This design comes from an exercise in tuning for small area and few clock cycles on the open sky130 flow, not from production work.
At most, simulation tests tie the RTL to the original design; equivalence was not proved.
Not every run is shown, and edits may drop behaviour that the tests do not exercise.
The RTL of runs 2 to 4 and 7 to 12 was laid out without a check of its function.

**flow/run.sh**
```bash
#!/bin/bash
# synth_recipe.tcl (not shown) runs the flow's synth.tcl, then flattens the netlist and writes it again
# the make line also repeats each setting of config.mk as NAME=value (left out here)
make -C /OpenROAD-flow-scripts/flow DESIGN_CONFIG=/design/flow/config.mk WORK_HOME=/design/flow/orfs CLKGATE_MAP_FILE= SYNTH_SCRIPT=/design/flow/synth_recipe.tcl finish
```
**flow/config.mk**
```make
export PLATFORM = sky130hd
export DESIGN_NAME = mul_divider
export DESIGN_NICKNAME = mul_divider
export VERILOG_FILES = /design/flow/design.v
export SDC_FILE = /design/flow/constraint.sdc
export NUM_CORES = 4
export LEC_CHECK = 0
export CAP_MARGIN = 20
export CORE_MARGIN = 2
export CORE_UTILIZATION = 40
export SLEW_MARGIN = 20
```
**flow/constraint.sdc**
```tcl
create_clock -name core_clock -period 5.0 [get_ports {clk}]
set_input_delay 1.0000 -clock core_clock [delete_from_list [all_inputs] [get_ports {clk}]]
set_output_delay 1.0000 -clock core_clock [all_outputs]
set_load 0.01 [all_outputs]
```
**flow/design.v**
```verilog
`timescale 1ns/1ns
module mul_divider
(
    input   wire    rst,
    input   wire    clk,
    output  wire    muldiv_int,
                                        input   wire    muldiv_cn_wctrl,
                                        input   wire    muldiv_ar_wctrl,
    output  wire  [7:0] muldiv_br,      input   wire    muldiv_br_wctrl,
    output  wire  [7:0] muldiv_hr,      input   wire    muldiv_hr_wctrl,
    output  wire  [7:0] muldiv_cr,      input   wire    muldiv_cr_wctrl,
    input   wire  [7:0] dbus_wdata
  );
reg           muldiv_run;      
reg           muldiv_f;
reg           muldiv_md;       
reg   [1:0]   muldiv_sm;       
reg   [7:0]   ar_reg;
reg   [7:0]   br_reg;
reg   [7:0]   hr_reg;
reg   [7:0]   cr_reg;
reg   [3:0]   cnt_reg;
assign  muldiv_br   =br_reg;
assign  muldiv_hr   =hr_reg;
assign  muldiv_cr   =cr_reg;
assign  muldiv_int  = muldiv_f;
wire  [8:0] cr_div={cr_reg,hr_reg[7]}-{1'b0,ar_reg};
always
@(negedge rst or posedge clk)
begin
  if(~rst)
  begin
    {muldiv_f,muldiv_run,muldiv_md,muldiv_sm}<=5'h0;
    ar_reg <=8'h0;
    br_reg <=8'h0;
    hr_reg <=8'h0;
    cr_reg <=8'h0;
    cnt_reg <=4'h0;
  end
  else  
  begin
    if(muldiv_run)
    begin
      if(~muldiv_md)   
      begin
        cnt_reg<=cnt_reg+1'b1;
        if(cnt_reg==4'h7) begin muldiv_run<=1'b0; muldiv_f<=1'b1; end
        if(ar_reg[7]) {hr_reg,cr_reg}<={hr_reg[6:0],cr_reg,1'b0}+br_reg;
        else          {hr_reg,cr_reg}<={hr_reg[6:0],cr_reg,1'b0};
        ar_reg<={ar_reg[6:0],ar_reg[7]};
      end
      else             
      begin
        cnt_reg<=cnt_reg+1'b1;
        if({cr_reg,hr_reg[7]}>={1'b0,ar_reg})
        begin
          cr_reg<=cr_div[7:0];
          {hr_reg,br_reg}<={hr_reg[6:0],br_reg,1'b1};
        end
        else
        begin
          cr_reg<={cr_reg[6:0],hr_reg[7]};
          {hr_reg,br_reg}<={hr_reg[6:0],br_reg,1'b0};
        end
        if(cnt_reg==4'hf) begin muldiv_run<=1'b0; muldiv_f<=1'b1; end
      end
    end
    else  cnt_reg<=4'h0;
    if(muldiv_cn_wctrl) begin {muldiv_f,muldiv_run,muldiv_md,muldiv_sm}<={dbus_wdata[6:5],dbus_wdata[3],dbus_wdata[1:0]};if(dbus_wdata[5]) cr_reg<=8'h0; end
    if(muldiv_ar_wctrl) begin ar_reg<=dbus_wdata; if(muldiv_sm==2'h1) begin muldiv_f<=1'b0; muldiv_run<=1'b1;   cr_reg<=8'h0;  end  end
    if(muldiv_br_wctrl) begin br_reg<=dbus_wdata; if(muldiv_sm==2'h2) begin muldiv_f<=1'b0; muldiv_run<=1'b1;   cr_reg<=8'h0;  end  end
    if(muldiv_hr_wctrl) begin hr_reg<=dbus_wdata; if(muldiv_sm==2'h3) begin muldiv_f<=1'b0; muldiv_run<=1'b1;   cr_reg<=8'h0;  end  end
    if(muldiv_cr_wctrl)       cr_reg<=dbus_wdata;
  end
end
endmodule
```
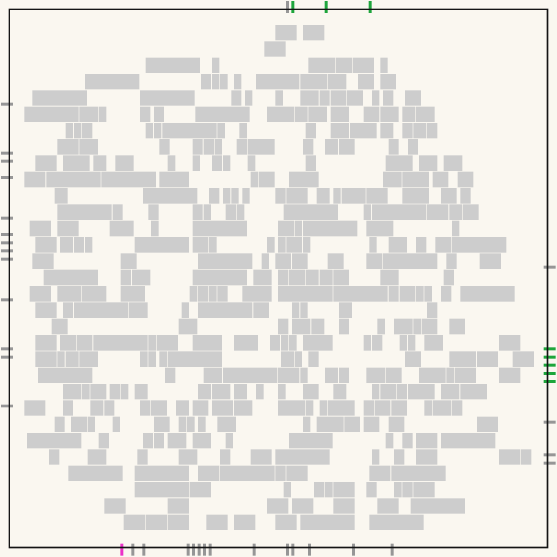
run_1/pinout.png
(6 px per micron) Pins as bars across the die edge, other pins in gray.
[magenta] muldiv_br_wctrl | pins: 1 | direction: input | edge: bottom
[green] muldiv_cr | pins: 8 | direction: output | edge: 5 right, 3 top
IO buf count: 39
die height: 89.46 microns
Die X-Extent: 89.46 microns

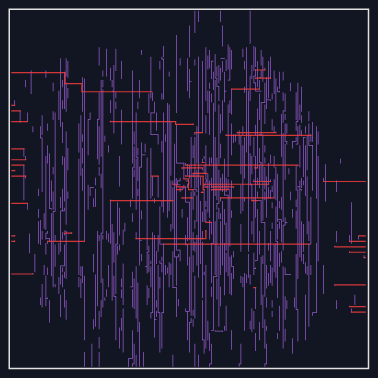
run_1/layers.png
(4 px per micron) Only two layers are drawn.
[red] M3 | wire length: 370 microns
[purple] M2 | wire length: 3,830 microns
via count: 2,675
Global Route Usage Sum: 22.02%

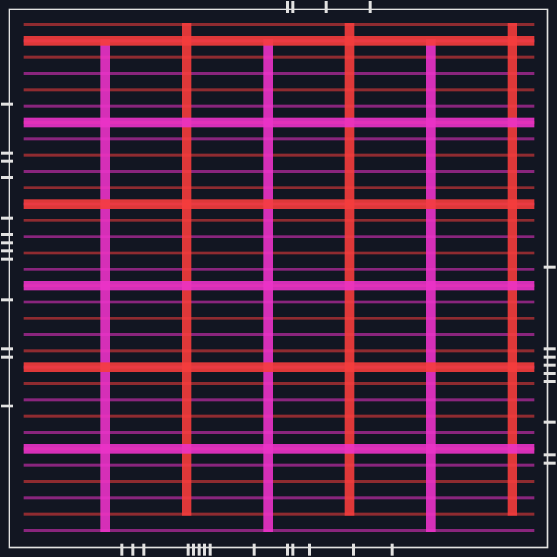
run_1/floorplan.png
(6 px per micron) Pins as bars on the die edge.
[red] VDD
[magenta] VSS
signal pins: 40
met5 straps: 6
rows: 31

[run 1: area by class of cell]
type,count,area [sq um],area share (%)
Sequential cell,41,1026,29.58
Inverter,16,60.06,1.732
Multi-Input combinational cell,265,1767,50.94
Tap cell,99,123.9,3.571
Timing Repair Buffer,41,400.4,11.54
Clock buffer,5,68.82,1.984
Clock inverter,3,22.52,0.6493
[run 1: final timing paths]
path / startpoint / end / cells past startpoint
max in group asynchronous: rst / cr_reg[5] / 1
hold reg to reg: cnt_reg[0] / cnt_reg[0] / 1
setup reg to reg: ar_reg[7] / cr_reg[4] / 7
min in group asynchronous: rst / br_reg[5] / 1
hold / removal: cnt_reg[0] / cnt_reg[0] / 1
setup / recovery: muldiv_hr_wctrl / cr_reg[1] / 6
[run 1: synth_stat cells, drive strengths merged, types with 3 or more instances]
cell | count | area (sq um)
mux2 | 5 | 56.30
buf | 5 | 23.77
clkbuf | 12 | 45.04
nor3b | 7 | 52.55
a211oi | 5 | 37.54
xnor2 | 7 | 61.31
nand2 | 33 | 123.9
nor3 | 5 | 25.02
nor2 | 31 | 116.4
a32oi | 3 | 26.28
o211ai | 3 | 22.52
a21boi | 3 | 22.52
inv | 16 | 60.05
a21oi | 25 | 132.6
o21ai | 34 | 170.2
ha | 16 | 200.2
nand2b | 4 | 25.02
o31ai | 8 | 65.06
mux2i | 10 | 100.1
a22oi | 4 | 30.03
dfrtp | 41 | 1026
xor2 | 7 | 61.31
a21o | 3 | 22.52
o21a | 4 | 30.03
nor2b | 5 | 31.28
nand3 | 3 | 15.01
[run 1: cell usage in the layout, fill, tap and decap left out, types with 3 or more instances in the layout]
master	netlist	final
nor3_1	5	5
a32oi_1	3	3
mux2i_1	10	10
nand2_1	33	33
ha_1	16	16
o21ai_0	34	34
nand3_1	3	3
clkdlybuf4s50_1	0	38
clkinvlp_4	0	3
nor2b_1	5	5
mux2_2	5	5
a211oi_1	5	5
o21a_1	4	4
nand2b_1	4	4
o211ai_1	3	3
o31ai_1	7	7
xor2_1	7	7
a21o_1	3	3
nor2_1	31	31
a22oi_1	4	4
dfrtp_1	41	41
clkbuf_8	0	5
inv_1	15	15
a21oi_1	23	23
nor3b_1	7	7
xnor2_1	7	7
[run 1: critical path: cells and delay by family]
family / cells / cell delay (ps)
buffers and inverters: 1 / 730
multiplexers: 1 / 440
AO/OA/AOI/OAI: 2 / 770
AND/OR/NAND/NOR: 2 / 740
[run 1: routing by layer]
layer / global-route usage [%] / share of wire, %
met1: 31.03 / 47
met2: 36.50 / 47
met3: 3.047 / 4.6
met4: 4.071 / 1.1
met5: 0 / 0
[run 1: kinds of logic (layout without fill, tap and decap cells)]
logic type	count (synthesis)	after routing	share of synthesized area [%]
adders and majority gates	18	18	8.223
DFF	41	41	35.12
muxes	15	15	5.353
and+or+nand+nor	107	107	18.16
xor gates and xnor gates	14	14	4.197
buffers and inverters	33	65	4.411
AOI/OAI and AO/OA	111	111	24.54
[run 1: metrics by stage]
stage	instance area [sq um]	hold WS, ps	instances	setup slack (ps)
after detailed placement	3377	450.6	462	1293
final	3468	469.3	470	1512
after global placement	3377	450.9	462	1363
after floorplan	2922	425.0	339	2662
after global routing	3468	487.4	470	1305
after CTS	3468	463.7	470	1616
==> impl_metrics.ini, run 1 <==
[floorplan]
initial_core_util_pct = 40.71
core-area_sq_mm = 0.007176

[synth]
yosysWarnings = 1
avgSynthCellArea_sq_um = 8.618
synthFlopType = dfrtp_1
yosysSeqAreaShare_pct = 35.12
syn_area_sq_mm = 0.002922

[cts]
root_buffer = clkbuf_8
cts_resized = 0
cts_tree = yes
htree_levels = 2
cts_buffers = 5
path_clk_slew_ps = 90
post-cts-setup-buffer-count = 0

[sta]
max_freq_mhz = 286.7
finClkSkew_ps = 5.887
finalMaxSlewViolations = 0
finalSetupViolCount = 0
finalCritPeriodShare_pct = 69.76
rsz0062_at_grt = no
finalSetupTns_ps = 0

[drt]
viasPerCell = 5.691
dr.pass1.iters = 5
drt-total-wl_mm = 8.069

[worst_setup_path]
end_kind = flip-flop
crit_chain = clkdlybuf4s50_1 > mux2_2 > a221oi_1 > nor2b_1 > nand2_1 > o31ai_1
crit_slowest_cell = clkdlybuf4s50_1
cp.arrival_ps = 3690

[global_route]
grt_pass1_vias = 2562
grt_max_degree = 42
grt_pass1_wl_mm = 13.33

[final_layout]
final_util_pct = 48.33
syn2layout_area_growth_pct = 18.72
n_fill_cell = 697

[placement]
dp_hpwl_mm = 5.887
place.gp.congestion = 0.8533

[outcome]
status = no timing/DRC/antenna violations

[worst_hold_path]
hp-class = reg -> reg
Testbench counts for the RTL of run 1, summed over its fixed seeds: cycles 266,321.
run_1/clock_nets.png
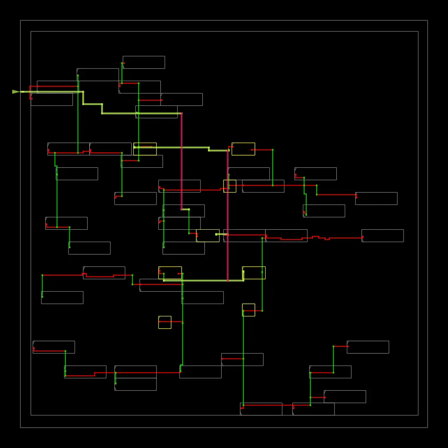

==> run 1 -> run 2 <==
==> flow/design.v (replaced) <==
`timescale 1ns/1ns
module mul_divider
#(parameter RM = 2, parameter RD = 2)
(
    input   wire    rst,
    input   wire    clk,
    output  wire    muldiv_int,
                                        input   wire    muldiv_cn_wctrl,
                                        input   wire    muldiv_ar_wctrl,
    output  wire  [7:0] muldiv_br,      input   wire    muldiv_br_wctrl,
    output  wire  [7:0] muldiv_hr,      input   wire    muldiv_hr_wctrl,
    output  wire  [7:0] muldiv_cr,      input   wire    muldiv_cr_wctrl,
    input   wire  [7:0] dbus_wdata
  );
localparam NM = 8/RM;      
localparam ND = 16/RD;     
reg           muldiv_run;
reg           muldiv_f;
reg           muldiv_md;
reg   [1:0]   muldiv_sm;
reg   [7:0]   ar_reg;
reg   [7:0]   br_reg;
reg   [7:0]   hr_reg;
reg   [7:0]   cr_reg;
reg   [3:0]   cnt_reg;
assign  muldiv_br   =br_reg;
assign  muldiv_hr   =hr_reg;
assign  muldiv_cr   =cr_reg;
assign  muldiv_int  = muldiv_f;
wire  [7:0] a0 = muldiv_ar_wctrl ? dbus_wdata : ar_reg;
wire  [7:0] b0 = muldiv_br_wctrl ? dbus_wdata : br_reg;
wire  [7:0] h0 = muldiv_hr_wctrl ? dbus_wdata : hr_reg;
wire        start = (muldiv_cn_wctrl & dbus_wdata[5])
                  | (muldiv_ar_wctrl & (muldiv_sm==2'h1))
                  | (muldiv_br_wctrl & (muldiv_sm==2'h2))
                  | (muldiv_hr_wctrl & (muldiv_sm==2'h3));
wire        md_eff = muldiv_cn_wctrl ? dbus_wdata[3] : muldiv_md;
wire  [7:0]    m_h = start ? 8'h0 : hr_reg;
wire  [7:0]    m_c = start ? a0   : cr_reg;
wire  [RM+7:0] m_s = m_h + m_c[RM-1:0] * b0;
wire  [15:0]   m_next = {m_s, m_c[7:RM]};       
wire           m_last = (NM == 1) | (~start & (cnt_reg == NM-2));
reg   [7:0]  r_rem;
reg   [15:0] r_x;
reg   [8:0]  r_t;
reg   [9:0]  r_d;
integer j;
always @*
begin
  r_rem = start ? 8'h0 : cr_reg;
  r_x   = {h0, b0};
  for (j = 0; j < RD; j = j + 1)
  begin
    r_t   = {r_rem, r_x[15]};
    r_d   = {1'b0, r_t} - {2'b0, a0};
    r_rem = r_d[9] ? r_t[7:0] : r_d[7:0];
    r_x   = {r_x[14:0], ~r_d[9]};
  end
end
wire           d_last = ~start & (cnt_reg == ND-2);
always
@(negedge rst or posedge clk)
begin
  if(~rst)
  begin
    {muldiv_f,muldiv_run,muldiv_md,muldiv_sm}<=5'h0;
    ar_reg <=8'h0;
    br_reg <=8'h0;
    hr_reg <=8'h0;
    cr_reg <=8'h0;
    cnt_reg <=4'h0;
  end
  else
  begin
    if(muldiv_cn_wctrl) {muldiv_f,muldiv_run,muldiv_md,muldiv_sm}<={dbus_wdata[6:5],dbus_wdata[3],dbus_wdata[1:0]};
    if(muldiv_ar_wctrl) ar_reg<=dbus_wdata;
    if(muldiv_br_wctrl) br_reg<=dbus_wdata;
    if(muldiv_hr_wctrl) hr_reg<=dbus_wdata;
    if(muldiv_cr_wctrl) cr_reg<=dbus_wdata;
    if(start | muldiv_run)
    begin
      cnt_reg <= start ? 4'h0 : cnt_reg + 1'b1;
      if(~md_eff)
      begin
        {hr_reg,cr_reg} <= m_next;
        muldiv_f   <= m_last;
        muldiv_run <= ~m_last;
      end
      else
      begin
        {hr_reg,br_reg} <= r_x;
        cr_reg <= r_rem;
        muldiv_f   <= d_last;
        muldiv_run <= ~d_last;
      end
      if(muldiv_cn_wctrl & ~dbus_wdata[5])
      begin
        muldiv_f   <= dbus_wdata[6];
        muldiv_run <= 1'b0;
      end
    end
  end
end
endmodule
--- a/flow/config.mk
+++ b/flow/config.mk
@@ -5,6 +5,7 @@
 export SDC_FILE = /design/flow/constraint.sdc
 export NUM_CORES = 4
 export LEC_CHECK = 0
+export ABC_AREA = 1
 export CAP_MARGIN = 20
 export CORE_MARGIN = 2
 export CORE_UTILIZATION = 40
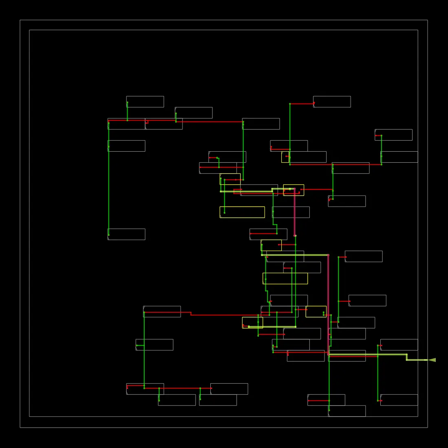
run_2/clock_nets.png
clock latency (worst-skew pair): 300 ps
CLK BUF: 5

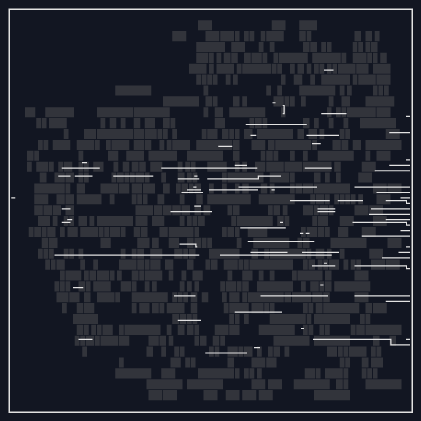
run_2/m3.png
(4 px per micron) Cells faint in the background.
longest straight run: 35.9 microns
nets with wire on the layer: 61
main direction: horizontal

==> run 2 against run 1 <==
  * Fmax decreased by 25%
  * Still clean on timing, DRC and antenna
  * Largest cell class unchanged
  * Hold slack improved by 82 ps
  * Sequential cell count unchanged
==> impl_metrics.ini, run 2 <==
[worst_setup_path]
critPathTopFamily = simple AND/OR/NAND/NOR gates
rr_startpoint = muldiv_sm[1]
reg2reg_depth = 32
end_kind = flip-flop
critPathLaunch = muldiv_hr_wctrl
timing.rr.end = cr_reg[4]

[global_route]
grt_pass1_wl_mm = 18.05
grt_util_all_layers_pct = 22.90

[worst_hold_path]
hp-class = reg -> reg

[floorplan]
die_w_microns = 100.4
die_h_microns = 100.4
core-area_sq_mm = 0.009109

[sta]
finalSetupViolCount = 0
rsz0062_at_grt = no
finalCritPeriodShare_pct = 92.48
max_freq_mhz = 216.3
holdWs_ps = 551.3
finalMaxSlewViolations = 0
finClkSkew_ps = 6.443

[placement]
dp_hpwl_mm = 8.890
place.gp.congestion = 0.9376
dp.cells = 713
io_buffers = 39

[synth]
yosysWarnings = 1
post-synth-top-area-fraction_pct = 27.62
synthFlopType = dfrtp_1
yosys-top-cells-area = dfrtp_1 (28%), nand2_1 (17%), ha_1 (8.8%), inv_1 (8.5%), o21ai_0 (6.5%)
syn_area_sq_mm = 0.003715
avgSynthCellArea_sq_um = 6.905
yosysTopAreaCell = dfrtp_1

[drt]
drt-total-wl_mm = 11.19
dr.pass1.iters = 5
viasPerCell = 5.201

[outcome]
status = no timing/DRC/antenna violations

[final_layout]
n_fill_cell = 903
final_cell_mix = nand2_1 (169), inv_1 (84), o21ai_0 (48)
syn2layout_area_growth_pct = 23.95
mostFrequentLayoutCell = nand2_1
final_util_pct = 50.55
fin_cells = 721

[cts]
cts_tree = yes
path_clk_slew_ps = 80
cts_buffers = 5
[run 2: how the worst min path moves through the flow]
stage	start	to	slack [ps]	depth (start not counted)
5_1_grt	cr_reg[7]	cr_reg[7]	590	2
3_3_place_gp	cnt_reg[3]	cnt_reg[3]	520	2
4_1_cts	cr_reg[7]	cr_reg[7]	560	2
6_report	cr_reg[4]	cr_reg[4]	550	2
3_5_place_dp	cr_reg[7]	cr_reg[7]	530	2
2_1_floorplan	ar_reg[0]	ar_reg[0]	490	2
[run 2: metal layers]
metal	wire length [microns]	track usage [%]	part of all wire, %
met1	5150	31.00	46
met5	0	0	0
met3	553	2.716	4.9
met2	5218	38.10	47
met4	271	7.587	2.4
[run 2: cell families after synthesis]
logic type / Yosys count / share of synthesized area, %
adders and majority gates: 36 / 14.15
and+or+nand+nor: 252 / 30.92
xor gates and xnor gates: 11 / 2.593
buffers and inverters: 107 / 11.32
DFF: 41 / 27.62
AOI/OAI and AO/OA: 91 / 13.41
[run 2: through the flow]
step           instance area (sq um)  worst slack [ps]
2_1_floorplan                   3715             481.3
3_3_place_gp                    4456             36.55
3_5_place_dp                    4456            -35.58
4_1_cts                         4589             248.1
5_1_grt                         4604             13.00
6_report                        4604             376.0
[run 2: cell type report]
type | instances | area [sq um] | area share (%)
clock buffer | 5 | 68.82 | 1.495
clock inverter | 3 | 65.06 | 1.413
inverter | 95 | 359.1 | 7.799
multi-input combinational | 390 | 2283 | 49.59
sequential | 41 | 1026 | 22.28
tap | 111 | 138.9 | 3.016
timing repair buffer | 76 | 663.1 | 14.40
[run 2: timing repair]
| item | CTS | global route |
|---|---|---|
| resized for setup | 0 | 4 |
| endpoints found under the setup margin | 0 | 8 |
| buffers inserted | 0 | 0 |
[run 2: tightest hold or removal path, cell delays in order (launching register included)]
cell     delay, ps
dfrtp_1        400
nand2_1         70
nand2_1         60
run_2/layers.png
(4 px per micron) Only two layers are drawn.
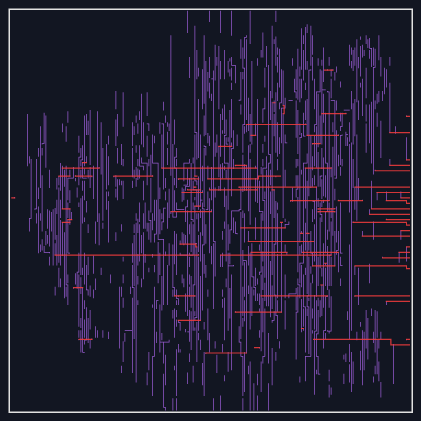

==> run 2 -> run 3 <==
--- a/flow/config.mk
+++ b/flow/config.mk
@@ -9,4 +9,5 @@
 export CAP_MARGIN = 20
 export CORE_MARGIN = 2
 export CORE_UTILIZATION = 40
+export GPL_TIMING_DRIVEN = 0
 export SLEW_MARGIN = 20
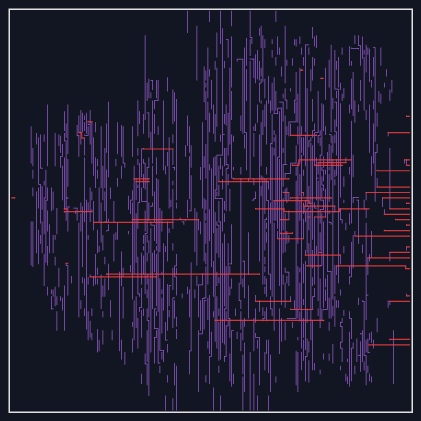
run_3/layers.png
(4 px per micron) Only two layers are drawn.
[red] M3 | wire length: 440 microns
[purple] M2 | wire length: 5,220 microns
DR WL/cell: 15.23 microns
via count: 3,644
final wirelength: 10.71 mm
Global Route Usage Sum: 21.28%

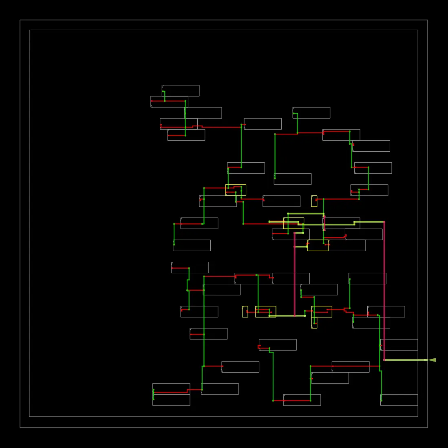
run_3/clock_nets.png
CLK BUF: 8
FF+latch count: 41
Final Skew: 7.631 ps
clock latency (worst-skew pair): 290 ps

==> run 3 against run 2 <==
  * Synthesized cell count stayed put
  * Global-route usage is 1.6 points lower
  * Critical path type unchanged
  * Highest routed layer unchanged
==> impl_metrics.ini, run 3 <==
[outcome]
status = no timing/DRC/antenna violations

[worst_hold_path]
hp-class = reg -> reg

[final_layout]
diodes = 0
num-nets-final = 642
stdcell_area_sq_mm = 0.004489
final_cell_mix = nand2_1 (164), inv_1 (82), o21ai_0 (47)
drive_above_1_share_pct = 11.66
syn2layout_area_growth_pct = 20.85
mostFrequentLayoutCell = nand2_1

[floorplan]
die_h_microns = 100.4
initial_core_util_pct = 40.78
die_area_sq_mm = 0.01007
rows = 35
io_pins = 40
core-area_sq_mm = 0.009109
die_w_microns = 100.4

[cts]
clk_path_buf_depth = 2
cts_hold_buf = 0
root_buffer = clkbuf_8
path_clk_slew_ps = 80
cts_buffers = 5
cts_tree = yes
htree_levels = 2
cts.sinks = 41

[global_route]
grt_max_degree = 32
antenna_found_initial = 0
grt_pass1_wl_mm = 16.93
grt.overflow.total = 0
grt_pass1_vias = 3385

[placement]
place.gp.congestion = 0.9196
io_buffers = 38
preCtsSetupSlack_ps = -809.7
place_area_sq_mm = 0.004249
dp_hpwl_mm = 8.558

[worst_setup_path]
end_kind = flip-flop
path_class = in -> reg
max_stage_delay_ps = 470
required_ps = 5230
cp.arrival_ps = 4910
cp-start-kind = primary input
reg2reg_setup_slack_ps = 990
crit_slowest_cell = clkdlybuf4s50_1
crit_fanout = 9
crit_top_cell = nand2_1

[synth]
synth_edf_count = 0
yosysTopAreaCell = dfrtp_1
postSynthCellCount = 538
synthSimpleGateAreaFrac_pct = 30.92
yosysWarnings = 1
synth_commonest_cells = nand2_1 (170), inv_1 (84), o21ai_0 (48)
post-synth-top-area-fraction_pct = 27.62
synth_xor_area_share_pct = 2.593
synth_adder_area_share_pct = 14.15
synth_top_family_by_area = simple AND/OR/NAND/NOR gates
yosysSeqAreaShare_pct = 27.62
avgSynthCellArea_sq_um = 6.905
synth_seq_cells = 41
synthMostInstantiatedCell = nand2_1
synth_cell_types = 40
synthFlopType = dfrtp_1
syn_area_sq_mm = 0.003715
yosys-top-cells-area = dfrtp_1 (28%), nand2_1 (17%), ha_1 (8.8%), inv_1 (8.5%), o21ai_0 (6.5%)
synthMuxAreaShare_pct = 0
syn-num-nets = 589
synth_compound_area_share_pct = 13.41
async_flop_share_pct = 100.0

[sta]
finalMaxSlewViolations = 0
finalSetupTns_ps = 0
finalCritPeriodShare_pct = 93.54
rsz0062_at_grt = no
max-slew-margin-rel_pct = 35.27
max_freq_mhz = 213.8
worst_pin_slew_ps = 960.8
setup_slack_ps = 322.8
holdWs_ps = 536.3
finalSetupViolCount = 0
hold_viol = 0
finalCriticalPeriod_ps = 4677

[drt]
drcViolationCount = 0
dr.pass1.iters = 4
drt_iter0_markers = 191
viasPerCell = 5.183
ant_nets = 0

[job]
max_cap_violations = 0
-- run 3: kinds of logic (layout without fill, tap and decap cells) --
logic type	after synthesis	after routing
AND/OR/NAND/NOR	252	253
AO/OA/AOI/OAI	91	91
adder cells (fa/ha/maj)	36	36
XOR/XNOR	11	11
buffers and inverters	107	160
flip-flops	41	41
-- run 3: layout make-up --
| cell class | count | area, sq um |
|---|---|---|
| fill | 946 | 4619 |
| clock buffer | 8 | 80.08 |
| multi-input combinational | 391 | 2377 |
| inverter | 95 | 361.6 |
| buffer | 12 | 67.56 |
| timing repair buffer | 45 | 437.9 |
| tap | 111 | 138.9 |
| sequential | 41 | 1026 |
-- run 3: final timing paths --
check / from / end / cells past startpoint
setup / recovery: dbus_wdata[5] / cr_reg[2] / 32
hold / removal: cr_reg[4] / cr_reg[4] / 2
setup reg to reg: muldiv_sm[1] / cr_reg[2] / 32
hold reg to reg: cr_reg[4] / cr_reg[4] / 2
max in group asynchronous: rst / br_reg[1] / 2
min in group asynchronous: rst / cnt_reg[3] / 1
-- run 3: routing by layer --
layer / vias up / global-route usage (%) / routed length (microns)
li1: 1827 / - / -
met1: 1715 / 27.74 / 4898
met2: 89 / 37.12 / 5222
met3: 13 / 2.716 / 440
met4: 0 / 5.796 / 145
met5: - / 0 / 0
-- run 3: timing repair --
item | CTS | global route
gates resized for setup | 7 | 20
endpoints found under the setup margin | 12 | 12
setup buffers | 0 | 6
hold endpoints to repair | 0 | 0
pin swaps | 0 | 6
cloned | 0 | 1
-- run 3: per-stage QoR --
| step | instances | utilization [%] |
|---|---|---|
| 6_report | 703 | 49.29 |
| 3_5_place_dp | 688 | 46.65 |
| 4_1_cts | 696 | 47.64 |
| 2_1_floorplan | 538 | - |
| 5_1_grt | 703 | 49.29 |
| 3_3_place_gp | 687 | 46.48 |
-- run 3: critical path: cells and delay by family --
family	cells	cell delay, ps
buffers and inverters	7	1110
adders and majority gates	2	510
AOI/OAI and AO/OA	3	460
and+or+nand+nor	20	1780
run_3/floorplan.png
(4 px per micron) Pins as bars on the die edge.
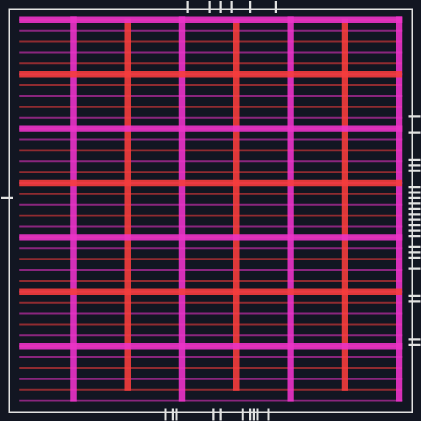

==> run 3 -> run 4 <==
--- a/flow/config.mk
+++ b/flow/config.mk
@@ -8,6 +8,7 @@
 export ABC_AREA = 1
 export CAP_MARGIN = 20
 export CORE_MARGIN = 2
-export CORE_UTILIZATION = 40
+export CORE_UTILIZATION = 65
 export GPL_TIMING_DRIVEN = 0
+export PLACE_DENSITY = 0.75
 export SLEW_MARGIN = 20
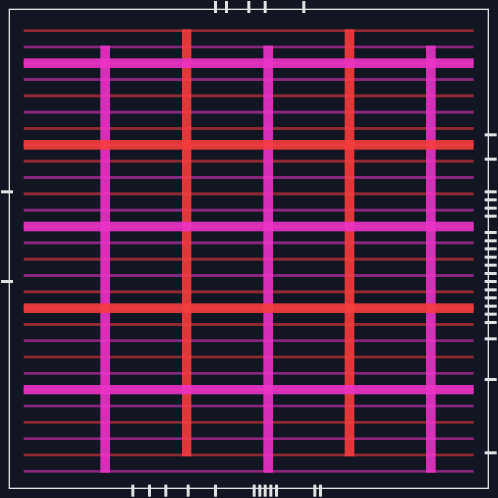
run_4/floorplan.png
(6 px per micron) Pins as bars on the die edge.
[red] VDD
[magenta] VSS
met1 rails: 28
met4 straps: 5
rows: 27
met5 straps: 5
Die X-Extent: 79.60 microns
Core ar.: 0.005507 sq mm
die height: 79.60 microns

==> run 4 against run 3 <==
  * Still clean on timing, DRC and antenna
  * Die area shrank 37%
  * Hold slack worse by 13 ps
  * Cell count shrank 5.1%
  * Setup slack got worse by 43 ps
  * Fmax fell by 0.90%
==> impl_metrics.ini, run 4 <==
[outcome]
status = no timing/DRC/antenna violations

[drt]
viasPerCell = 5.846
dr.pass1.iters = 5
ant_nets = 0
drt_iter0_markers = 388
wl_per_cell_microns = 16.32
drcViolationCount = 0

[cts]
cts_tree = yes
clk_path_buf_depth = 2
cts_hold_buf = 0
path_clk_slew_ps = 100
insertion_delay_ps = 310
root_buffer = clkbuf_8
htree_levels = 2
cts_buffers = 5
cts.sinks = 41

[synth]
synthMuxAreaShare_pct = 0
yosysTopAreaCell = dfrtp_1
synth_commonest_cells = nand2_1 (170), inv_1 (84), o21ai_0 (48)
synthFlopType = dfrtp_1
avgSynthCellArea_sq_um = 6.905
synth_seq_cells = 41
synth_compound_area_share_pct = 13.41
yosysWarnings = 1
synth_xor_area_share_pct = 2.593
synthSimpleGateAreaFrac_pct = 30.92
yosysSeqAreaShare_pct = 27.62
postSynthCellCount = 538
post-synth-top-area-fraction_pct = 27.62
synth_edf_count = 0
synth_top_family_by_area = simple AND/OR/NAND/NOR gates
async_flop_share_pct = 100.0
syn-num-nets = 589
yosys-top-cells-area = dfrtp_1 (28%), nand2_1 (17%), ha_1 (8.8%), inv_1 (8.5%), o21ai_0 (6.5%)
synthMostInstantiatedCell = nand2_1
synth_cell_types = 40
synth_adder_area_share_pct = 14.15
syn_area_sq_mm = 0.003715

[sta]
finClkSkew_ps = 12.68
finalCriticalPeriod_ps = 4720
worst_pin_slew_ps = 857.8
max-slew-margin-rel_pct = 42.21
finalSetupTns_ps = 0
hold_viol = 0
finalMaxSlewViolations = 0
holdWs_ps = 523.3
finalSetupViolCount = 0
max_freq_mhz = 211.9
setup_slack_ps = 280.2
finalCritPeriodShare_pct = 94.40

[global_route]
grt_util_all_layers_pct = 35.28
grt_pass1_vias = 3656
antenna_found_initial = 0
grt_max_degree = 32

[final_layout]
mostFrequentLayoutCell = nand2_1
drive_above_1_share_pct = 11.93
diodes = 0
syn2layout_area_growth_pct = 20.07
final_cell_mix = nand2_1 (169), inv_1 (82), o21ai_0 (44)
num-nets-final = 645
stdcell_area_sq_mm = 0.004461
n_fill_cell = 396
seqCellArea_sq_mm = 0.001026
multi_input_area_sq_mm = 0.002366

[worst_hold_path]
hold_end = cr_reg[4]
min_path_cells = 2
holdCritStartpoint = cr_reg[4]

[worst_setup_path]
path_class = in -> reg
reg2reg_setup_slack_ps = 900
reg2reg_depth = 33
rr_startpoint = muldiv_sm[0]
end_kind = flip-flop
crit_slowest_cell = clkdlybuf4s50_1
cp-start-kind = primary input
timing.rr.end = cr_reg[4]
cp.arrival_ps = 4930
crit_top_cell = nand2_1
max_stage_delay_ps = 470
required_ps = 5210

[job]
max_cap_violations = 0

[floorplan]
die_area_sq_mm = 0.006336
initial_core_util_pct = 67.46
io_pins = 40

[placement]
place_area_sq_mm = 0.004200
dp_hpwl_mm = 8.291
place.gp.congestion = 0.9776
preCtsSetupSlack_ps = -886.8
io_buffers = 38
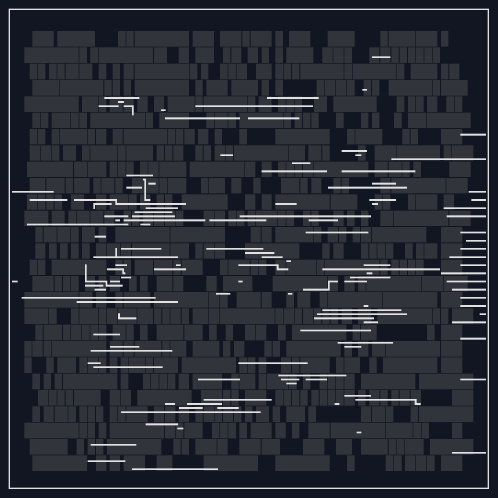
run_4/m3.png
(6 px per micron) Cells faint in the background.
longest straight run: 23.0 microns
share of all routed wire: 7.0%
wire length on this layer: 763 microns
main direction: horizontal
final wirelength: 10.88 mm
met3 GRT Util: 3.394%
via count: 3,899

## run 4: per-layer routing
layer,global-route usage (%),part of all wire (%)
met5,0,0
met2,61.43,49
met3,3.394,7.0
met1,44.56,41
met4,15.00,3.1
## run 4: repair_timing
item	in CTS	in global routing
resized for setup	9	16
gates cloned	0	1
pin swaps	0	7
buffers inserted	0	9
endpoints found under the setup margin	10	12
## run 4: kinds of logic after synthesis
family | count (synthesis)
AOI/OAI and AO/OA | 91
xor gates and xnor gates | 11
adders and majority gates | 36
buffers and inverters | 107
DFF | 41
and+or+nand+nor | 252
## run 4: through the flow
| step | instances | utilization (%) |
|---|---|---|
| detailed placement | 649 | 76.28 |
| floorplan | 538 | - |
| CTS | 657 | 78.25 |
| global placement | 648 | 76.01 |
| finish | 667 | 81.00 |
| global route | 667 | 81.00 |
## run 4: final cells by class
cell class              instances  share of cell area [%]
clock inverters                 3                  0.5610
well taps                      72                   2.020
clock buffers                   5                   1.543
inverters                      95                   8.107
plain buffers                  12                   1.515
multi-input cells             391                   53.04
repair buffers                 48                   10.21
flip-flops and latches         41                   23.00
## run 4: worst max-delay path, delay by kind of cell
| family | cells | cell delay [ps] |
|---|---|---|
| and+or+nand+nor | 20 | 1730 |
| adders and majority gates | 2 | 510 |
| buffers and inverters | 8 | 1060 |
| AOI/OAI and AO/OA | 4 | 600 |
## run 4: worst max path at each step
stage	startpoint	end	slack [ps]	cells after the start
after floorplan	muldiv_br_wctrl	cr_reg[6]	480	31
after global placement	muldiv_hr_wctrl	cr_reg[2]	-770	32
after CTS	dbus_wdata[5]	cr_reg[2]	10	32
final	dbus_wdata[5]	cr_reg[4]	280	34
after detailed placement	muldiv_hr_wctrl	cr_reg[2]	-890	32
after global routing	dbus_wdata[5]	cr_reg[4]	-20	34
run_4/layers.png
(4 px per micron) Only two layers are drawn.
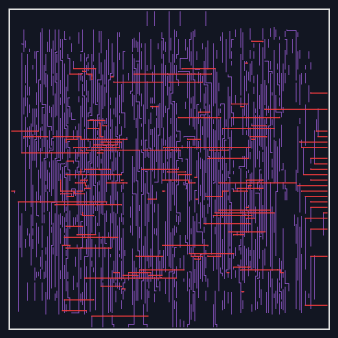

==> run 4 -> run 5 <==
--- a/flow/design.v
+++ b/flow/design.v
@@ -22,7 +22,7 @@
 reg   [7:0]   br_reg;
 reg   [7:0]   hr_reg;
 reg   [7:0]   cr_reg;
-reg   [3:0]   cnt_reg;
+reg   [2:0]   cnt_reg;
 assign  muldiv_br   =br_reg;
 assign  muldiv_hr   =hr_reg;
 assign  muldiv_cr   =cr_reg;
@@ -68,7 +68,7 @@
     br_reg <=8'h0;
     hr_reg <=8'h0;
     cr_reg <=8'h0;
-    cnt_reg <=4'h0;
+    cnt_reg <=3'h0;
   end
   else
   begin
@@ -79,7 +79,7 @@
     if(muldiv_cr_wctrl) cr_reg<=dbus_wdata;
     if(start | muldiv_run)
     begin
-      cnt_reg <= start ? 4'h0 : cnt_reg + 1'b1;
+      cnt_reg <= start ? 3'h0 : cnt_reg + 1'b1;
       if(~md_eff)
       begin
         {hr_reg,cr_reg} <= m_next;
==> flow/config.mk (replaced) <==
export PLATFORM = sky130hd
export DESIGN_NAME = mul_divider
export DESIGN_NICKNAME = mul_divider
export VERILOG_FILES = /design/flow/design.v
export SDC_FILE = /design/flow/constraint.sdc
export NUM_CORES = 4
export LEC_CHECK = 0
export ABC_AREA = 0
export CAP_MARGIN = 20
export CORE_MARGIN = 2
export CORE_UTILIZATION = 40
export GPL_TIMING_DRIVEN = 0
export SLEW_MARGIN = 20
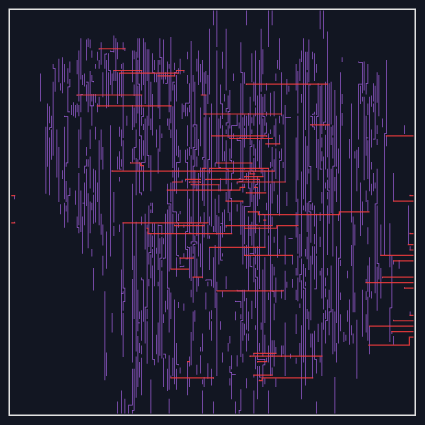
run_5/layers.png
(4 px per micron) Only two layers are drawn.
[red] M3 | wire length: 587 microns
[purple] M2 | wire length: 5,340 microns

==> run 5 against run 4 <==
  * Design area rose by 6.6%
  * Clock-buffer cell count unchanged
  * Still clean on timing, DRC and antenna
  * First-iteration DRC count fell by 53%
  * Clock skew down 6.6 ps
  * Sequential share of layout area down 1.9 points
  * Register-to-register slack worse by 580 ps
==> impl_metrics.ini, run 5 <==
[outcome]
status = no timing/DRC/antenna violations

[final_layout]
num-nets-final = 527
final_cell_mix = nand2_1 (44), dfrtp_1 (40), inv_1 (33)
diodes = 0
syn2layout_area_growth_pct = 25.95
drive_above_1_share_pct = 20.55

[synth]
synth_commonest_cells = nand2_1 (47), dfrtp_1 (40), inv_1 (35)
post-synth-top-area-fraction_pct = 26.52
async_flop_share_pct = 100.0
synth_cell_types = 66
avgSynthCellArea_sq_um = 9.031
yosysSeqAreaShare_pct = 26.52
synth_seq_cells = 40
syn_area_sq_mm = 0.003775
synthFlopType = dfrtp_1
synthMostInstantiatedCell = nand2_1
yosysWarnings = 1
yosys-top-cells-area = dfrtp_1 (27%), ha_1 (8.6%), mux2i_1 (6.9%), fa_1 (5.3%), nand2_1 (4.7%)
synth_edf_count = 0
syn-num-nets = 469
yosysTopAreaCell = dfrtp_1

[global_route]
grt_pass1_vias = 3382
antenna_found_initial = 0
grt_util_all_layers_pct = 22.93
grt.overflow.total = 0
grt_max_degree = 22
grt_pass1_wl_mm = 18.20

[job]
max_cap_violations = 0

[sta]
max_freq_mhz = 202.6
finalCritPeriodShare_pct = 98.70
finalSetupViolCount = 0
finalCriticalPeriod_ps = 4935
setup_slack_ps = 65.20
hold_viol = 0
finalMaxSlewViolations = 0
rsz0062_at_grt = yes

[cts]
path_clk_slew_ps = 80
cts_hold_buf = 0
root_buffer = clkbuf_8
clk_path_buf_depth = 2
htree_levels = 2
cts_buffers = 5

[placement]
dp_hpwl_mm = 8.464
io_buffers = 34
preCtsSetupSlack_ps = -1266
place.gp.congestion = 0.8731

[floorplan]
core-area_sq_mm = 0.009196
die_area_sq_mm = 0.01023
die_h_microns = 101.1
rows = 35
die_w_microns = 101.1
initial_core_util_pct = 41.05
io_pins = 40

[worst_setup_path]
crit_end = cr_reg[0]
crit_chain = buf_12 > mux2i_4 > o211a_4 > and2_4 > ha_4 > a21oi_4 > nand2_2 > o2111ai_4 > a31o_4 > and2_4 > mux2i_4 > ha_1 > nor2b_1 > o21a_1 > o21a_1 > o31a_1 > o31ai_4 > o21a_4 > mux2_2 > o31ai_2
cp-start-kind = primary input
rr_startpoint = muldiv_sm[0]
max_stage_delay_ps = 350
crit_slowest_cell = mux2_2
cp.arrival_ps = 5140
path_depth = 20
path_class = in -> reg
critPathTopFamily = compound AO/OA/AOI/OAI gates
reg2reg_depth = 19
crit_fanout = 9
required_ps = 5210
crit_buf_inv = 1
timing.rr.end = cr_reg[0]
reg2reg_setup_slack_ps = 320
end_kind = flip-flop

[worst_hold_path]
hp-class = reg -> reg

[drt]
wl_per_cell_microns = 19.45
ant_nets = 0
dr.pass1.iters = 7
drcViolationCount = 0
via_count = 3472
Testbench counts for the RTL of run 5, summed over its fixed seeds: cycles 154,097.
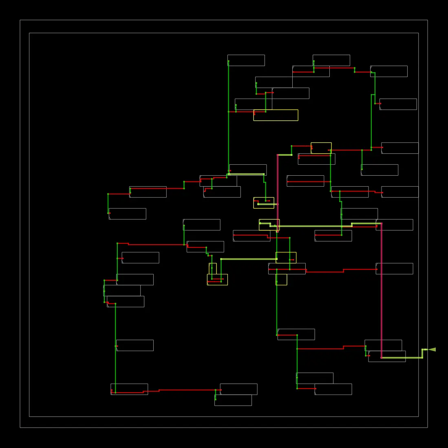
run_5/clock_nets.png
CTS sink count: 40
clock latency (worst-skew pair): 300 ps
FF+latch count: 40
Final Skew: 6.074 ps

-- run 5: cell types whose count changed in the layout (fill, tap and decap cells not counted), sizes merged, moves of 7 or more --
cell | before | now
nand4 | 14 | 1
clkdlybuf4s50 | 34 | 26
nor3 | 1 | 8
o21ai | 52 | 20
nand3 | 29 | 7
mux2 | 0 | 13
nand2 | 176 | 47
nor2b | 0 | 7
inv | 94 | 36
o21a | 0 | 7
mux2i | 0 | 27
-- run 5: cell type report --
type | count | area, sq um
clock inverter | 3 | 42.54
timing repair buffer | 51 | 475.5
inverter | 37 | 138.9
tap | 111 | 138.9
multi-input combinational | 327 | 2788
buffer | 14 | 101.3
clock buffer | 5 | 68.82
sequential | 40 | 1001
fill | 872 | 4442
-- run 5: worst min-delay path by stage --
stage,start,endpoint,slack [ps],depth (start not counted)
floorplan,ar_reg[2],ar_reg[2],490,1
global placement,ar_reg[2],ar_reg[2],510,1
detailed placement,ar_reg[2],ar_reg[2],520,1
CTS,ar_reg[2],ar_reg[2],540,1
global route,ar_reg[2],ar_reg[2],560,1
finish,ar_reg[0],ar_reg[0],540,1
-- run 5: timing repair --
| action | in CTS | in global routing |
|---|---|---|
| buffers inserted | 14 | 2 |
| resized for setup | 28 | 26 |
| setup endpoints to repair | 12 | 10 |
| pin swaps | 5 | 9 |
-- run 5: worst reg2reg max path, stage by stage (launching register included) --
cell and delay (ps):
dfrtp_1 450, mux2i_4 220, o211a_4 290, and2_4 190, ha_4 300, nand3b_1 130, nand2_2 140, o2111ai_4 150
a31o_4 250, and2_4 170, mux2i_4 180, ha_1 260, nor2b_1 130, o21a_1 180, o21a_1 220, o31a_1 290
o31ai_4 300, o21a_4 210, mux2_2 350, o31ai_2 180
-- run 5: cell families after synthesis --
group,after synthesis,share of synthesized area [%]
xor gates and xnor gates,11,2.552
and+or+nand+nor,117,14.35
adders and majority gates,36,13.92
DFF,40,26.52
buffers and inverters,51,5.767
AOI/OAI and AO/OA,117,21.94
muxes,46,14.95
-- run 5: through the flow --
step	instance area, sq um	instances	TNS (ps)	util [%]	hold WS (ps)
after floorplan	3869	418	-60.84	-	485.6
after global placement	4348	563	-10530	47.28	512.0
after detailed placement	4370	564	-11330	47.52	520.1
after CTS	4653	586	0	50.60	539.7
after global routing	4755	588	-257.8	51.70	557.4
final	4755	588	0	51.70	542.2
-- run 5: per-layer routing --
metal,vias up,wire length [microns],global-route usage (%)
li1,1622,-,-
met1,1724,5431,33.68
met2,117,5340,36.42
met3,9,587,3.037
met4,0,78,4.574
met5,-,0,0
run_5/floorplan.png
(4 px per micron) Pins as bars on the die edge.
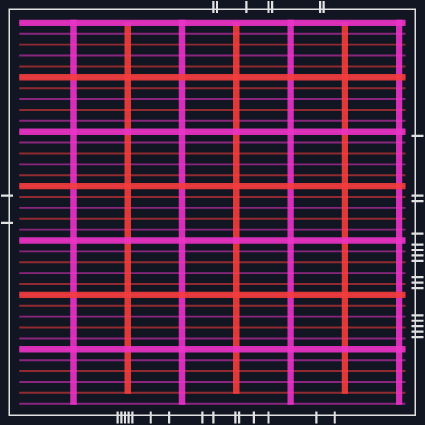

==> run 5 -> run 6 <==
--- a/flow/config.mk
+++ b/flow/config.mk
@@ -5,7 +5,7 @@
 export SDC_FILE = /design/flow/constraint.sdc
 export NUM_CORES = 4
 export LEC_CHECK = 0
-export ABC_AREA = 0
+export ABC_AREA = 1
 export CAP_MARGIN = 20
 export CORE_MARGIN = 2
 export CORE_UTILIZATION = 40
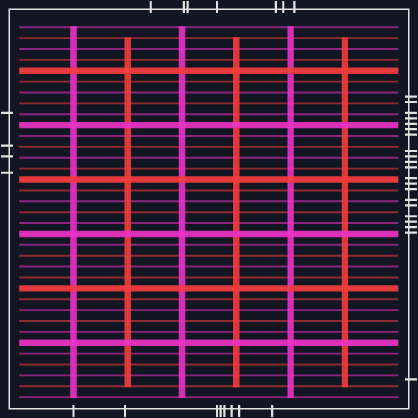
run_6/floorplan.png
(4 px per micron) Pins as bars on the die edge.
[magenta] VSS
[red] VDD
met5 straps: 6
rows: 34
met1 rails: 35
met4 straps: 6

==> run 6 against run 5 <==
  * Clock-buffer cell count is 2 higher
  * Synthesized cell count is 27% higher
  * Cell count is 17% higher
  * Sequential share of layout area is 1.5 points higher
  * Global-route usage is 0.31 points lower
  * Utilization is 1.1 points lower
  * Sequential cell count stayed put
==> impl_metrics.ini, run 6 <==
[final_layout]
syn2layout_area_growth_pct = 21.47
mostFrequentLayoutCell = nand2_1
num-nets-final = 632
final_cell_mix = nand2_1 (166), inv_1 (79), o21ai_0 (47)

[synth]
avgSynthCellArea_sq_um = 6.884
yosysWarnings = 1
postSynthCellCount = 530
yosysTopAreaCell = dfrtp_1
syn_area_sq_mm = 0.003648
synthMostInstantiatedCell = nand2_1
synth_edf_count = 0
synth_seq_cells = 40
synth_commonest_cells = nand2_1 (171), inv_1 (80), o21ai_0 (50)
yosysSeqAreaShare_pct = 27.43

[worst_setup_path]
max_stage_delay_ps = 490
crit_fanout = 9
path_class = in -> reg
cp.arrival_ps = 4950
crit_slowest_cell = clkdlybuf4s50_1
crit_buf_inv = 3

[cts]
cts_buffers = 5
clk_path_buf_depth = 2
root_buffer = clkbuf_8
path_clk_slew_ps = 90
insertion_delay_ps = 300

[placement]
dp.cells = 677
dp_hpwl_mm = 8.549
place.gp.congestion = 0.9193

[outcome]
status = no timing/DRC/antenna violations

[floorplan]
rows = 34

[sta]
worst_pin_slew_ps = 854.1
finalMaxSlewViolations = 0
finalSetupViolCount = 0

[global_route]
grt_max_degree = 22
antenna_found_initial = 0
grt_util_all_layers_pct = 22.63
grt.overflow.total = 0

[job]
max_cap_violations = 0

[worst_hold_path]
hp-class = reg -> reg

[drt]
via_count = 3555
viasPerCell = 5.152
drt-total-wl_mm = 10.86
drcViolationCount = 0
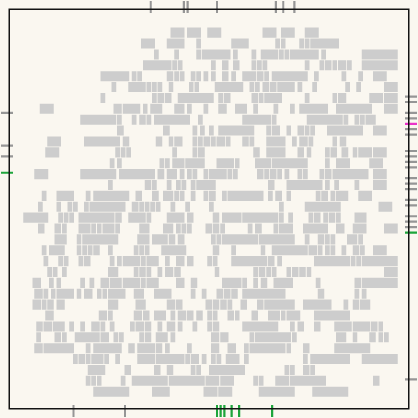
run_6/pinout.png
(4 px per micron) Pins as bars across the die edge, other pins in gray.
[green] muldiv_cr | pins: 8 | direction: output | edge: 6 bottom, 1 left, 1 right
[magenta] muldiv_br_wctrl | pins: 1 | direction: input | edge: right
die height: 99.51 microns
IO buf count: 38
Die X-Extent: 99.51 microns

[run 6: through the flow]
stage | instance area, sq um | utilization [%] | setup TNS [ps] | worst slack [ps]
finish | 4432 | 50.57 | 0 | 250.3
global route | 4432 | 50.57 | -89.55 | -30.86
CTS | 4318 | 49.27 | -9.344 | -9.344
detailed placement | 4187 | 47.77 | -8910 | -793.1
global placement | 4164 | 47.52 | -8397 | -742.2
floorplan | 3649 | - | 0 | 590.1
[run 6: what timing repair did]
item	in CTS	in global routing
hold buffers	0	0
cloned	0	0
resized for setup	6	21
setup endpoints to repair	14	12
pin swaps	0	2
setup buffers	0	5
endpoints found under the hold margin	0	0
[run 6: logic make-up after synthesis]
logic type	Yosys count	synth area share, %
AOI/OAI and AO/OA	92	13.92
xor gates and xnor gates	10	2.400
adders and majority gates	36	14.40
buffers and inverters	102	10.80
DFF	40	27.43
and+or+nand+nor	250	31.04
[run 6: final timing paths]
check | slack (ps) | end | startpoint | cells past startpoint
setup / recovery | 250 | cr_reg[4] | dbus_wdata[5] | 27
hold / removal | 530 | cnt_reg[1] | cnt_reg[1] | 2
setup reg to reg | 980 | cr_reg[4] | muldiv_sm[1] | 31
hold reg to reg | 530 | cnt_reg[1] | cnt_reg[1] | 2
max in group asynchronous | 3830 | ar_reg[5] | rst | 2
min in group asynchronous | 670 | cnt_reg[2] | rst | 1
[run 6: per-layer routing]
metal | wire length (microns) | vias up | global-route usage [%]
li1 | - | 1801 | -
met1 | 5310 | 1642 | 33.92
met2 | 4828 | 104 | 35.76
met3 | 639 | 8 | 2.530
met4 | 78 | 0 | 3.793
met5 | 0 | - | 0
[run 6: tightest hold or removal path, delay by kind of cell, from the launching register on]
kind	cells	cell delay, ps
AO/OA/AOI/OAI	1	50
flip-flops	1	380
AND/OR/NAND/NOR	1	60
[run 6: area by class of cell]
| cell class | count | area, sq um |
|---|---|---|
| Sequential cell | 40 | 1001 |
| Clock buffer | 7 | 96.34 |
| Timing Repair Buffer | 44 | 434.2 |
| Tap cell | 108 | 135.1 |
| Inverter | 91 | 351.6 |
| Buffer | 11 | 48.80 |
| Fill cell | 914 | 4332 |
| Clock inverter | 1 | 30.03 |
| Multi-Input combinational cell | 388 | 2335 |
run_6/m3.png
(4 px per micron) Cells faint in the background.
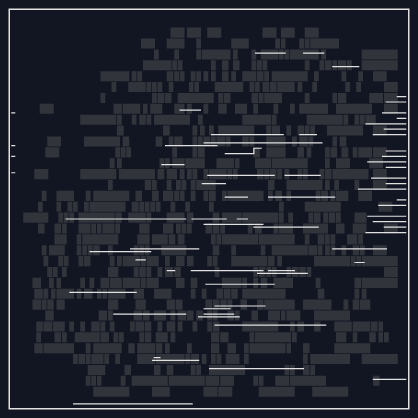

==> run 6 -> run 7 <==
--- a/flow/design.v
+++ b/flow/design.v
@@ -35,28 +35,35 @@
                   | (muldiv_br_wctrl & (muldiv_sm==2'h2))
                   | (muldiv_hr_wctrl & (muldiv_sm==2'h3));
 wire        md_eff = muldiv_cn_wctrl ? dbus_wdata[3] : muldiv_md;
-wire  [7:0]    m_h = start ? 8'h0 : hr_reg;
-wire  [7:0]    m_c = start ? a0   : cr_reg;
-wire  [RM+7:0] m_s = m_h + m_c[RM-1:0] * b0;
-wire  [15:0]   m_next = {m_s, m_c[7:RM]};       
-wire           m_last = (NM == 1) | (~start & (cnt_reg == NM-2));
-reg   [7:0]  r_rem;
-reg   [15:0] r_x;
-reg   [8:0]  r_t;
-reg   [9:0]  r_d;
+wire           sub = md_eff;
+reg   [7:0]  u_h;        
+reg   [7:0]  u_c;        
+reg   [7:0]  u_rem;      
+reg   [15:0] u_x;        
+reg   [8:0]  u_a, u_b;
+reg   [9:0]  u_s;
 integer j;
 always @*
 begin
-  r_rem = start ? 8'h0 : cr_reg;
-  r_x   = {h0, b0};
-  for (j = 0; j < RD; j = j + 1)
+  u_h   = start ? 8'h0 : hr_reg;
+  u_c   = start ? a0   : cr_reg;
+  u_rem = start ? 8'h0 : cr_reg;
+  u_x   = {h0, b0};
+  for (j = 0; j < 2; j = j + 1)
   begin
-    r_t   = {r_rem, r_x[15]};
-    r_d   = {1'b0, r_t} - {2'b0, a0};
-    r_rem = r_d[9] ? r_t[7:0] : r_d[7:0];
-    r_x   = {r_x[14:0], ~r_d[9]};
+    u_a = sub ? {u_rem, u_x[15]} : {1'b0, u_h};
+    u_b = sub ? ~{1'b0, a0}      : {1'b0, b0 & {8{u_c[0]}}};
+    u_s = {1'b0, u_a} + {1'b0, u_b} + {9'h0, sub};
+    u_rem = u_s[9] ? u_s[7:0] : u_a[7:0];
+    u_x   = {u_x[14:0], u_s[9]};
+    u_h   = u_s[8:1];
+    u_c   = {u_s[0], u_c[7:1]};
   end
 end
+wire  [15:0]   m_next = {u_h, u_c};
+wire           m_last = ~start & (cnt_reg == NM-2);
+wire  [7:0]    r_rem = u_rem;
+wire  [15:0]   r_x = u_x;
 wire           d_last = ~start & (cnt_reg == ND-2);
 always
 @(negedge rst or posedge clk)
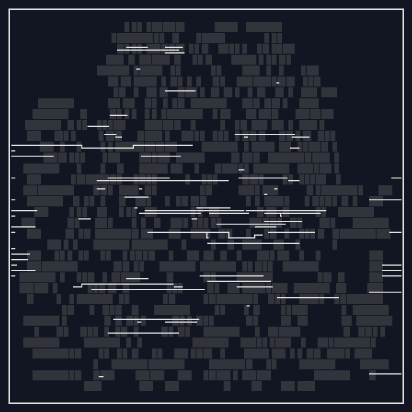
run_7/m3.png
(4 px per micron) Cells faint in the background.
share of all routed wire: 5.3%
nets with wire on the layer: 63
main direction: horizontal
longest straight run: 32.7 microns
wire length on this layer: 643 microns

==> run 7 against run 6 <==
  * Cell count increased by 2.5%
  * Die area decreased by 2.8%
  * Hold slack improved by 7.2 ps
  * Register-to-register slack worse by 310 ps
  * Critical path depth up 2
  * Setup slack worse by 86 ps
  * First-iteration DRC count up 9.4%
  * Area after synthesis decreased by 2.9%
  * Design area up 1.8%
  * Largest cell class unchanged
  * Highest routed layer unchanged
==> impl_metrics.ini, run 7 <==
[synth]
async_flop_share_pct = 100.0
yosys-top-cells-area = dfrtp_1 (28%), nand2_1 (20%), o21ai_0 (7.1%), inv_1 (6.7%), ha_1 (5.7%)
synth_top_family_by_area = simple AND/OR/NAND/NOR gates
synthMostInstantiatedCell = nand2_1
synth_edf_count = 0
synth_xor_area_share_pct = 2.473
synth_adder_area_share_pct = 7.912
synthMuxAreaShare_pct = 0
yosysSeqAreaShare_pct = 28.26

[floorplan]
initial_core_util_pct = 41.02
die_h_microns = 98.10
die_area_sq_mm = 0.009624
rows = 34

[sta]
worst_pin_slew_ps = 690.1
finalCritPeriodShare_pct = 96.71
max_freq_mhz = 206.8
finalSetupViolCount = 0
finalCriticalPeriod_ps = 4835
finClkSkew_ps = 11.21

[worst_setup_path]
crit_top_cell = nand2_1
crit_buf_inv = 6
cp-start-kind = primary input
path_class = in -> reg
critPathTopFamily = compound AO/OA/AOI/OAI gates

[global_route]
grt_max_degree = 32
grt_pass1_wl_mm = 18.57
antenna_found_initial = 0
grt.overflow.total = 0

[cts]
path_clk_slew_ps = 90
insertion_delay_ps = 300
cts_hold_buf = 0
clk_path_buf_depth = 2
cts_tree = yes
cts.sinks = 40

[drt]
drt_iter0_markers = 210
via_count = 3762
drt-total-wl_mm = 12.08
drcViolationCount = 0

[placement]
dp_hpwl_mm = 9.254

[final_layout]
mostFrequentLayoutCell = nand2_1
num-nets-final = 634
syn2layout_area_growth_pct = 27.41

[outcome]
status = no timing/DRC/antenna violations
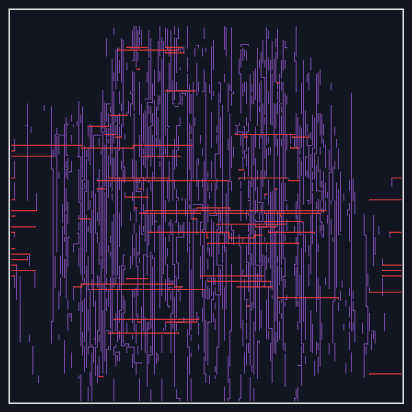
run_7/layers.png
(4 px per micron) Only two layers are drawn.
[purple] M2 | wire length: 5,770 microns
[red] M3 | wire length: 643 microns
Global Route Usage Sum: 24.76%
DR WL/cell: 17.09 microns

[run 7: cell count changes after synthesis, moves of 6 or more]
cell / before / now
nand2_1: 171 / 193
inv_1: 80 / 63
a21oi_1: 23 / 36
nand4_1: 12 / 1
ha_1: 26 / 16
buf_6: 0 / 6
fa_1: 10 / 4
[run 7: per-stage QoR]
stage	worst slack, ps	util, %	instances	area, sq um
3_5_place_dp	-1112	47.04	682	4063
5_1_grt	-14.21	52.26	707	4513
3_3_place_gp	-1046	46.87	681	4048
2_1_floorplan	325.3	-	536	3542
6_report	164.7	52.26	707	4513
4_1_cts	1.453	49.19	698	4248
[run 7: cell families (layout without fill, tap and decap cells)]
logic type / after synthesis / count (layout)
AO/OA/AOI/OAI: 112 / 112
XOR/XNOR: 10 / 10
adder cells (fa/ha/maj): 20 / 20
flip-flops: 40 / 40
AND/OR/NAND/NOR: 263 / 263
buffers and inverters: 91 / 154
[run 7: final timing paths]
| kind | slack [ps] | start | endpoint | cells after the start |
|---|---|---|---|---|
| worst min-delay path | 530 | cnt_reg[1] | cnt_reg[1] | 2 |
| min in group asynchronous | 550 | rst | cnt_reg[1] | 1 |
| worst min register to register | 530 | cnt_reg[1] | cnt_reg[1] | 2 |
| max in group asynchronous | 3990 | rst | hr_reg[1] | 2 |
| worst max register to register | 670 | muldiv_sm[0] | cr_reg[4] | 34 |
| worst max-delay path | 160 | muldiv_ar_wctrl | cr_reg[4] | 29 |
[run 7: routing by layer]
layer | global-route usage, % | vias up | share of wire [%]
li1 | - | 1845 | -
met1 | 35.05 | 1779 | 45
met2 | 40.89 | 118 | 48
met3 | 3.364 | 20 | 5.3
met4 | 4.594 | 0 | 1.8
met5 | 0 | - | 0
[run 7: cell type report]
cell class | count | area, sq um
fillers | 881 | 4123
multi-input cells | 405 | 2323
flip-flops and latches | 40 | 1001
repair buffers | 56 | 508.0
inverters | 72 | 290.3
plain buffers | 19 | 173.9
well taps | 108 | 135.1
clock buffers | 5 | 68.82
clock inverters | 2 | 12.51
[run 7: worst min-delay path, delay by kind of cell (launching register included)]
family | cells | cell delay [ps]
flip-flops | 1 | 380
AND/OR/NAND/NOR | 1 | 60
AO/OA/AOI/OAI | 1 | 60
[run 7: repair_timing]
item	in CTS	in global routing
endpoints found under the setup margin	17	13
setup buffers	9	9
resized for setup	25	64
pin swaps	7	20
run_7/clock_nets.png
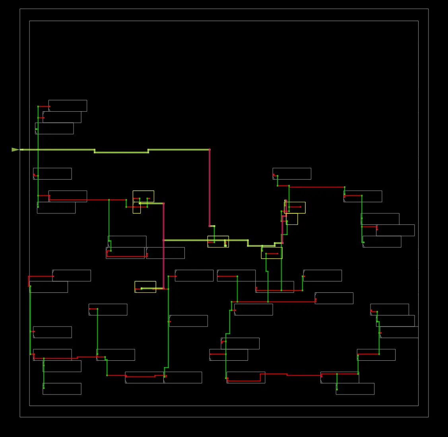

==> run 7 -> run 8 <==
==> flow/design.v (replaced) <==
`timescale 1ns/1ns
module mul_divider
(
    input   wire    rst,
    input   wire    clk,
    output  wire    muldiv_int,
                                        input   wire    muldiv_cn_wctrl,
                                        input   wire    muldiv_ar_wctrl,
    output  wire  [7:0] muldiv_br,      input   wire    muldiv_br_wctrl,
    output  wire  [7:0] muldiv_hr,      input   wire    muldiv_hr_wctrl,
    output  wire  [7:0] muldiv_cr,      input   wire    muldiv_cr_wctrl,
    input   wire  [7:0] dbus_wdata
  );
reg           muldiv_f;
reg           muldiv_md;       
reg   [1:0]   muldiv_sm;       
reg   [7:0]   ar_reg;
reg   [7:0]   br_reg;
reg   [7:0]   hr_reg;
reg   [7:0]   cr_reg;
reg   [2:0]   cnt_reg;
wire          muldiv_run = |cnt_reg;
assign  muldiv_br   =br_reg;
assign  muldiv_hr   =hr_reg;
assign  muldiv_cr   =cr_reg;
assign  muldiv_int  = muldiv_f;
wire  [7:0] a0 = muldiv_ar_wctrl ? dbus_wdata : ar_reg;
wire  [7:0] b0 = muldiv_br_wctrl ? dbus_wdata : br_reg;
wire  [7:0] h0 = muldiv_hr_wctrl ? dbus_wdata : hr_reg;
wire        start = (muldiv_cn_wctrl & dbus_wdata[5])
                  | (muldiv_ar_wctrl & (muldiv_sm==2'h1))
                  | (muldiv_br_wctrl & (muldiv_sm==2'h2))
                  | (muldiv_hr_wctrl & (muldiv_sm==2'h3));
wire        md_eff = muldiv_cn_wctrl ? dbus_wdata[3] : muldiv_md;
wire        last   = ~start & (cnt_reg == 3'h7);
function [9:0] add9;
  input [8:0] a;
  input [8:0] b;
  input       cin;
  reg   [9:0] g, p, gg, pp, ng, np;
  integer i, l, d;
  begin
    g  = {a & b, cin};
    p  = {a ^ b, 1'b0};
    gg = g; pp = p;
    for (l = 0; l < 4; l = l + 1)
    begin
      d  = 1 << l;
      ng = gg; np = pp;
      for (i = 0; i < 10; i = i + 1)
        if ((i / d) % 2 == 1)
        begin
          ng[i] = gg[i] | (pp[i] & gg[(i / d) * d - 1]);
          np[i] = pp[i] & pp[(i / d) * d - 1];
        end
      gg = ng; pp = np;
    end
    add9 = {gg[9], p[9:1] ^ gg[8:0]};
  end
endfunction
reg   [7:0]  u_h;
reg   [7:0]  u_c;
reg   [7:0]  r_rem;
reg   [15:0] r_x;
reg   [8:0]  u_a, u_b;
reg   [9:0]  u_s;
integer j;
always @*
begin
  u_h   = start ? 8'h0 : hr_reg;
  u_c   = start ? a0   : cr_reg;
  r_rem = start ? 8'h0 : cr_reg;
  r_x   = {h0, b0};
  for (j = 0; j < 2; j = j + 1)
  begin
    u_a   = md_eff ? {r_rem, r_x[15]} : {1'b0, u_h};
    u_b   = md_eff ? ~{1'b0, a0}      : {1'b0, b0 & {8{u_c[0]}}};
    u_s   = add9(u_a, u_b, md_eff);
    r_rem = u_s[9] ? u_s[7:0] : u_a[7:0];
    r_x   = {r_x[14:0], u_s[9]};
    u_h   = u_s[8:1];
    u_c   = {u_s[0], u_c[7:1]};
  end
end
wire  [15:0] m_next = {u_h, u_c};
always
@(negedge rst or posedge clk)
begin
  if(~rst)
  begin
    {muldiv_f,muldiv_md,muldiv_sm}<=4'h0;
    ar_reg <=8'h0;
    br_reg <=8'h0;
    hr_reg <=8'h0;
    cr_reg <=8'h0;
    cnt_reg <=3'h0;
  end
  else
  begin
    if(muldiv_cn_wctrl) begin {muldiv_f,muldiv_md,muldiv_sm}<={dbus_wdata[6],dbus_wdata[3],dbus_wdata[1:0]}; cnt_reg<=3'h0; end
    if(muldiv_ar_wctrl) ar_reg<=dbus_wdata;
    if(muldiv_br_wctrl) br_reg<=dbus_wdata;
    if(muldiv_hr_wctrl) hr_reg<=dbus_wdata;
    if(muldiv_cr_wctrl) cr_reg<=dbus_wdata;
    if(start | (muldiv_run & ~muldiv_cn_wctrl))
    begin
      cnt_reg <= start ? (md_eff ? 3'h1 : 3'h5) : cnt_reg + 1'b1;
      muldiv_f <= last;
      if(~md_eff)
        {hr_reg,cr_reg} <= m_next;
      else
      begin
        {hr_reg,br_reg} <= r_x;
        cr_reg <= r_rem;
      end
    end
  end
end
endmodule
==> flow/flow/run.sh (new file) <==
#!/bin/bash
# Standard layout (standard.sh), with the port buffers made from the
# smallest buffer cell instead of the default one.
export BUFFER_PORTS_ARGS="-buffer_cell sky130_fd_sc_hd__buf_1"
bash standard.sh > standard.log 2>&1
==> flow/standard.sh (new file) <==
#!/bin/bash
# synth_recipe.tcl (not shown) runs the flow's synth.tcl, then flattens the netlist and writes it again
# the make line also repeats each setting of config.mk as NAME=value (left out here)
make -C /OpenROAD-flow-scripts/flow DESIGN_CONFIG=/design/flow/config.mk WORK_HOME=/design/flow/orfs CLKGATE_MAP_FILE= SYNTH_SCRIPT=/design/flow/synth_recipe.tcl "${@:-finish}"
removed: flow/run.sh
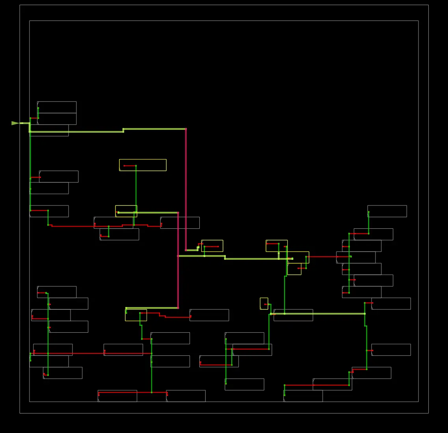
run_8/clock_nets.png
CTS Buf Count: 5
CLK BUF: 5

==> run 8 against run 7 <==
  * Area after synthesis fell by 4.0%
  * Sequential share of layout area rose by 1.3 points
  * Sequential cell count is 1 lower
  * Cell count decreased by 5.8%
  * Design area decreased by 8.0%
==> impl_metrics.ini, run 8 <==
[sta]
finalMaxSlewViolations = 0
worst_pin_slew_ps = 751.8
max_freq_mhz = 210.3
finalCritPeriodShare_pct = 95.11
hold_viol = 0
finClkSkew_ps = 17.36
setup_slack_ps = 244.4
finalSetupViolCount = 0
max-slew-margin-rel_pct = 49.35
finalCriticalPeriod_ps = 4756
rsz0062_at_grt = no

[final_layout]
num-nets-final = 600
diodes = 0
n_fill_cell = 852
mostFrequentLayoutCell = nand2_1
syn2layout_area_growth_pct = 22.15
drive_above_1_share_pct = 20.50
multi_input_area_sq_mm = 0.002258
fin_cells = 666
seqCellArea_sq_um = 975.9
final_cell_mix = nand2_1 (161), inv_1 (54), o21ai_0 (41)

[synth]
syn_area_sq_mm = 0.003401
yosys-top-cells-area = dfrtp_1 (29%), nand2_1 (19%), o21ai_0 (7.5%), inv_1 (6.5%), ha_1 (6.3%)
synth_commonest_cells = nand2_1 (170), inv_1 (59), o21ai_0 (51)
synth_cell_types = 38
postSynthCellCount = 502
yosysWarnings = 1
post-synth-top-area-fraction_pct = 28.70
yosysSeqAreaShare_pct = 28.70
synthFlopType = dfrtp_1
synthMostInstantiatedCell = nand2_1
syn-num-nets = 542
avgSynthCellArea_sq_um = 6.774
async_flop_share_pct = 100.0
synth_seq_cells = 39
yosysTopAreaCell = dfrtp_1
synth_edf_count = 0

[cts]
htree_levels = 2
cts_hold_buf = 0
cts.sinks = 39
insertion_delay_ps = 300
path_clk_slew_ps = 80
root_buffer = clkbuf_8
cts_tree = yes
clk_path_buf_depth = 2

[worst_setup_path]
timing.rr.end = cr_reg[7]
end_kind = flip-flop
cp.arrival_ps = 4940
reg2reg_setup_slack_ps = 650
path_class = in -> reg
cp-start-kind = primary input
required_ps = 5190
crit_fanout = 7
reg2reg_depth = 27
rr_startpoint = muldiv_sm[0]

[drt]
wl_per_cell_microns = 16.38
drt_iter0_markers = 221
drt-total-wl_mm = 10.91
drcViolationCount = 0
via_count = 3485
viasPerCell = 5.233
dr.pass1.iters = 5
ant_nets = 0

[placement]
dp.cells = 646
place.gp.congestion = 0.9184
dp_hpwl_mm = 8.695
io_buffers = 38
preCtsSetupSlack_ps = -1012

[worst_hold_path]
min_path_cells = 2
hold_end = ar_reg[0]
holdCritStartpoint = ar_reg[0]
hp-class = reg -> reg

[floorplan]
initial_core_util_pct = 41.39
io_pins = 40
die_h_microns = 96.21
core-area_sq_mm = 0.008217
die_w_microns = 96.21
die_area_sq_mm = 0.009255
rows = 33

[outcome]
status = no timing/DRC/antenna violations

[global_route]
grt_pass1_vias = 3321
grt.overflow.total = 0
antenna_found_initial = 0
grt_max_degree = 25
grt_util_all_layers_pct = 24.67
grt_pass1_wl_mm = 17.07

[job]
max_cap_violations = 0
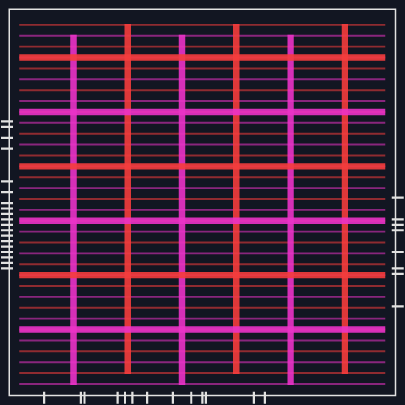
run_8/floorplan.png
(4 px per micron) Pins as bars on the die edge.
[red] VDD
[magenta] VSS
met4 straps: 6
met1 rails: 34
rows: 33

[run 8: changes by cell type in the layout (fill, tap and decap cells not counted), sizes merged, moves of 3 or more]
cell,delta
inv,-3
clkdlybuf4s50,-30
buf,+30
xor2,-4
clkbuf,-6
nor2,+3
o22ai,+6
o21ai,-5
fa,+4
nand2,-22
nand3,-4
[run 8: worst max-delay path, stage by stage]
cell and delay, ps:
buf_4 140, inv_4 60, nand2_1 60, nand3_2 130
nand2_2 90, buf_12 140, o21ai_4 190, inv_4 80
nand2_2 70, a21oi_2 50, ha_1 330, a21oi_2 160
nand2_2 100, fa_2 410, xnor2_2 160, a21oi_1 90
o21ai_1 150, nand2_1 80, ha_1 340, nand2_1 80
inv_1 60, nand3_2 80, nand3_2 100, fa_1 500
nand2_1 70, nand3_1 70, nand2_1 80, nand2_1 50
[run 8: how the worst max path moves through the flow]
| stage | start | to | slack (ps) | depth (start not counted) |
|---|---|---|---|---|
| after floorplan | muldiv_cn_wctrl | cr_reg[7] | 110 | 27 |
| after global placement | muldiv_cn_wctrl | cr_reg[7] | -880 | 27 |
| after detailed placement | muldiv_cn_wctrl | cr_reg[2] | -1010 | 30 |
| after CTS | muldiv_hr_wctrl | cr_reg[7] | 4 | 29 |
| after global routing | muldiv_cn_wctrl | cr_reg[7] | 20 | 28 |
| final | muldiv_br_wctrl | cr_reg[7] | 240 | 28 |
[run 8: cells by family (layout without fill, tap and decap cells)]
logic type | count (synthesis) | after routing | synth area share (%)
AND/OR/NAND/NOR | 240 | 240 | 31.42
flip-flops | 39 | 39 | 28.70
buffers and inverters | 84 | 143 | 10.27
adder cells (fa/ha/maj) | 25 | 25 | 10.96
AO/OA/AOI/OAI | 106 | 106 | 16.59
XOR/XNOR | 8 | 8 | 2.060
[run 8: stage by stage]
step	cell area, sq um	hold slack (ps)	utilization [%]	TNS (ps)
final	4154	518.7	50.56	0
after global routing	4154	559.1	50.56	0
after CTS	3880	556.9	47.22	0
after detailed placement	3704	529.9	45.07	-12980
after global placement	3675	523.1	44.72	-10800
after floorplan	3401	481.4	-	0
[run 8: layout make-up]
type,instances,share of cell area [%]
repair buffers,52,6.807
flip-flops and latches,39,23.49
well taps,105,3.163
inverters,68,6.446
clock inverters,3,1.054
multi-input cells,379,54.37
clock buffers,5,1.657
plain buffers,15,3.012
[run 8: layer usage]
| layer | vias up | track usage (%) | wire [microns] |
|---|---|---|---|
| li1 | 1728 | - | - |
| met5 | - | 0 | 0 |
| met2 | 126 | 39.93 | 4990 |
| met3 | 19 | 4.464 | 645 |
| met1 | 1612 | 33.89 | 5032 |
| met4 | 0 | 6.429 | 238 |
[run 8: what timing repair did]
item / 4_1_cts / 5_1_grt
buffers inserted: 1 / 11
endpoints found under the setup margin: 15 / 14
pin swaps: 5 / 23
cloned: 0 / 1
gates resized for setup: 26 / 65
endpoints found under the hold margin: 0 / 0
run_8/m3.png
(4 px per micron) Cells faint in the background.
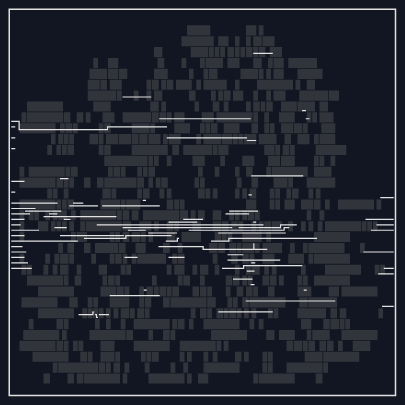

==> run 8 -> run 9 <==
--- a/flow/design.v
+++ b/flow/design.v
@@ -67,9 +67,9 @@
 integer j;
 always @*
 begin
-  u_h   = start ? 8'h0 : hr_reg;
-  u_c   = start ? a0   : cr_reg;
-  r_rem = start ? 8'h0 : cr_reg;
+  u_h   = muldiv_run ? hr_reg : 8'h0;
+  u_c   = muldiv_run ? cr_reg : a0;
+  r_rem = muldiv_run ? cr_reg : 8'h0;
   r_x   = {h0, b0};
   for (j = 0; j < 2; j = j + 1)
   begin
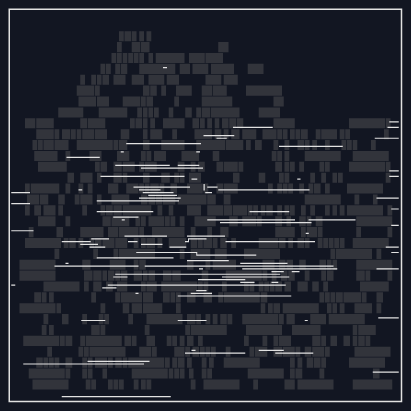
run_9/m3.png
(4 px per micron) Cells faint in the background.
main direction: horizontal
longest straight run: 46.9 microns
share of all routed wire: 7.4%
wire length on this layer: 874 microns
nets with wire on the layer: 77
final wirelength: 11.87 mm
via count: 3,642
met3 GRT Util: 3.381%

==> run 9 against run 8 <==
  * Routed wire length grew 8.8%
  * Largest cell class unchanged
  * Die area is 3.1% higher
  * Utilization shrank 0.70 points
  * Non-clock buffer count shrank 4
  * Global-route usage rose by 0.22 points
  * Critical path depth grew 3
==> impl_metrics.ini, run 9 <==
[outcome]
status = no timing/DRC/antenna violations

[floorplan]
io_pins = 40
die_h_microns = 97.69
rows = 34
core-area_sq_mm = 0.008636
initial_core_util_pct = 40.65

[worst_setup_path]
crit_buf_inv = 9
cp.arrival_ps = 5010
crit_top_cell = nand2_1
crit_fanout = 10
max_stage_delay_ps = 490
crit_slowest_cell = fa_1
required_ps = 5190
critPathLaunch = muldiv_cn_wctrl
path_class = in -> reg
end_kind = flip-flop

[synth]
synth_edf_count = 0
avgSynthCellArea_sq_um = 6.857
synthMostInstantiatedCell = nand2_1
postSynthCellCount = 512
syn_area_sq_mm = 0.003511
yosysTopAreaCell = dfrtp_1
synth_commonest_cells = nand2_1 (160), inv_1 (72), o21ai_0 (51)
yosysSeqAreaShare_pct = 27.80
post-synth-top-area-fraction_pct = 27.80
async_flop_share_pct = 100.0
synth_cell_types = 35
yosys-top-cells-area = dfrtp_1 (28%), nand2_1 (17%), inv_1 (7.7%), o21ai_0 (7.3%), ha_1 (6.1%)

[sta]
max_freq_mhz = 207.5
finalCritPeriodShare_pct = 96.38
finalCriticalPeriod_ps = 4819
finalMaxSlewViolations = 0
worst_pin_slew_ps = 467.3
max-slew-margin-rel_pct = 68.63
setup_slack_ps = 181.0
finClkSkew_ps = 7.898
hold_viol = 0
finalSetupViolCount = 0

[cts]
cts.sinks = 39
insertion_delay_ps = 300
clk_path_buf_depth = 2
cts_tree = yes
root_buffer = clkbuf_8
htree_levels = 2
path_clk_slew_ps = 80
cts_buffers = 5

[placement]
place.gp.congestion = 0.9721
place_area_sq_mm = 0.003865
dp.cells = 660

[final_layout]
fin_cells = 678
drive_above_1_share_pct = 22.11
multi_input_area_sq_mm = 0.002419
stdcell_area_sq_mm = 0.004305
syn2layout_area_growth_pct = 22.63
mostFrequentLayoutCell = nand2_1
num-nets-final = 609
diodes = 0

[global_route]
grt_pass1_vias = 3316
grt.overflow.total = 0
grt_max_degree = 25

[drt]
dr.pass1.iters = 6
drt_iter0_markers = 282

[worst_hold_path]
holdCritStartpoint = cr_reg[7]
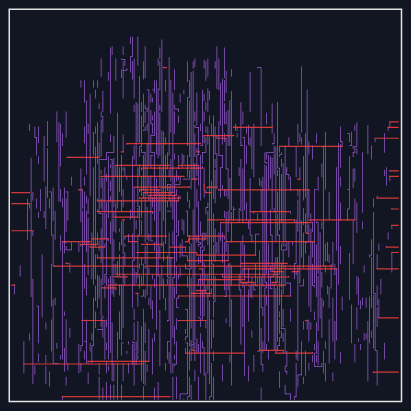
run_9/layers.png
(4 px per micron) Only two layers are drawn.
[red] M3 | wire length: 874 microns
[purple] M2 | wire length: 5,410 microns
DR WL/cell: 17.51 microns
Global Route Usage Sum: 24.89%

[run 9: cell types whose count changed in the layout (fill, tap and decap cells not counted), sizes merged, moves of 2 or more]
cell,before,now
inv,68,77
nor2,28,30
or2,1,3
a31oi,4,7
a21oi,38,27
nand3,29,35
buf,62,58
[run 9: repair_timing]
action | 4_1_cts | 5_1_grt
setup buffers | 6 | 2
resized for setup | 31 | 63
pin swaps | 7 | 16
gates cloned | 0 | 2
endpoints found under the setup margin | 15 | 13
[run 9: tightest hold or removal path: cells and delay by family, from the launching register on]
family	cells	cell delay (ps)
and+or+nand+nor	2	110
DFF	1	380
[run 9: cells by family after synthesis]
group,count (synthesis),share of synthesized area [%]
AND/OR/NAND/NOR,247,33.14
buffers and inverters,92,10.73
multiplexers,1,0.2851
AO/OA/AOI/OAI,101,15.68
XOR/XNOR,7,1.746
adder cells (fa/ha/maj),25,10.62
flip-flops,39,27.80
[run 9: path summary, 6_finish.rpt]
| kind | endpoint | slack [ps] | cells after the start |
|---|---|---|---|
| max | cr_reg[7] | 180 | 31 |
| min | cr_reg[7] | 520 | 2 |
| max reg2reg | cr_reg[7] | 330 | 31 |
| min reg2reg | cr_reg[7] | 520 | 2 |
| max in group asynchronous | br_reg[3] | 3910 | 2 |
| min in group asynchronous | cnt_reg[1] | 630 | 1 |
[run 9: stage by stage]
stage                     hold WS [ps]  TNS, ps
after floorplan                  475.4        0
final                            516.1        0
after global routing             543.9   -23.41
after detailed placement         499.3   -11380
after global placement           490.4   -10980
after CTS                        519.3        0
[run 9: layout make-up]
type | count | area share (%)
Inverter | 77 | 6.829
Sequential cell | 39 | 22.67
Timing Repair Buffer | 48 | 5.609
Multi-Input combinational cell | 383 | 56.18
Tap cell | 108 | 3.139
Clock buffer | 6 | 1.686
Buffer | 15 | 3.604
Clock inverter | 2 | 0.2906
[run 9: metal layers]
layer / vias up / routed length (microns) / GRT usage (%) / part of all wire, %
met1: 1707 / 5301 / 36.51 / 45
met2: 163 / 5409 / 38.20 / 46
met4: 0 / 285 / 7.265 / 2.4
met3: 21 / 874 / 3.381 / 7.4
met5: - / 0 / 0 / 0
li1: 1751 / - / - / -
run_9/clock_nets.png
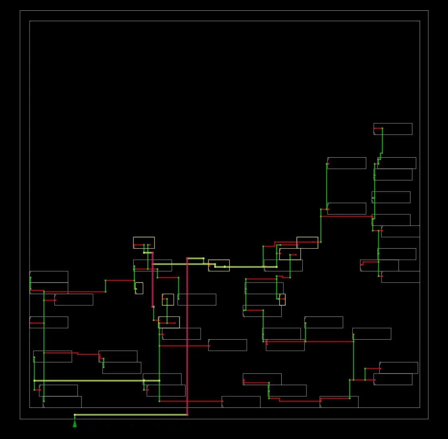

==> run 9 -> run 10 <==
--- a/flow/design.v
+++ b/flow/design.v
@@ -58,31 +58,28 @@
     add9 = {gg[9], p[9:1] ^ gg[8:0]};
   end
 endfunction
-reg   [7:0]  u_h;
-reg   [7:0]  u_c;
+wire  [7:0]    m_h = start ? 8'h0 : hr_reg;
+wire  [7:0]    m_c = start ? a0   : cr_reg;
+wire  [9:0]    m_s = m_h + m_c[1:0] * b0;
+wire  [15:0]   m_next = {m_s, m_c[7:2]};
 reg   [7:0]  r_rem;
 reg   [15:0] r_x;
-reg   [8:0]  u_a, u_b;
-reg   [9:0]  u_s;
+reg   [8:0]  r_t;
+reg   [9:0]  r_d;
 integer j;
 always @*
 begin
-  u_h   = muldiv_run ? hr_reg : 8'h0;
-  u_c   = muldiv_run ? cr_reg : a0;
-  r_rem = muldiv_run ? cr_reg : 8'h0;
+  r_rem = start ? 8'h0 : cr_reg;
   r_x   = {h0, b0};
   for (j = 0; j < 2; j = j + 1)
   begin
-    u_a   = md_eff ? {r_rem, r_x[15]} : {1'b0, u_h};
-    u_b   = md_eff ? ~{1'b0, a0}      : {1'b0, b0 & {8{u_c[0]}}};
-    u_s   = add9(u_a, u_b, md_eff);
-    r_rem = u_s[9] ? u_s[7:0] : u_a[7:0];
-    r_x   = {r_x[14:0], u_s[9]};
-    u_h   = u_s[8:1];
-    u_c   = {u_s[0], u_c[7:1]};
+    r_t   = {r_rem, r_x[15]};
+    r_d   = add9(r_t, ~{1'b0, a0}, 1'b1);
+    r_d[9] = ~r_d[9];
+    r_rem = r_d[9] ? r_t[7:0] : r_d[7:0];
+    r_x   = {r_x[14:0], ~r_d[9]};
   end
 end
-wire  [15:0] m_next = {u_h, u_c};
 always
 @(negedge rst or posedge clk)
 begin
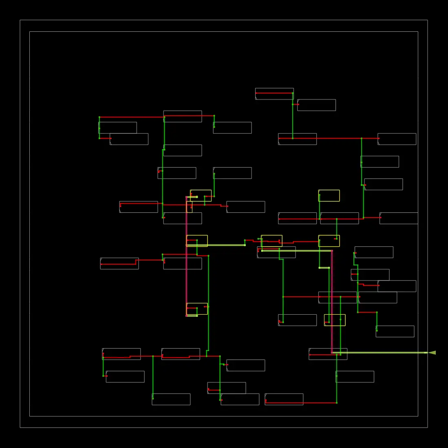
run_10/clock_nets.png
FF+latch count: 39
CTS sink count: 39
Final Skew: 7.760 ps
CLK BUF: 8

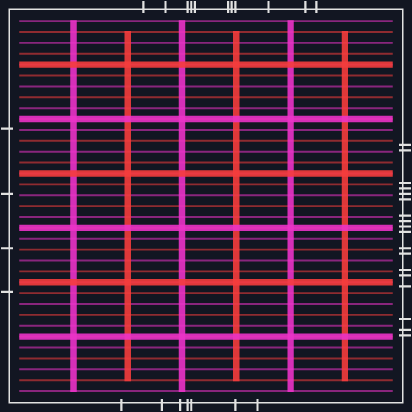
run_10/floorplan.png
(4 px per micron) Pins as bars on the die edge.
[red] VDD
[magenta] VSS
met5 straps: 6
rows: 34
signal pins: 40
die height: 97.99 microns
Die X-Extent: 97.99 microns

==> run 10 against run 9 <==
  * Sequential share of layout area increased by 1.2 points
  * Cell count decreased by 2.7%
  * First-iteration DRC count shrank 40%
  * Routed wire length shrank 10%
  * Design area fell by 5.0%
  * Synthesized cell count is 2.1% lower
  * Register-to-register slack better by 340 ps
  * Critical path type unchanged
  * Critical endpoint is now cr_reg[1]
  * Highest routed layer unchanged
==> impl_metrics.ini, run 10 <==
[worst_setup_path]
max_stage_delay_ps = 230
cp.arrival_ps = 4920
required_ps = 5200
crit_slowest_cell = ha_4
end_kind = flip-flop
cp-start-kind = primary input
crit_buf_inv = 6
crit_fanout = 10
path_class = in -> reg
critPathTopFamily = simple AND/OR/NAND/NOR gates

[drt]
drt_iter0_markers = 168
dr_wl_met2_mm = 5.124
ant_nets = 0
dr.pass1.iters = 4
drcViolationCount = 0
via_count = 3423
top_layer_used = met4
wl_per_cell_microns = 16.19
viasPerCell = 5.186
dr_wl_met3_microns = 445
drt-total-wl_mm = 10.69

[final_layout]
drive_above_1_share_pct = 13.04
mostFrequentLayoutCell = nand2_1
diodes = 0
num-nets-final = 604
final_cell_mix = nand2_1 (154), inv_1 (73), dfrtp_1 (39)
syn2layout_area_growth_pct = 15.76

[floorplan]
initial_core_util_pct = 40.92
io_pins = 40
core-area_sq_mm = 0.008636
rows = 34

[cts]
path_clk_slew_ps = 80
clk_path_buf_depth = 2
cts_tree = yes
root_buffer = clkbuf_8
cts_buffers = 5
insertion_delay_ps = 300
cts_hold_buf = 0
htree_levels = 2

[synth]
syn-num-nets = 554
yosysSeqAreaShare_pct = 27.62
syn_area_sq_mm = 0.003533
yosys-top-cells-area = dfrtp_1 (28%), nand2_1 (17%), ha_1 (9.6%), inv_1 (7.9%), fa_1 (6.2%)
synth_commonest_cells = nand2_1 (156), inv_1 (74), o21ai_0 (40)
postSynthCellCount = 501
yosysTopAreaCell = dfrtp_1
async_flop_share_pct = 100.0
synth_cell_types = 42
avgSynthCellArea_sq_um = 7.053
synthMostInstantiatedCell = nand2_1
synth_seq_cells = 39
synthFlopType = dfrtp_1
post-synth-top-area-fraction_pct = 27.62
synth_edf_count = 0
yosysWarnings = 1

[placement]
place.gp.congestion = 0.9376
io_buffers = 37
preCtsSetupSlack_ps = -1108
dp_hpwl_mm = 8.318

[global_route]
grt_pass1_vias = 3346
grt_pass1_wl_mm = 17.25
grt_util_all_layers_pct = 22.72
grt_max_degree = 26
grt.overflow.total = 0
antenna_found_initial = 0

[sta]
finalSetupViolCount = 0
setup_slack_ps = 275.5
finalCritPeriodShare_pct = 94.49
max_freq_mhz = 211.7
finalMaxSlewViolations = 0
finalCriticalPeriod_ps = 4724
finalSetupTns_ps = 0
max-slew-margin-rel_pct = 56.33
hold_viol = 0
worst_pin_slew_ps = 648.2

[outcome]
status = no timing/DRC/antenna violations

[worst_hold_path]
hp-class = reg -> reg

[job]
max_cap_violations = 0
==> run 10: cell types whose count changed in the layout (fill, tap and decap cells not counted), moves of 4 or more <==
| cell | change |
|---|---|
| ha_1 | +11 |
| a21oi_2 | -10 |
| nand2_2 | -10 |
| inv_1 | +8 |
| nor2_1 | +8 |
| inv_2 | -5 |
| nand2_4 | -5 |
| nand3_1 | -5 |
| o21ai_1 | -5 |
| buf_8 | -4 |
| fa_1 | +4 |
| o22ai_1 | -4 |
==> run 10: per-stage QoR <==
step | hold slack [ps] | instances | instance area, sq um | utilization, %
after floorplan | 487.1 | 501 | 3535 | -
after global placement | 504.1 | 646 | 3809 | 44.10
after detailed placement | 511.9 | 647 | 3830 | 44.35
after CTS | 533.6 | 658 | 3996 | 46.28
after global routing | 562.6 | 660 | 4090 | 47.36
final | 526.8 | 660 | 4090 | 47.36
==> run 10: cells by family (layout without fill, tap and decap cells) <==
logic type	count (synthesis)	in the layout	synth area share [%]
fa+ha+maj	38	38	15.79
buf+inv	93	144	10.69
compound gates	90	90	14.77
xor+xnor	9	9	2.231
flops	39	39	27.62
simple gates	232	232	28.90
==> run 10: worst register-to-register path, delay by kind of cell (launching register included) <==
| family | cells | cell delay [ps] |
|---|---|---|
| compound gates | 6 | 900 |
| fa+ha+maj | 2 | 550 |
| flops | 1 | 420 |
| simple gates | 20 | 1740 |
| buf+inv | 7 | 610 |
==> run 10: worst paths after layout <==
| kind | cells past startpoint | startpoint | slack (ps) | end |
|---|---|---|---|---|
| min reg2reg | 2 | cr_reg[1] | 530 | cr_reg[1] |
| max | 35 | muldiv_br_wctrl | 280 | cr_reg[1] |
| max reg2reg | 35 | muldiv_sm[0] | 670 | cr_reg[1] |
| min | 2 | cr_reg[1] | 530 | cr_reg[1] |
| min in group asynchronous | 1 | rst | 600 | cnt_reg[1] |
| max in group asynchronous | 2 | rst | 3920 | muldiv_sm[0] |
==> run 10: cell type report <==
cell class,count,area [sq um]
Buffer,12,88.84
Fill cell,890,4546
Timing Repair Buffer,43,206.4
Clock buffer,8,100.1
Tap cell,108,135.1
Multi-Input combinational cell,369,2272
Sequential cell,39,975.9
Inverter,81,311.5
==> run 10: repair_timing <==
action	4_1_cts	5_1_grt
endpoints found under the setup margin	10	9
setup buffers	3	2
gates resized for setup	15	18
pin swaps	4	6
==> run 10: layer usage <==
metal / global-route usage, % / vias up
li1: - / 1700
met1: 30.88 / 1612
met2: 37.51 / 94
met3: 2.720 / 17
met4: 7.906 / 0
met5: 0 / -
==> run 10 -> run 11 <==
--- a/flow/config.mk
+++ b/flow/config.mk
@@ -9,5 +9,7 @@
 export CAP_MARGIN = 20
 export CORE_MARGIN = 2
 export CORE_UTILIZATION = 40
+export CTS_CLUSTER_DIAMETER = 100
+export CTS_CLUSTER_SIZE = 50
 export GPL_TIMING_DRIVEN = 0
 export SLEW_MARGIN = 20
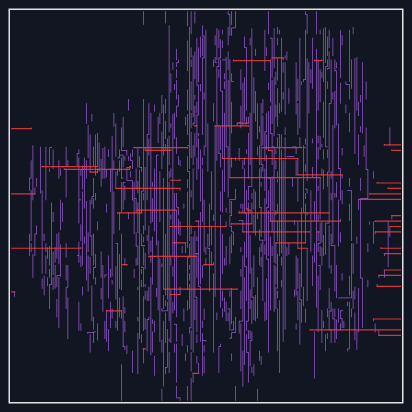
run_11/layers.png
(4 px per micron) Only two layers are drawn.
[purple] M2 | wire length: 5,120 microns
[red] M3 | wire length: 446 microns
via count: 3,423
DR WL/cell: 16.19 microns

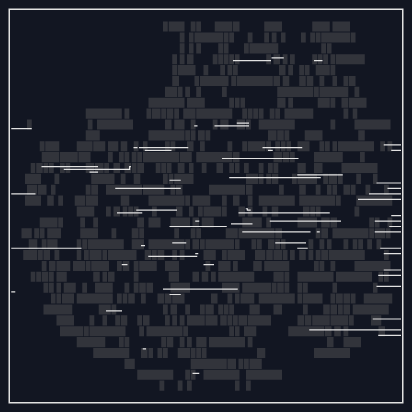
run_11/m3.png
(4 px per micron) Cells faint in the background.
longest straight run: 22.6 microns
share of all routed wire: 4.2%
wire length on this layer: 446 microns

==> run 11 against run 10 <==
  * Cell count unchanged
  * Highest routed layer unchanged
  * Critical endpoint unchanged
  * Routed wire length did not move
  * Design area did not move
  * Register-to-register slack is essentially flat
  * Synthesized cell count is the same
  * Critical path depth unchanged
  * Still clean
  * Via count did not move
  * Non-clock buffer count did not move
==> impl_metrics.ini, run 11 <==
[worst_setup_path]
crit_slowest_cell = ha_4
max_stage_delay_ps = 230
crit_buf_inv = 6
cp-start-kind = primary input
crit_fanout = 10
end_kind = flip-flop
crit_top_cell = nand2_1
reg2reg_depth = 35
cp.arrival_ps = 4920

[placement]
place.gp.congestion = 0.9376
io_buffers = 37

[synth]
syn_area_sq_mm = 0.003533
yosysWarnings = 1
synth_commonest_cells = nand2_1 (156), inv_1 (74), o21ai_0 (40)
synth_seq_cells = 39
synthFlopType = dfrtp_1
postSynthCellCount = 501
avgSynthCellArea_sq_um = 7.053
synth_edf_count = 0
yosysTopAreaCell = dfrtp_1
yosys-top-cells-area = dfrtp_1 (28%), nand2_1 (17%), ha_1 (9.6%), inv_1 (7.9%), fa_1 (6.2%)
syn-num-nets = 554
synthMostInstantiatedCell = nand2_1

[floorplan]
io_pins = 40
rows = 34
die_w_microns = 97.99
die_area_sq_mm = 0.009601

[drt]
viasPerCell = 5.186
drt-total-wl_mm = 10.69
drcViolationCount = 0
ant_nets = 0

[worst_hold_path]
holdCritStartpoint = cr_reg[1]
hold_end = cr_reg[1]
min_path_cells = 2
hp-class = reg -> reg

[sta]
worst_pin_slew_ps = 648.2
finalCritPeriodShare_pct = 94.49
finalMaxSlewViolations = 0
max-slew-margin-rel_pct = 56.33
finClkSkew_ps = 7.760

[final_layout]
mostFrequentLayoutCell = nand2_1
num-nets-final = 604
n_fill_cell = 890
syn2layout_area_growth_pct = 15.76
final_cell_mix = nand2_1 (154), inv_1 (73), dfrtp_1 (39)
diodes = 0

[cts]
cts_tree = yes
insertion_delay_ps = 300
path_clk_slew_ps = 80
cts_buffers = 5

[global_route]
grt_pass1_wl_mm = 17.25
met2_usage_pct = 37.51
grt_util_all_layers_pct = 22.72
grt_use_met3_pct = 2.720
antenna_found_initial = 0

[outcome]
status = no timing/DRC/antenna violations

[job]
max_cap_violations = 0
run 11: cell counts after synthesis:
No cell type changed its count.
run 11: final cells by class:
cell class / count / area [sq um] / area share, %
inverters: 81 / 311.5 / 7.617
plain buffers: 12 / 88.84 / 2.172
multi-input cells: 369 / 2272 / 55.55
repair buffers: 43 / 206.4 / 5.047
well taps: 108 / 135.1 / 3.304
clock buffers: 8 / 100.1 / 2.447
flip-flops and latches: 39 / 975.9 / 23.86
run 11: tightest hold or removal path: stages (launching register included):
cell	delay (ps)
dfrtp_1	380
nand2_1	60
nand2_1	60
run 11: how the worst max path moves through the flow:
stage,startpoint,slack [ps],end,cells past startpoint
after floorplan,muldiv_br_wctrl,80,cr_reg[1],35
after detailed placement,muldiv_ar_wctrl,-1110,cr_reg[1],35
after CTS,muldiv_ar_wctrl,8,cr_reg[1],35
after global placement,muldiv_ar_wctrl,-1000,cr_reg[1],35
final,muldiv_br_wctrl,280,cr_reg[1],35
after global routing,muldiv_br_wctrl,-20,cr_reg[5],35
run 11: per-stage QoR:
stage	hold WS [ps]	cells	setup TNS, ps	worst slack [ps]	util, %
finish	526.8	660	0	275.5	47.36
global route	562.6	660	-35.26	-18.76	47.36
detailed placement	511.9	647	-10150	-1108	44.35
floorplan	487.1	501	0	78.40	-
global placement	504.1	646	-9033	-1004	44.10
CTS	533.6	658	0	7.699	46.28
run 11: cells by family (layout without fill, tap and decap cells):
kind of cell,count (synthesis),after routing,share of synthesized area (%)
buf+inv,93,144,10.69
flops,39,39,27.62
compound gates,90,90,14.77
fa+ha+maj,38,38,15.79
simple gates,232,232,28.90
xor+xnor,9,9,2.231
run 11: metal layers:
| layer | routed length (microns) | up-vias |
|---|---|---|
| met5 | 0 | - |
| met4 | 204 | 0 |
| met3 | 445 | 17 |
| met2 | 5124 | 94 |
| met1 | 4911 | 1612 |
| li1 | - | 1700 |
run 11: repair_timing:
action | in CTS | in global routing
resized for setup | 15 | 18
endpoints found under the hold margin | 0 | 0
buffers inserted | 3 | 2
pin swaps | 4 | 6
hold buffers | 0 | 0
setup endpoints to repair | 10 | 9
run_11/pinout.png
(4 px per micron) Pins as bars across the die edge, other pins in gray.
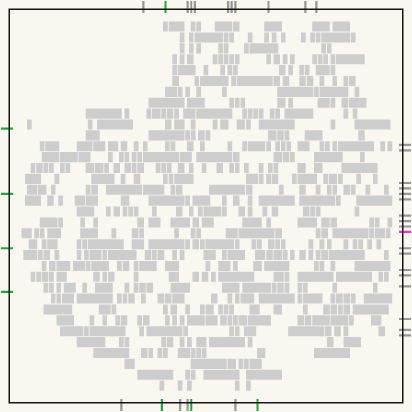

==> run 11 -> run 12 <==
--- a/flow/config.mk
+++ b/flow/config.mk
@@ -9,7 +9,7 @@
 export CAP_MARGIN = 20
 export CORE_MARGIN = 2
 export CORE_UTILIZATION = 40
-export CTS_CLUSTER_DIAMETER = 100
-export CTS_CLUSTER_SIZE = 50
+export CTS_BUF_LIST = sky130_fd_sc_hd__clkbuf_4 sky130_fd_sc_hd__clkbuf_8
+export CTS_CLUSTER_SIZE = 20
 export GPL_TIMING_DRIVEN = 0
 export SLEW_MARGIN = 20
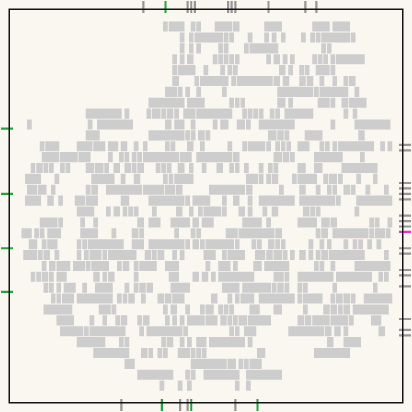
run_12/pinout.png
(4 px per micron) Pins as bars across the die edge, other pins in gray.
[magenta] muldiv_br_wctrl | pins: 1 | direction: input | edge: right
[green] muldiv_cr | pins: 8 | direction: output | edge: 4 left, 3 bottom, 1 top
all pins by edge: 18 right, 11 top, 7 bottom, 4 left

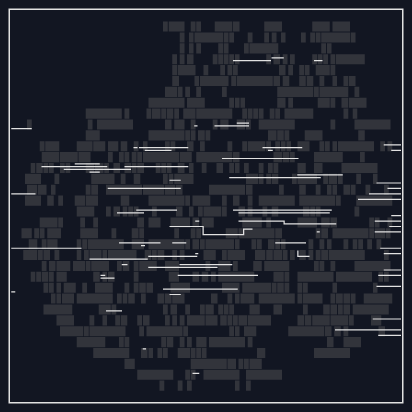
run_12/m3.png
(4 px per micron) Cells faint in the background.
nets with wire on the layer: 59
share of all routed wire: 5.3%
final wirelength: 10.70 mm
met3 GRT Util: 2.720%
via count: 3,432

==> run 12 against run 11 <==
  * Still clean
  * Sequential cell count is the same
  * Routed wire length is 0.15% higher
  * Utilization about the same
  * Global-route usage stayed put
  * Setup slack improved by 9.8 ps
  * Critical path type unchanged
  * Synthesized cell count unchanged
  * Non-clock buffer count did not move
==> impl_metrics.ini, run 12 <==
[sta]
finalCriticalPeriod_ps = 4715
max_freq_mhz = 212.1
worst_pin_slew_ps = 648.5
hold_viol = 0
finalSetupViolCount = 0
max-slew-margin-rel_pct = 56.31
finalCritPeriodShare_pct = 94.29
finalMaxSlewViolations = 0
holdWs_ps = 527.0
finClkSkew_ps = 7.469

[global_route]
antenna_found_initial = 0
grt_util_all_layers_pct = 22.72
grt.overflow.total = 0
grt_pass1_wl_mm = 17.25
grt_pass1_vias = 3346
grt_max_degree = 26

[floorplan]
initial_core_util_pct = 40.92
rows = 34
die_w_microns = 97.99
die_h_microns = 97.99
io_pins = 40
core-area_sq_mm = 0.008636
die_area_sq_mm = 0.009601

[cts]
clk_path_buf_depth = 2
path_clk_slew_ps = 80
cts_buffers = 5
htree_levels = 2
cts_tree = yes
cts.sinks = 39
insertion_delay_ps = 300
cts_hold_buf = 0
root_buffer = clkbuf_8

[worst_setup_path]
path_class = in -> reg
crit_fanout = 10
cp.arrival_ps = 4910
crit_top_cell = nand2_1
cp-start-kind = primary input
required_ps = 5200
crit_slowest_cell = ha_4
end_kind = flip-flop
max_stage_delay_ps = 230

[synth]
yosys-top-cells-area = dfrtp_1 (28%), nand2_1 (17%), ha_1 (9.6%), inv_1 (7.9%), fa_1 (6.2%)
yosysSeqAreaShare_pct = 27.62
synthFlopType = dfrtp_1
synth_cell_types = 42
synth_edf_count = 0
post-synth-top-area-fraction_pct = 27.62
synth_commonest_cells = nand2_1 (156), inv_1 (74), o21ai_0 (40)
async_flop_share_pct = 100.0
synth_seq_cells = 39
syn_area_sq_mm = 0.003533
synthMostInstantiatedCell = nand2_1
yosysWarnings = 1
yosysTopAreaCell = dfrtp_1
syn-num-nets = 554
postSynthCellCount = 501
avgSynthCellArea_sq_um = 7.053

[drt]
drcViolationCount = 0
dr.pass1.iters = 7
wl_per_cell_microns = 16.22
ant_nets = 0
viasPerCell = 5.200
drt_iter0_markers = 167

[final_layout]
n_fill_cell = 888
stdcell_area_sq_mm = 0.004094
seqCellArea_sq_um = 975.9
diodes = 0
final_util_pct = 47.41
mostFrequentLayoutCell = nand2_1
multi_input_area_sq_mm = 0.002272
syn2layout_area_growth_pct = 15.86
drive_above_1_share_pct = 13.22
final_cell_mix = nand2_1 (154), inv_1 (73), dfrtp_1 (39)
num-nets-final = 604

[job]
max_cap_violations = 0

[worst_hold_path]
hp-class = reg -> reg

[placement]
io_buffers = 37
place_area_sq_mm = 0.003830
dp_hpwl_mm = 8.318
place.gp.congestion = 0.9376

[outcome]
status = no timing/DRC/antenna violations
-- run 12: critical path: cells and delay by family --
kind	cells	cell delay (ps)
fa+ha+maj	2	440
simple gates	21	1880
buf+inv	6	750
compound gates	6	850
-- run 12: final timing paths --
check / start / to / slack (ps) / cells past startpoint
hold reg to reg: cr_reg[1] / cr_reg[1] / 530 / 2
hold / removal: cr_reg[1] / cr_reg[1] / 530 / 2
setup reg to reg: muldiv_sm[0] / cr_reg[1] / 680 / 35
min in group asynchronous: rst / cnt_reg[1] / 600 / 1
max in group asynchronous: rst / muldiv_sm[0] / 3920 / 2
setup / recovery: muldiv_br_wctrl / cr_reg[1] / 290 / 35
-- run 12: area by class of cell --
cell class	instances	area share, %
flip-flops and latches	39	23.84
plain buffers	12	2.170
well taps	108	3.301
repair buffers	43	5.043
multi-input cells	369	55.50
inverters	81	7.610
clock buffers	8	2.537
-- run 12: kinds of logic after synthesis --
kind of cell	Yosys count	synth area share [%]
xor+xnor	9	2.231
simple gates	232	28.90
compound gates	90	14.77
flops	39	27.62
fa+ha+maj	38	15.79
buf+inv	93	10.69
-- run 12: per-stage QoR --
stage | setup TNS (ps) | setup slack (ps) | cells
final | 0 | 285.3 | 660
after global routing | -35.78 | -19.28 | 660
after CTS | 0 | 7.699 | 658
after detailed placement | -10150 | -1108 | 647
after global placement | -9033 | -1004 | 646
after floorplan | 0 | 78.40 | 501
-- run 12: routing by layer --
layer  up-vias  routed length (microns)  global-route usage (%)
met5         -                        0                       0
met4         0                      206                   7.906
met3        17                      561                   2.720
met2       107                     5124                   37.51
met1      1606                     4811                   30.88
li1       1702                        -                       -
-- run 12: what timing repair did --
item,in CTS,in global routing
setup endpoints to repair,10,9
buffers inserted,3,2
pin swaps,4,6
resized for setup,15,18
cloned,0,0
run_12/clock_nets.png
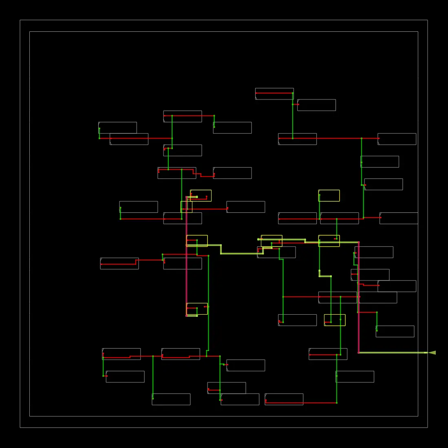

==> run 12 -> run 13 <==
--- a/flow/design.v
+++ b/flow/design.v
@@ -58,8 +58,8 @@
     add9 = {gg[9], p[9:1] ^ gg[8:0]};
   end
 endfunction
-wire  [7:0]    m_h = start ? 8'h0 : hr_reg;
-wire  [7:0]    m_c = start ? a0   : cr_reg;
+wire  [7:0]    m_h = muldiv_run ? hr_reg : 8'h0;
+wire  [7:0]    m_c = muldiv_run ? cr_reg : a0;
 wire  [9:0]    m_s = m_h + m_c[1:0] * b0;
 wire  [15:0]   m_next = {m_s, m_c[7:2]};
 reg   [7:0]  r_rem;
@@ -69,7 +69,7 @@
 integer j;
 always @*
 begin
-  r_rem = start ? 8'h0 : cr_reg;
+  r_rem = muldiv_run ? cr_reg : 8'h0;
   r_x   = {h0, b0};
   for (j = 0; j < 2; j = j + 1)
   begin
--- a/flow/config.mk
+++ b/flow/config.mk
@@ -9,7 +9,5 @@
 export CAP_MARGIN = 20
 export CORE_MARGIN = 2
 export CORE_UTILIZATION = 40
-export CTS_BUF_LIST = sky130_fd_sc_hd__clkbuf_4 sky130_fd_sc_hd__clkbuf_8
-export CTS_CLUSTER_SIZE = 20
 export GPL_TIMING_DRIVEN = 0
 export SLEW_MARGIN = 20
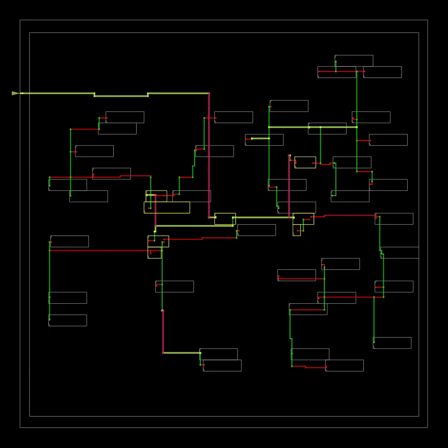
run_13/clock_nets.png
Final Skew: 8.483 ps
CLK BUF: 5

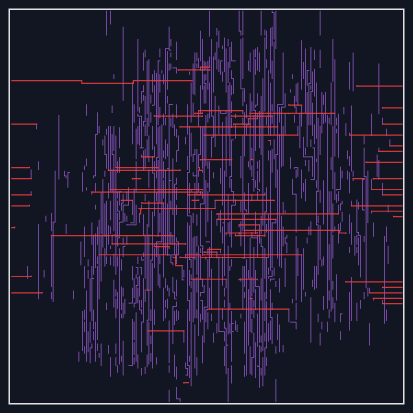
run_13/layers.png
(4 px per micron) Only two layers are drawn.
[red] M3 | wire length: 767 microns
[purple] M2 | wire length: 4,700 microns

==> run 13 against run 12 <==
  * First-iteration DRC count rose by 22%
  * Area after synthesis up 0.57%
  * Critical path type unchanged
  * Non-clock buffer count is 6 lower
==> impl_metrics.ini, run 13 <==
[sta]
finalCriticalPeriod_ps = 4551
setup_slack_ps = 449.3
max_freq_mhz = 219.7
hold_viol = 0
holdWs_ps = 515.1
max-slew-margin-rel_pct = 50.56
finalSetupViolCount = 0
rsz0062_at_grt = no
worst_pin_slew_ps = 733.8
finalMaxSlewViolations = 0
finalCritPeriodShare_pct = 91.01

[floorplan]
rows = 34
core-area_sq_mm = 0.008678
io_pins = 40
die_area_sq_mm = 0.009653
initial_core_util_pct = 40.95
die_h_microns = 98.25

[global_route]
antenna_found_initial = 0
grt_max_degree = 23
grt_pass1_vias = 3427
grt_pass1_wl_mm = 17.51
grt_util_all_layers_pct = 22.83

[final_layout]
multi_input_area_sq_mm = 0.002207
drive_above_1_share_pct = 10.41
diodes = 0
seqCellArea_sq_um = 975.9
num-nets-final = 609
syn2layout_area_growth_pct = 11.83
final_cell_mix = nand2_1 (155), inv_1 (77), dfrtp_1 (39)
mostFrequentLayoutCell = nand2_1
n_fill_cell = 928
stdcell_area_sq_mm = 0.003974

[worst_setup_path]
required_ps = 5190
cp-start-kind = primary input
end_kind = flip-flop
crit_fanout = 10
reg2reg_depth = 28
cp.arrival_ps = 4740
path_class = in -> reg

[placement]
io_buffers = 37
place.gp.congestion = 0.8772
place_area_sq_mm = 0.003856
dp_hpwl_mm = 8.239
preCtsSetupSlack_ps = -177.2

[synth]
yosysTopAreaCell = dfrtp_1
synthFlopType = dfrtp_1
post-synth-top-area-fraction_pct = 27.46
synth_commonest_cells = nand2_1 (155), inv_1 (77), dfrtp_1 (39), o21ai_0 (39), nor2_1 (29)
yosys-top-cells-area = dfrtp_1 (27%), nand2_1 (16%), ha_1 (9.5%), inv_1 (8.1%), fa_1 (6.2%)
syn-num-nets = 564
synthMostInstantiatedCell = nand2_1
async_flop_share_pct = 100.0
yosysSeqAreaShare_pct = 27.46
synth_seq_cells = 39
postSynthCellCount = 511
syn_area_sq_mm = 0.003553
synth_edf_count = 0
avgSynthCellArea_sq_um = 6.954
yosysWarnings = 1

[drt]
viasPerCell = 5.211
dr.pass1.iters = 5
drt-total-wl_mm = 10.50
dr_wl_met3_microns = 767
top_layer_used = met4
drcViolationCount = 0
wl_per_cell_microns = 15.80
dr_wl_met2_mm = 4.701
via_count = 3465
drt_iter0_markers = 203
wl_met1_mm = 4.907

[cts]
cts_buffers = 5
root_buffer = clkbuf_8
clk_path_buf_depth = 2
path_clk_slew_ps = 80
htree_levels = 2
insertion_delay_ps = 300
cts_hold_buf = 0
cts_tree = yes
cts.sinks = 39

[worst_hold_path]
hp-class = reg -> reg
min_path_cells = 2

[outcome]
status = no timing/DRC/antenna violations
Testbench counts for the RTL of run 13, summed over its fixed seeds: cycles 154,097.
==> run 13: cells by family after synthesis <==
| logic type | after synthesis | share of synthesized area, % |
|---|---|---|
| simple gates | 234 | 28.42 |
| compound gates | 97 | 15.67 |
| buf+inv | 94 | 10.53 |
| flops | 39 | 27.46 |
| fa+ha+maj | 38 | 15.70 |
| xor+xnor | 9 | 2.218 |
==> run 13: cell type report <==
cell class	count	share of cell area, %
Inverter	83	7.840
Buffer	11	1.574
Clock buffer	5	1.732
Sequential cell	39	24.56
Multi-Input combinational cell	378	55.54
Clock inverter	3	1.102
Timing Repair Buffer	38	4.251
Tap cell	108	3.401
==> run 13: worst paths after layout <==
check	from	to	slack [ps]
worst max-delay path	muldiv_ar_wctrl	cr_reg[3]	450
worst min-delay path	cr_reg[3]	cr_reg[3]	520
worst max register to register	cnt_reg[0]	cr_reg[3]	640
worst min register to register	cr_reg[3]	cr_reg[3]	520
max in group asynchronous	rst	ar_reg[7]	3800
min in group asynchronous	rst	ar_reg[5]	690
==> run 13: metrics by stage <==
step,std cells,utilization (%),TNS (ps)
3_3_place_gp,656,44.10,-205.7
6_report,665,45.79,0
3_5_place_dp,657,44.43,-954.2
4_1_cts,665,45.73,0
2_1_floorplan,511,-,0
5_1_grt,665,45.79,0
==> run 13: worst max-delay path, cell delays in order <==
cell	delay, ps
clkbuf_2	150
inv_2	90
or2_2	290
o21ai_2	130
ha_1	330
a21o_1	190
nand2_1	60
nand2_1	70
a21oi_2	170
nand2_2	90
nand2_4	90
nand2_4	80
buf_6	170
o21ai_1	230
inv_1	80
ha_1	340
a21o_1	180
a31oi_1	150
nand2_1	100
nand2_1	120
inv_1	100
nor2_4	180
nand2_1	70
nand3_1	60
nand2_1	50
nand2_1	90
nand2_1	50
==> run 13: timing repair <==
item | 4_1_cts | 5_1_grt
gates resized for setup | 0 | 4
setup buffers | 0 | 0
endpoints found under the setup margin | 0 | 9
==> run 13: layer usage <==
metal | global-route usage (%) | vias to the layer above
met5 | 0 | -
met4 | 4.636 | 0
met3 | 3.078 | 12
met2 | 35.93 | 128
met1 | 33.83 | 1612
li1 | - | 1713
run_13/m3.png
(4 px per micron) Cells faint in the background.
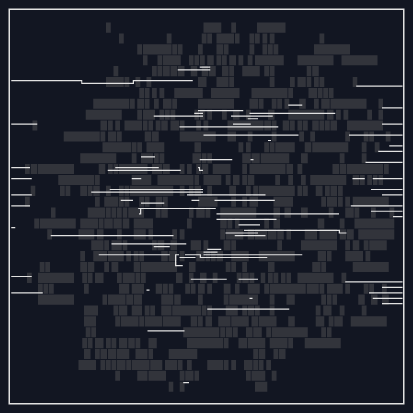

==> run 13 -> run 14 <==
--- a/flow/config.mk
+++ b/flow/config.mk
@@ -6,8 +6,8 @@
 export NUM_CORES = 4
 export LEC_CHECK = 0
 export ABC_AREA = 1
-export CAP_MARGIN = 20
+export CAP_MARGIN = 0
 export CORE_MARGIN = 2
 export CORE_UTILIZATION = 40
 export GPL_TIMING_DRIVEN = 0
-export SLEW_MARGIN = 20
+export SLEW_MARGIN = 0
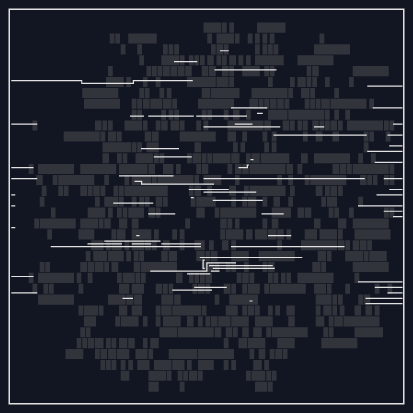
run_14/m3.png
(4 px per micron) Cells faint in the background.
longest straight run: 40.0 microns
share of all routed wire: 6.2%
via count: 3,511
met3 GRT Util: 3.221%
final wirelength: 10.66 mm

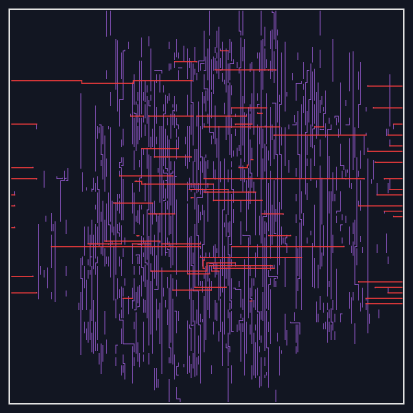
run_14/layers.png
(4 px per micron) Only two layers are drawn.
[purple] M2 | wire length: 4,740 microns
[red] M3 | wire length: 662 microns

==> run 14 against run 13 <==
  * Critical path type unchanged
  * Area after synthesis stayed put
  * Global-route usage is 0.12 points higher
  * Sequential share of layout area hardly changed
  * Still clean
  * Register-to-register slack worse by 50 ps
  * Die area stayed put
  * Cell count stayed put
  * Design area is 0.19% lower
==> impl_metrics.ini, run 14 <==
[placement]
place.gp.congestion = 0.8772
io_buffers = 37
dp_hpwl_mm = 8.241

[floorplan]
die_w_microns = 98.25
rows = 34
core-area_sq_mm = 0.008678
die_h_microns = 98.25
die_area_sq_mm = 0.009653
io_pins = 40
initial_core_util_pct = 40.95

[cts]
path_clk_slew_ps = 90
clk_path_buf_depth = 2
cts_tree = yes
cts.sinks = 39
cts_buffers = 5
cts_resized = 0
insertion_delay_ps = 310
cts_hold_buf = 0
post-cts-setup-buffer-count = 0
htree_levels = 2
root_buffer = clkbuf_8

[sta]
max-slew-margin-rel_pct = 50.11
worst_pin_slew_ps = 740.5
finClkSkew_ps = 10.40
max_freq_mhz = 218.7
finalMaxSlewViolations = 0
hold_viol = 0
rsz0062_at_grt = no
finalSetupViolCount = 0
finalCriticalPeriod_ps = 4572
finalCritPeriodShare_pct = 91.44

[synth]
synth_edf_count = 0
avgSynthCellArea_sq_um = 6.954
synthFlopType = dfrtp_1
postSynthCellCount = 511
synthMostInstantiatedCell = nand2_1
syn_area_sq_mm = 0.003553
yosys-top-cells-area = dfrtp_1 (27%), nand2_1 (16%), ha_1 (9.5%), inv_1 (8.1%), fa_1 (6.2%)
synth_cell_types = 34
syn-num-nets = 564
synth_seq_cells = 39
yosysTopAreaCell = dfrtp_1
post-synth-top-area-fraction_pct = 27.46
yosysSeqAreaShare_pct = 27.46
yosysWarnings = 1
synth_commonest_cells = nand2_1 (155), inv_1 (77), dfrtp_1 (39), o21ai_0 (39), nor2_1 (29)
async_flop_share_pct = 100.0

[drt]
ant_nets = 0
viasPerCell = 5.280
drt_iter0_markers = 286
drcViolationCount = 0
wl_per_cell_microns = 16.03
dr.pass1.iters = 5

[worst_setup_path]
reg2reg_depth = 28
required_ps = 5200
cp.arrival_ps = 4780
end_kind = flip-flop
reg2reg_setup_slack_ps = 590
crit_fanout = 10
path_class = in -> reg
rr_startpoint = cnt_reg[0]
cp-start-kind = primary input
timing.rr.end = cr_reg[3]

[final_layout]
diodes = 0
final_cell_mix = nand2_1 (155), inv_1 (77), dfrtp_1 (39)
syn2layout_area_growth_pct = 11.62
final_util_pct = 45.70
num-nets-final = 609
mostFrequentLayoutCell = nand2_1
drive_above_1_share_pct = 10.41
n_fill_cell = 894

[global_route]
grt_max_degree = 35
antenna_found_initial = 0
grt_pass1_wl_mm = 17.57
grt_util_all_layers_pct = 22.95
grt_pass1_vias = 3433
grt.overflow.total = 0

[worst_hold_path]
hp-class = in -> async

[job]
max_cap_violations = 0

[outcome]
status = no timing/DRC/antenna violations
-- run 14: kinds of logic (layout without fill, tap and decap cells) --
kind of cell / after synthesis / after routing / synth area share (%)
simple gates: 234 / 234 / 28.42
fa+ha+maj: 38 / 38 / 15.70
xor+xnor: 9 / 9 / 2.218
buf+inv: 94 / 140 / 10.53
compound gates: 97 / 97 / 15.67
flops: 39 / 39 / 27.46
-- run 14: per-stage QoR --
stage	cells	area (sq um)	TNS, ps	setup WS, ps	hold slack, ps
final	665	3966	0	427.9	512.3
after global routing	665	3966	0	86.51	525.2
after CTS	665	3961	0	160.2	517.6
after detailed placement	657	3849	-658.2	-139.2	496.3
after global placement	656	3827	-205.7	-72.79	494.5
after floorplan	511	3553	0	813.3	485.3
-- run 14: worst max-delay path by stage --
stage / from / end / slack, ps / cells after the start
floorplan: muldiv_ar_wctrl / cr_reg[3] / 810 / 24
global placement: muldiv_ar_wctrl / cr_reg[3] / -70 / 27
detailed placement: muldiv_ar_wctrl / cr_reg[3] / -140 / 27
CTS: muldiv_ar_wctrl / cr_reg[3] / 160 / 27
global route: muldiv_ar_wctrl / cr_reg[3] / 90 / 27
finish: muldiv_ar_wctrl / cr_reg[3] / 430 / 27
-- run 14: per-layer routing --
layer | vias to the layer above | wire length, microns | GRT usage (%)
met5 | - | 0 | 0
met4 | 0 | 103 | 5.585
met3 | 9 | 662 | 3.221
met2 | 118 | 4738 | 35.88
met1 | 1669 | 5158 | 33.72
li1 | 1715 | - | -
-- run 14: worst max-delay path, stage by stage --
cell	delay, ps
clkbuf_2	150
inv_2	90
or2_2	290
o21ai_2	120
ha_1	330
a21o_1	200
nand2_1	60
nand2_1	70
a21oi_2	170
nand2_2	90
nand2_4	90
nand2_4	80
buf_6	170
o21ai_1	240
inv_1	80
ha_1	340
a21o_1	180
a31oi_1	170
nand2_1	110
nand2_1	130
inv_1	90
nor2_4	180
nand2_1	70
nand3_1	60
nand2_1	60
nand2_1	90
nand2_1	50
-- run 14: cell type report --
cell class | count | area [sq um] | area share (%)
sequential | 39 | 975.9 | 24.61
multi-input combinational | 378 | 2207 | 55.65
clock inverter | 3 | 43.79 | 1.104
inverter | 83 | 311.5 | 7.855
tap | 108 | 135.1 | 3.407
buffer | 11 | 62.56 | 1.577
clock buffer | 5 | 68.82 | 1.735
timing repair buffer | 38 | 161.4 | 4.069

==> port drivers added, routing unchanged <==
No port has a modelled driver above. Below, the same layouts with a new extraction and two added sets of constraints. Step 1, drivers: a clkbuf_16 drives clk and a buf_2 each remaining input, both assumed. Step 2 adds t to the input delays and takes it off the output delays; t is the mean of the earliest and latest rising clock arrival at the registers after step 1. Input paths then give back, and output paths get back, about the clock's delay inside the block. a / b / c = ideal ports / drivers / drivers and shift; a / b = the first two.
run	t (ns)	slack for setup (ns)	worst setup path after step 2	worst slew at a driven data input, ns
run 1	0.329	1.512 / 1.519 / 1.191	input to register	0.03
run 2	0.326	0.376 / 0.370 / 0.044	input to register	0.04
run 3	0.321	0.323 / 0.329 / 0.008	input to register	0.04
run 4	0.331	0.280 / 0.274 / -0.057	input to register	0.04
run 5	0.326	0.065 / 0.036 / -0.290	input to register	0.06
run 6	0.326	0.250 / 0.250 / -0.076	input to register	0.04
run 7	0.328	0.165 / 0.177 / -0.150	input to register	0.04
run 8	0.328	0.244 / 0.250 / -0.077	input to register	0.04
run 9	0.321	0.181 / 0.188 / -0.132	input to register	0.04
run 10	0.326	0.276 / 0.282 / -0.044	input to register	0.04
run 11	0.326	0.276 / 0.282 / -0.044	input to register	0.04
run 12	0.327	0.285 / 0.292 / -0.035	input to register	0.04
run 13	0.323	0.449 / 0.454 / 0.131	input to register	0.03
run 14	0.334	0.428 / 0.431 / 0.097	input to register	0.03
With both steps, setup timing fails in 9 of these runs, where it was met with ideal ports. The setup slack of run 5, which loses most, moves by -0.029 ns with the drivers and by -0.355 ns with both steps.
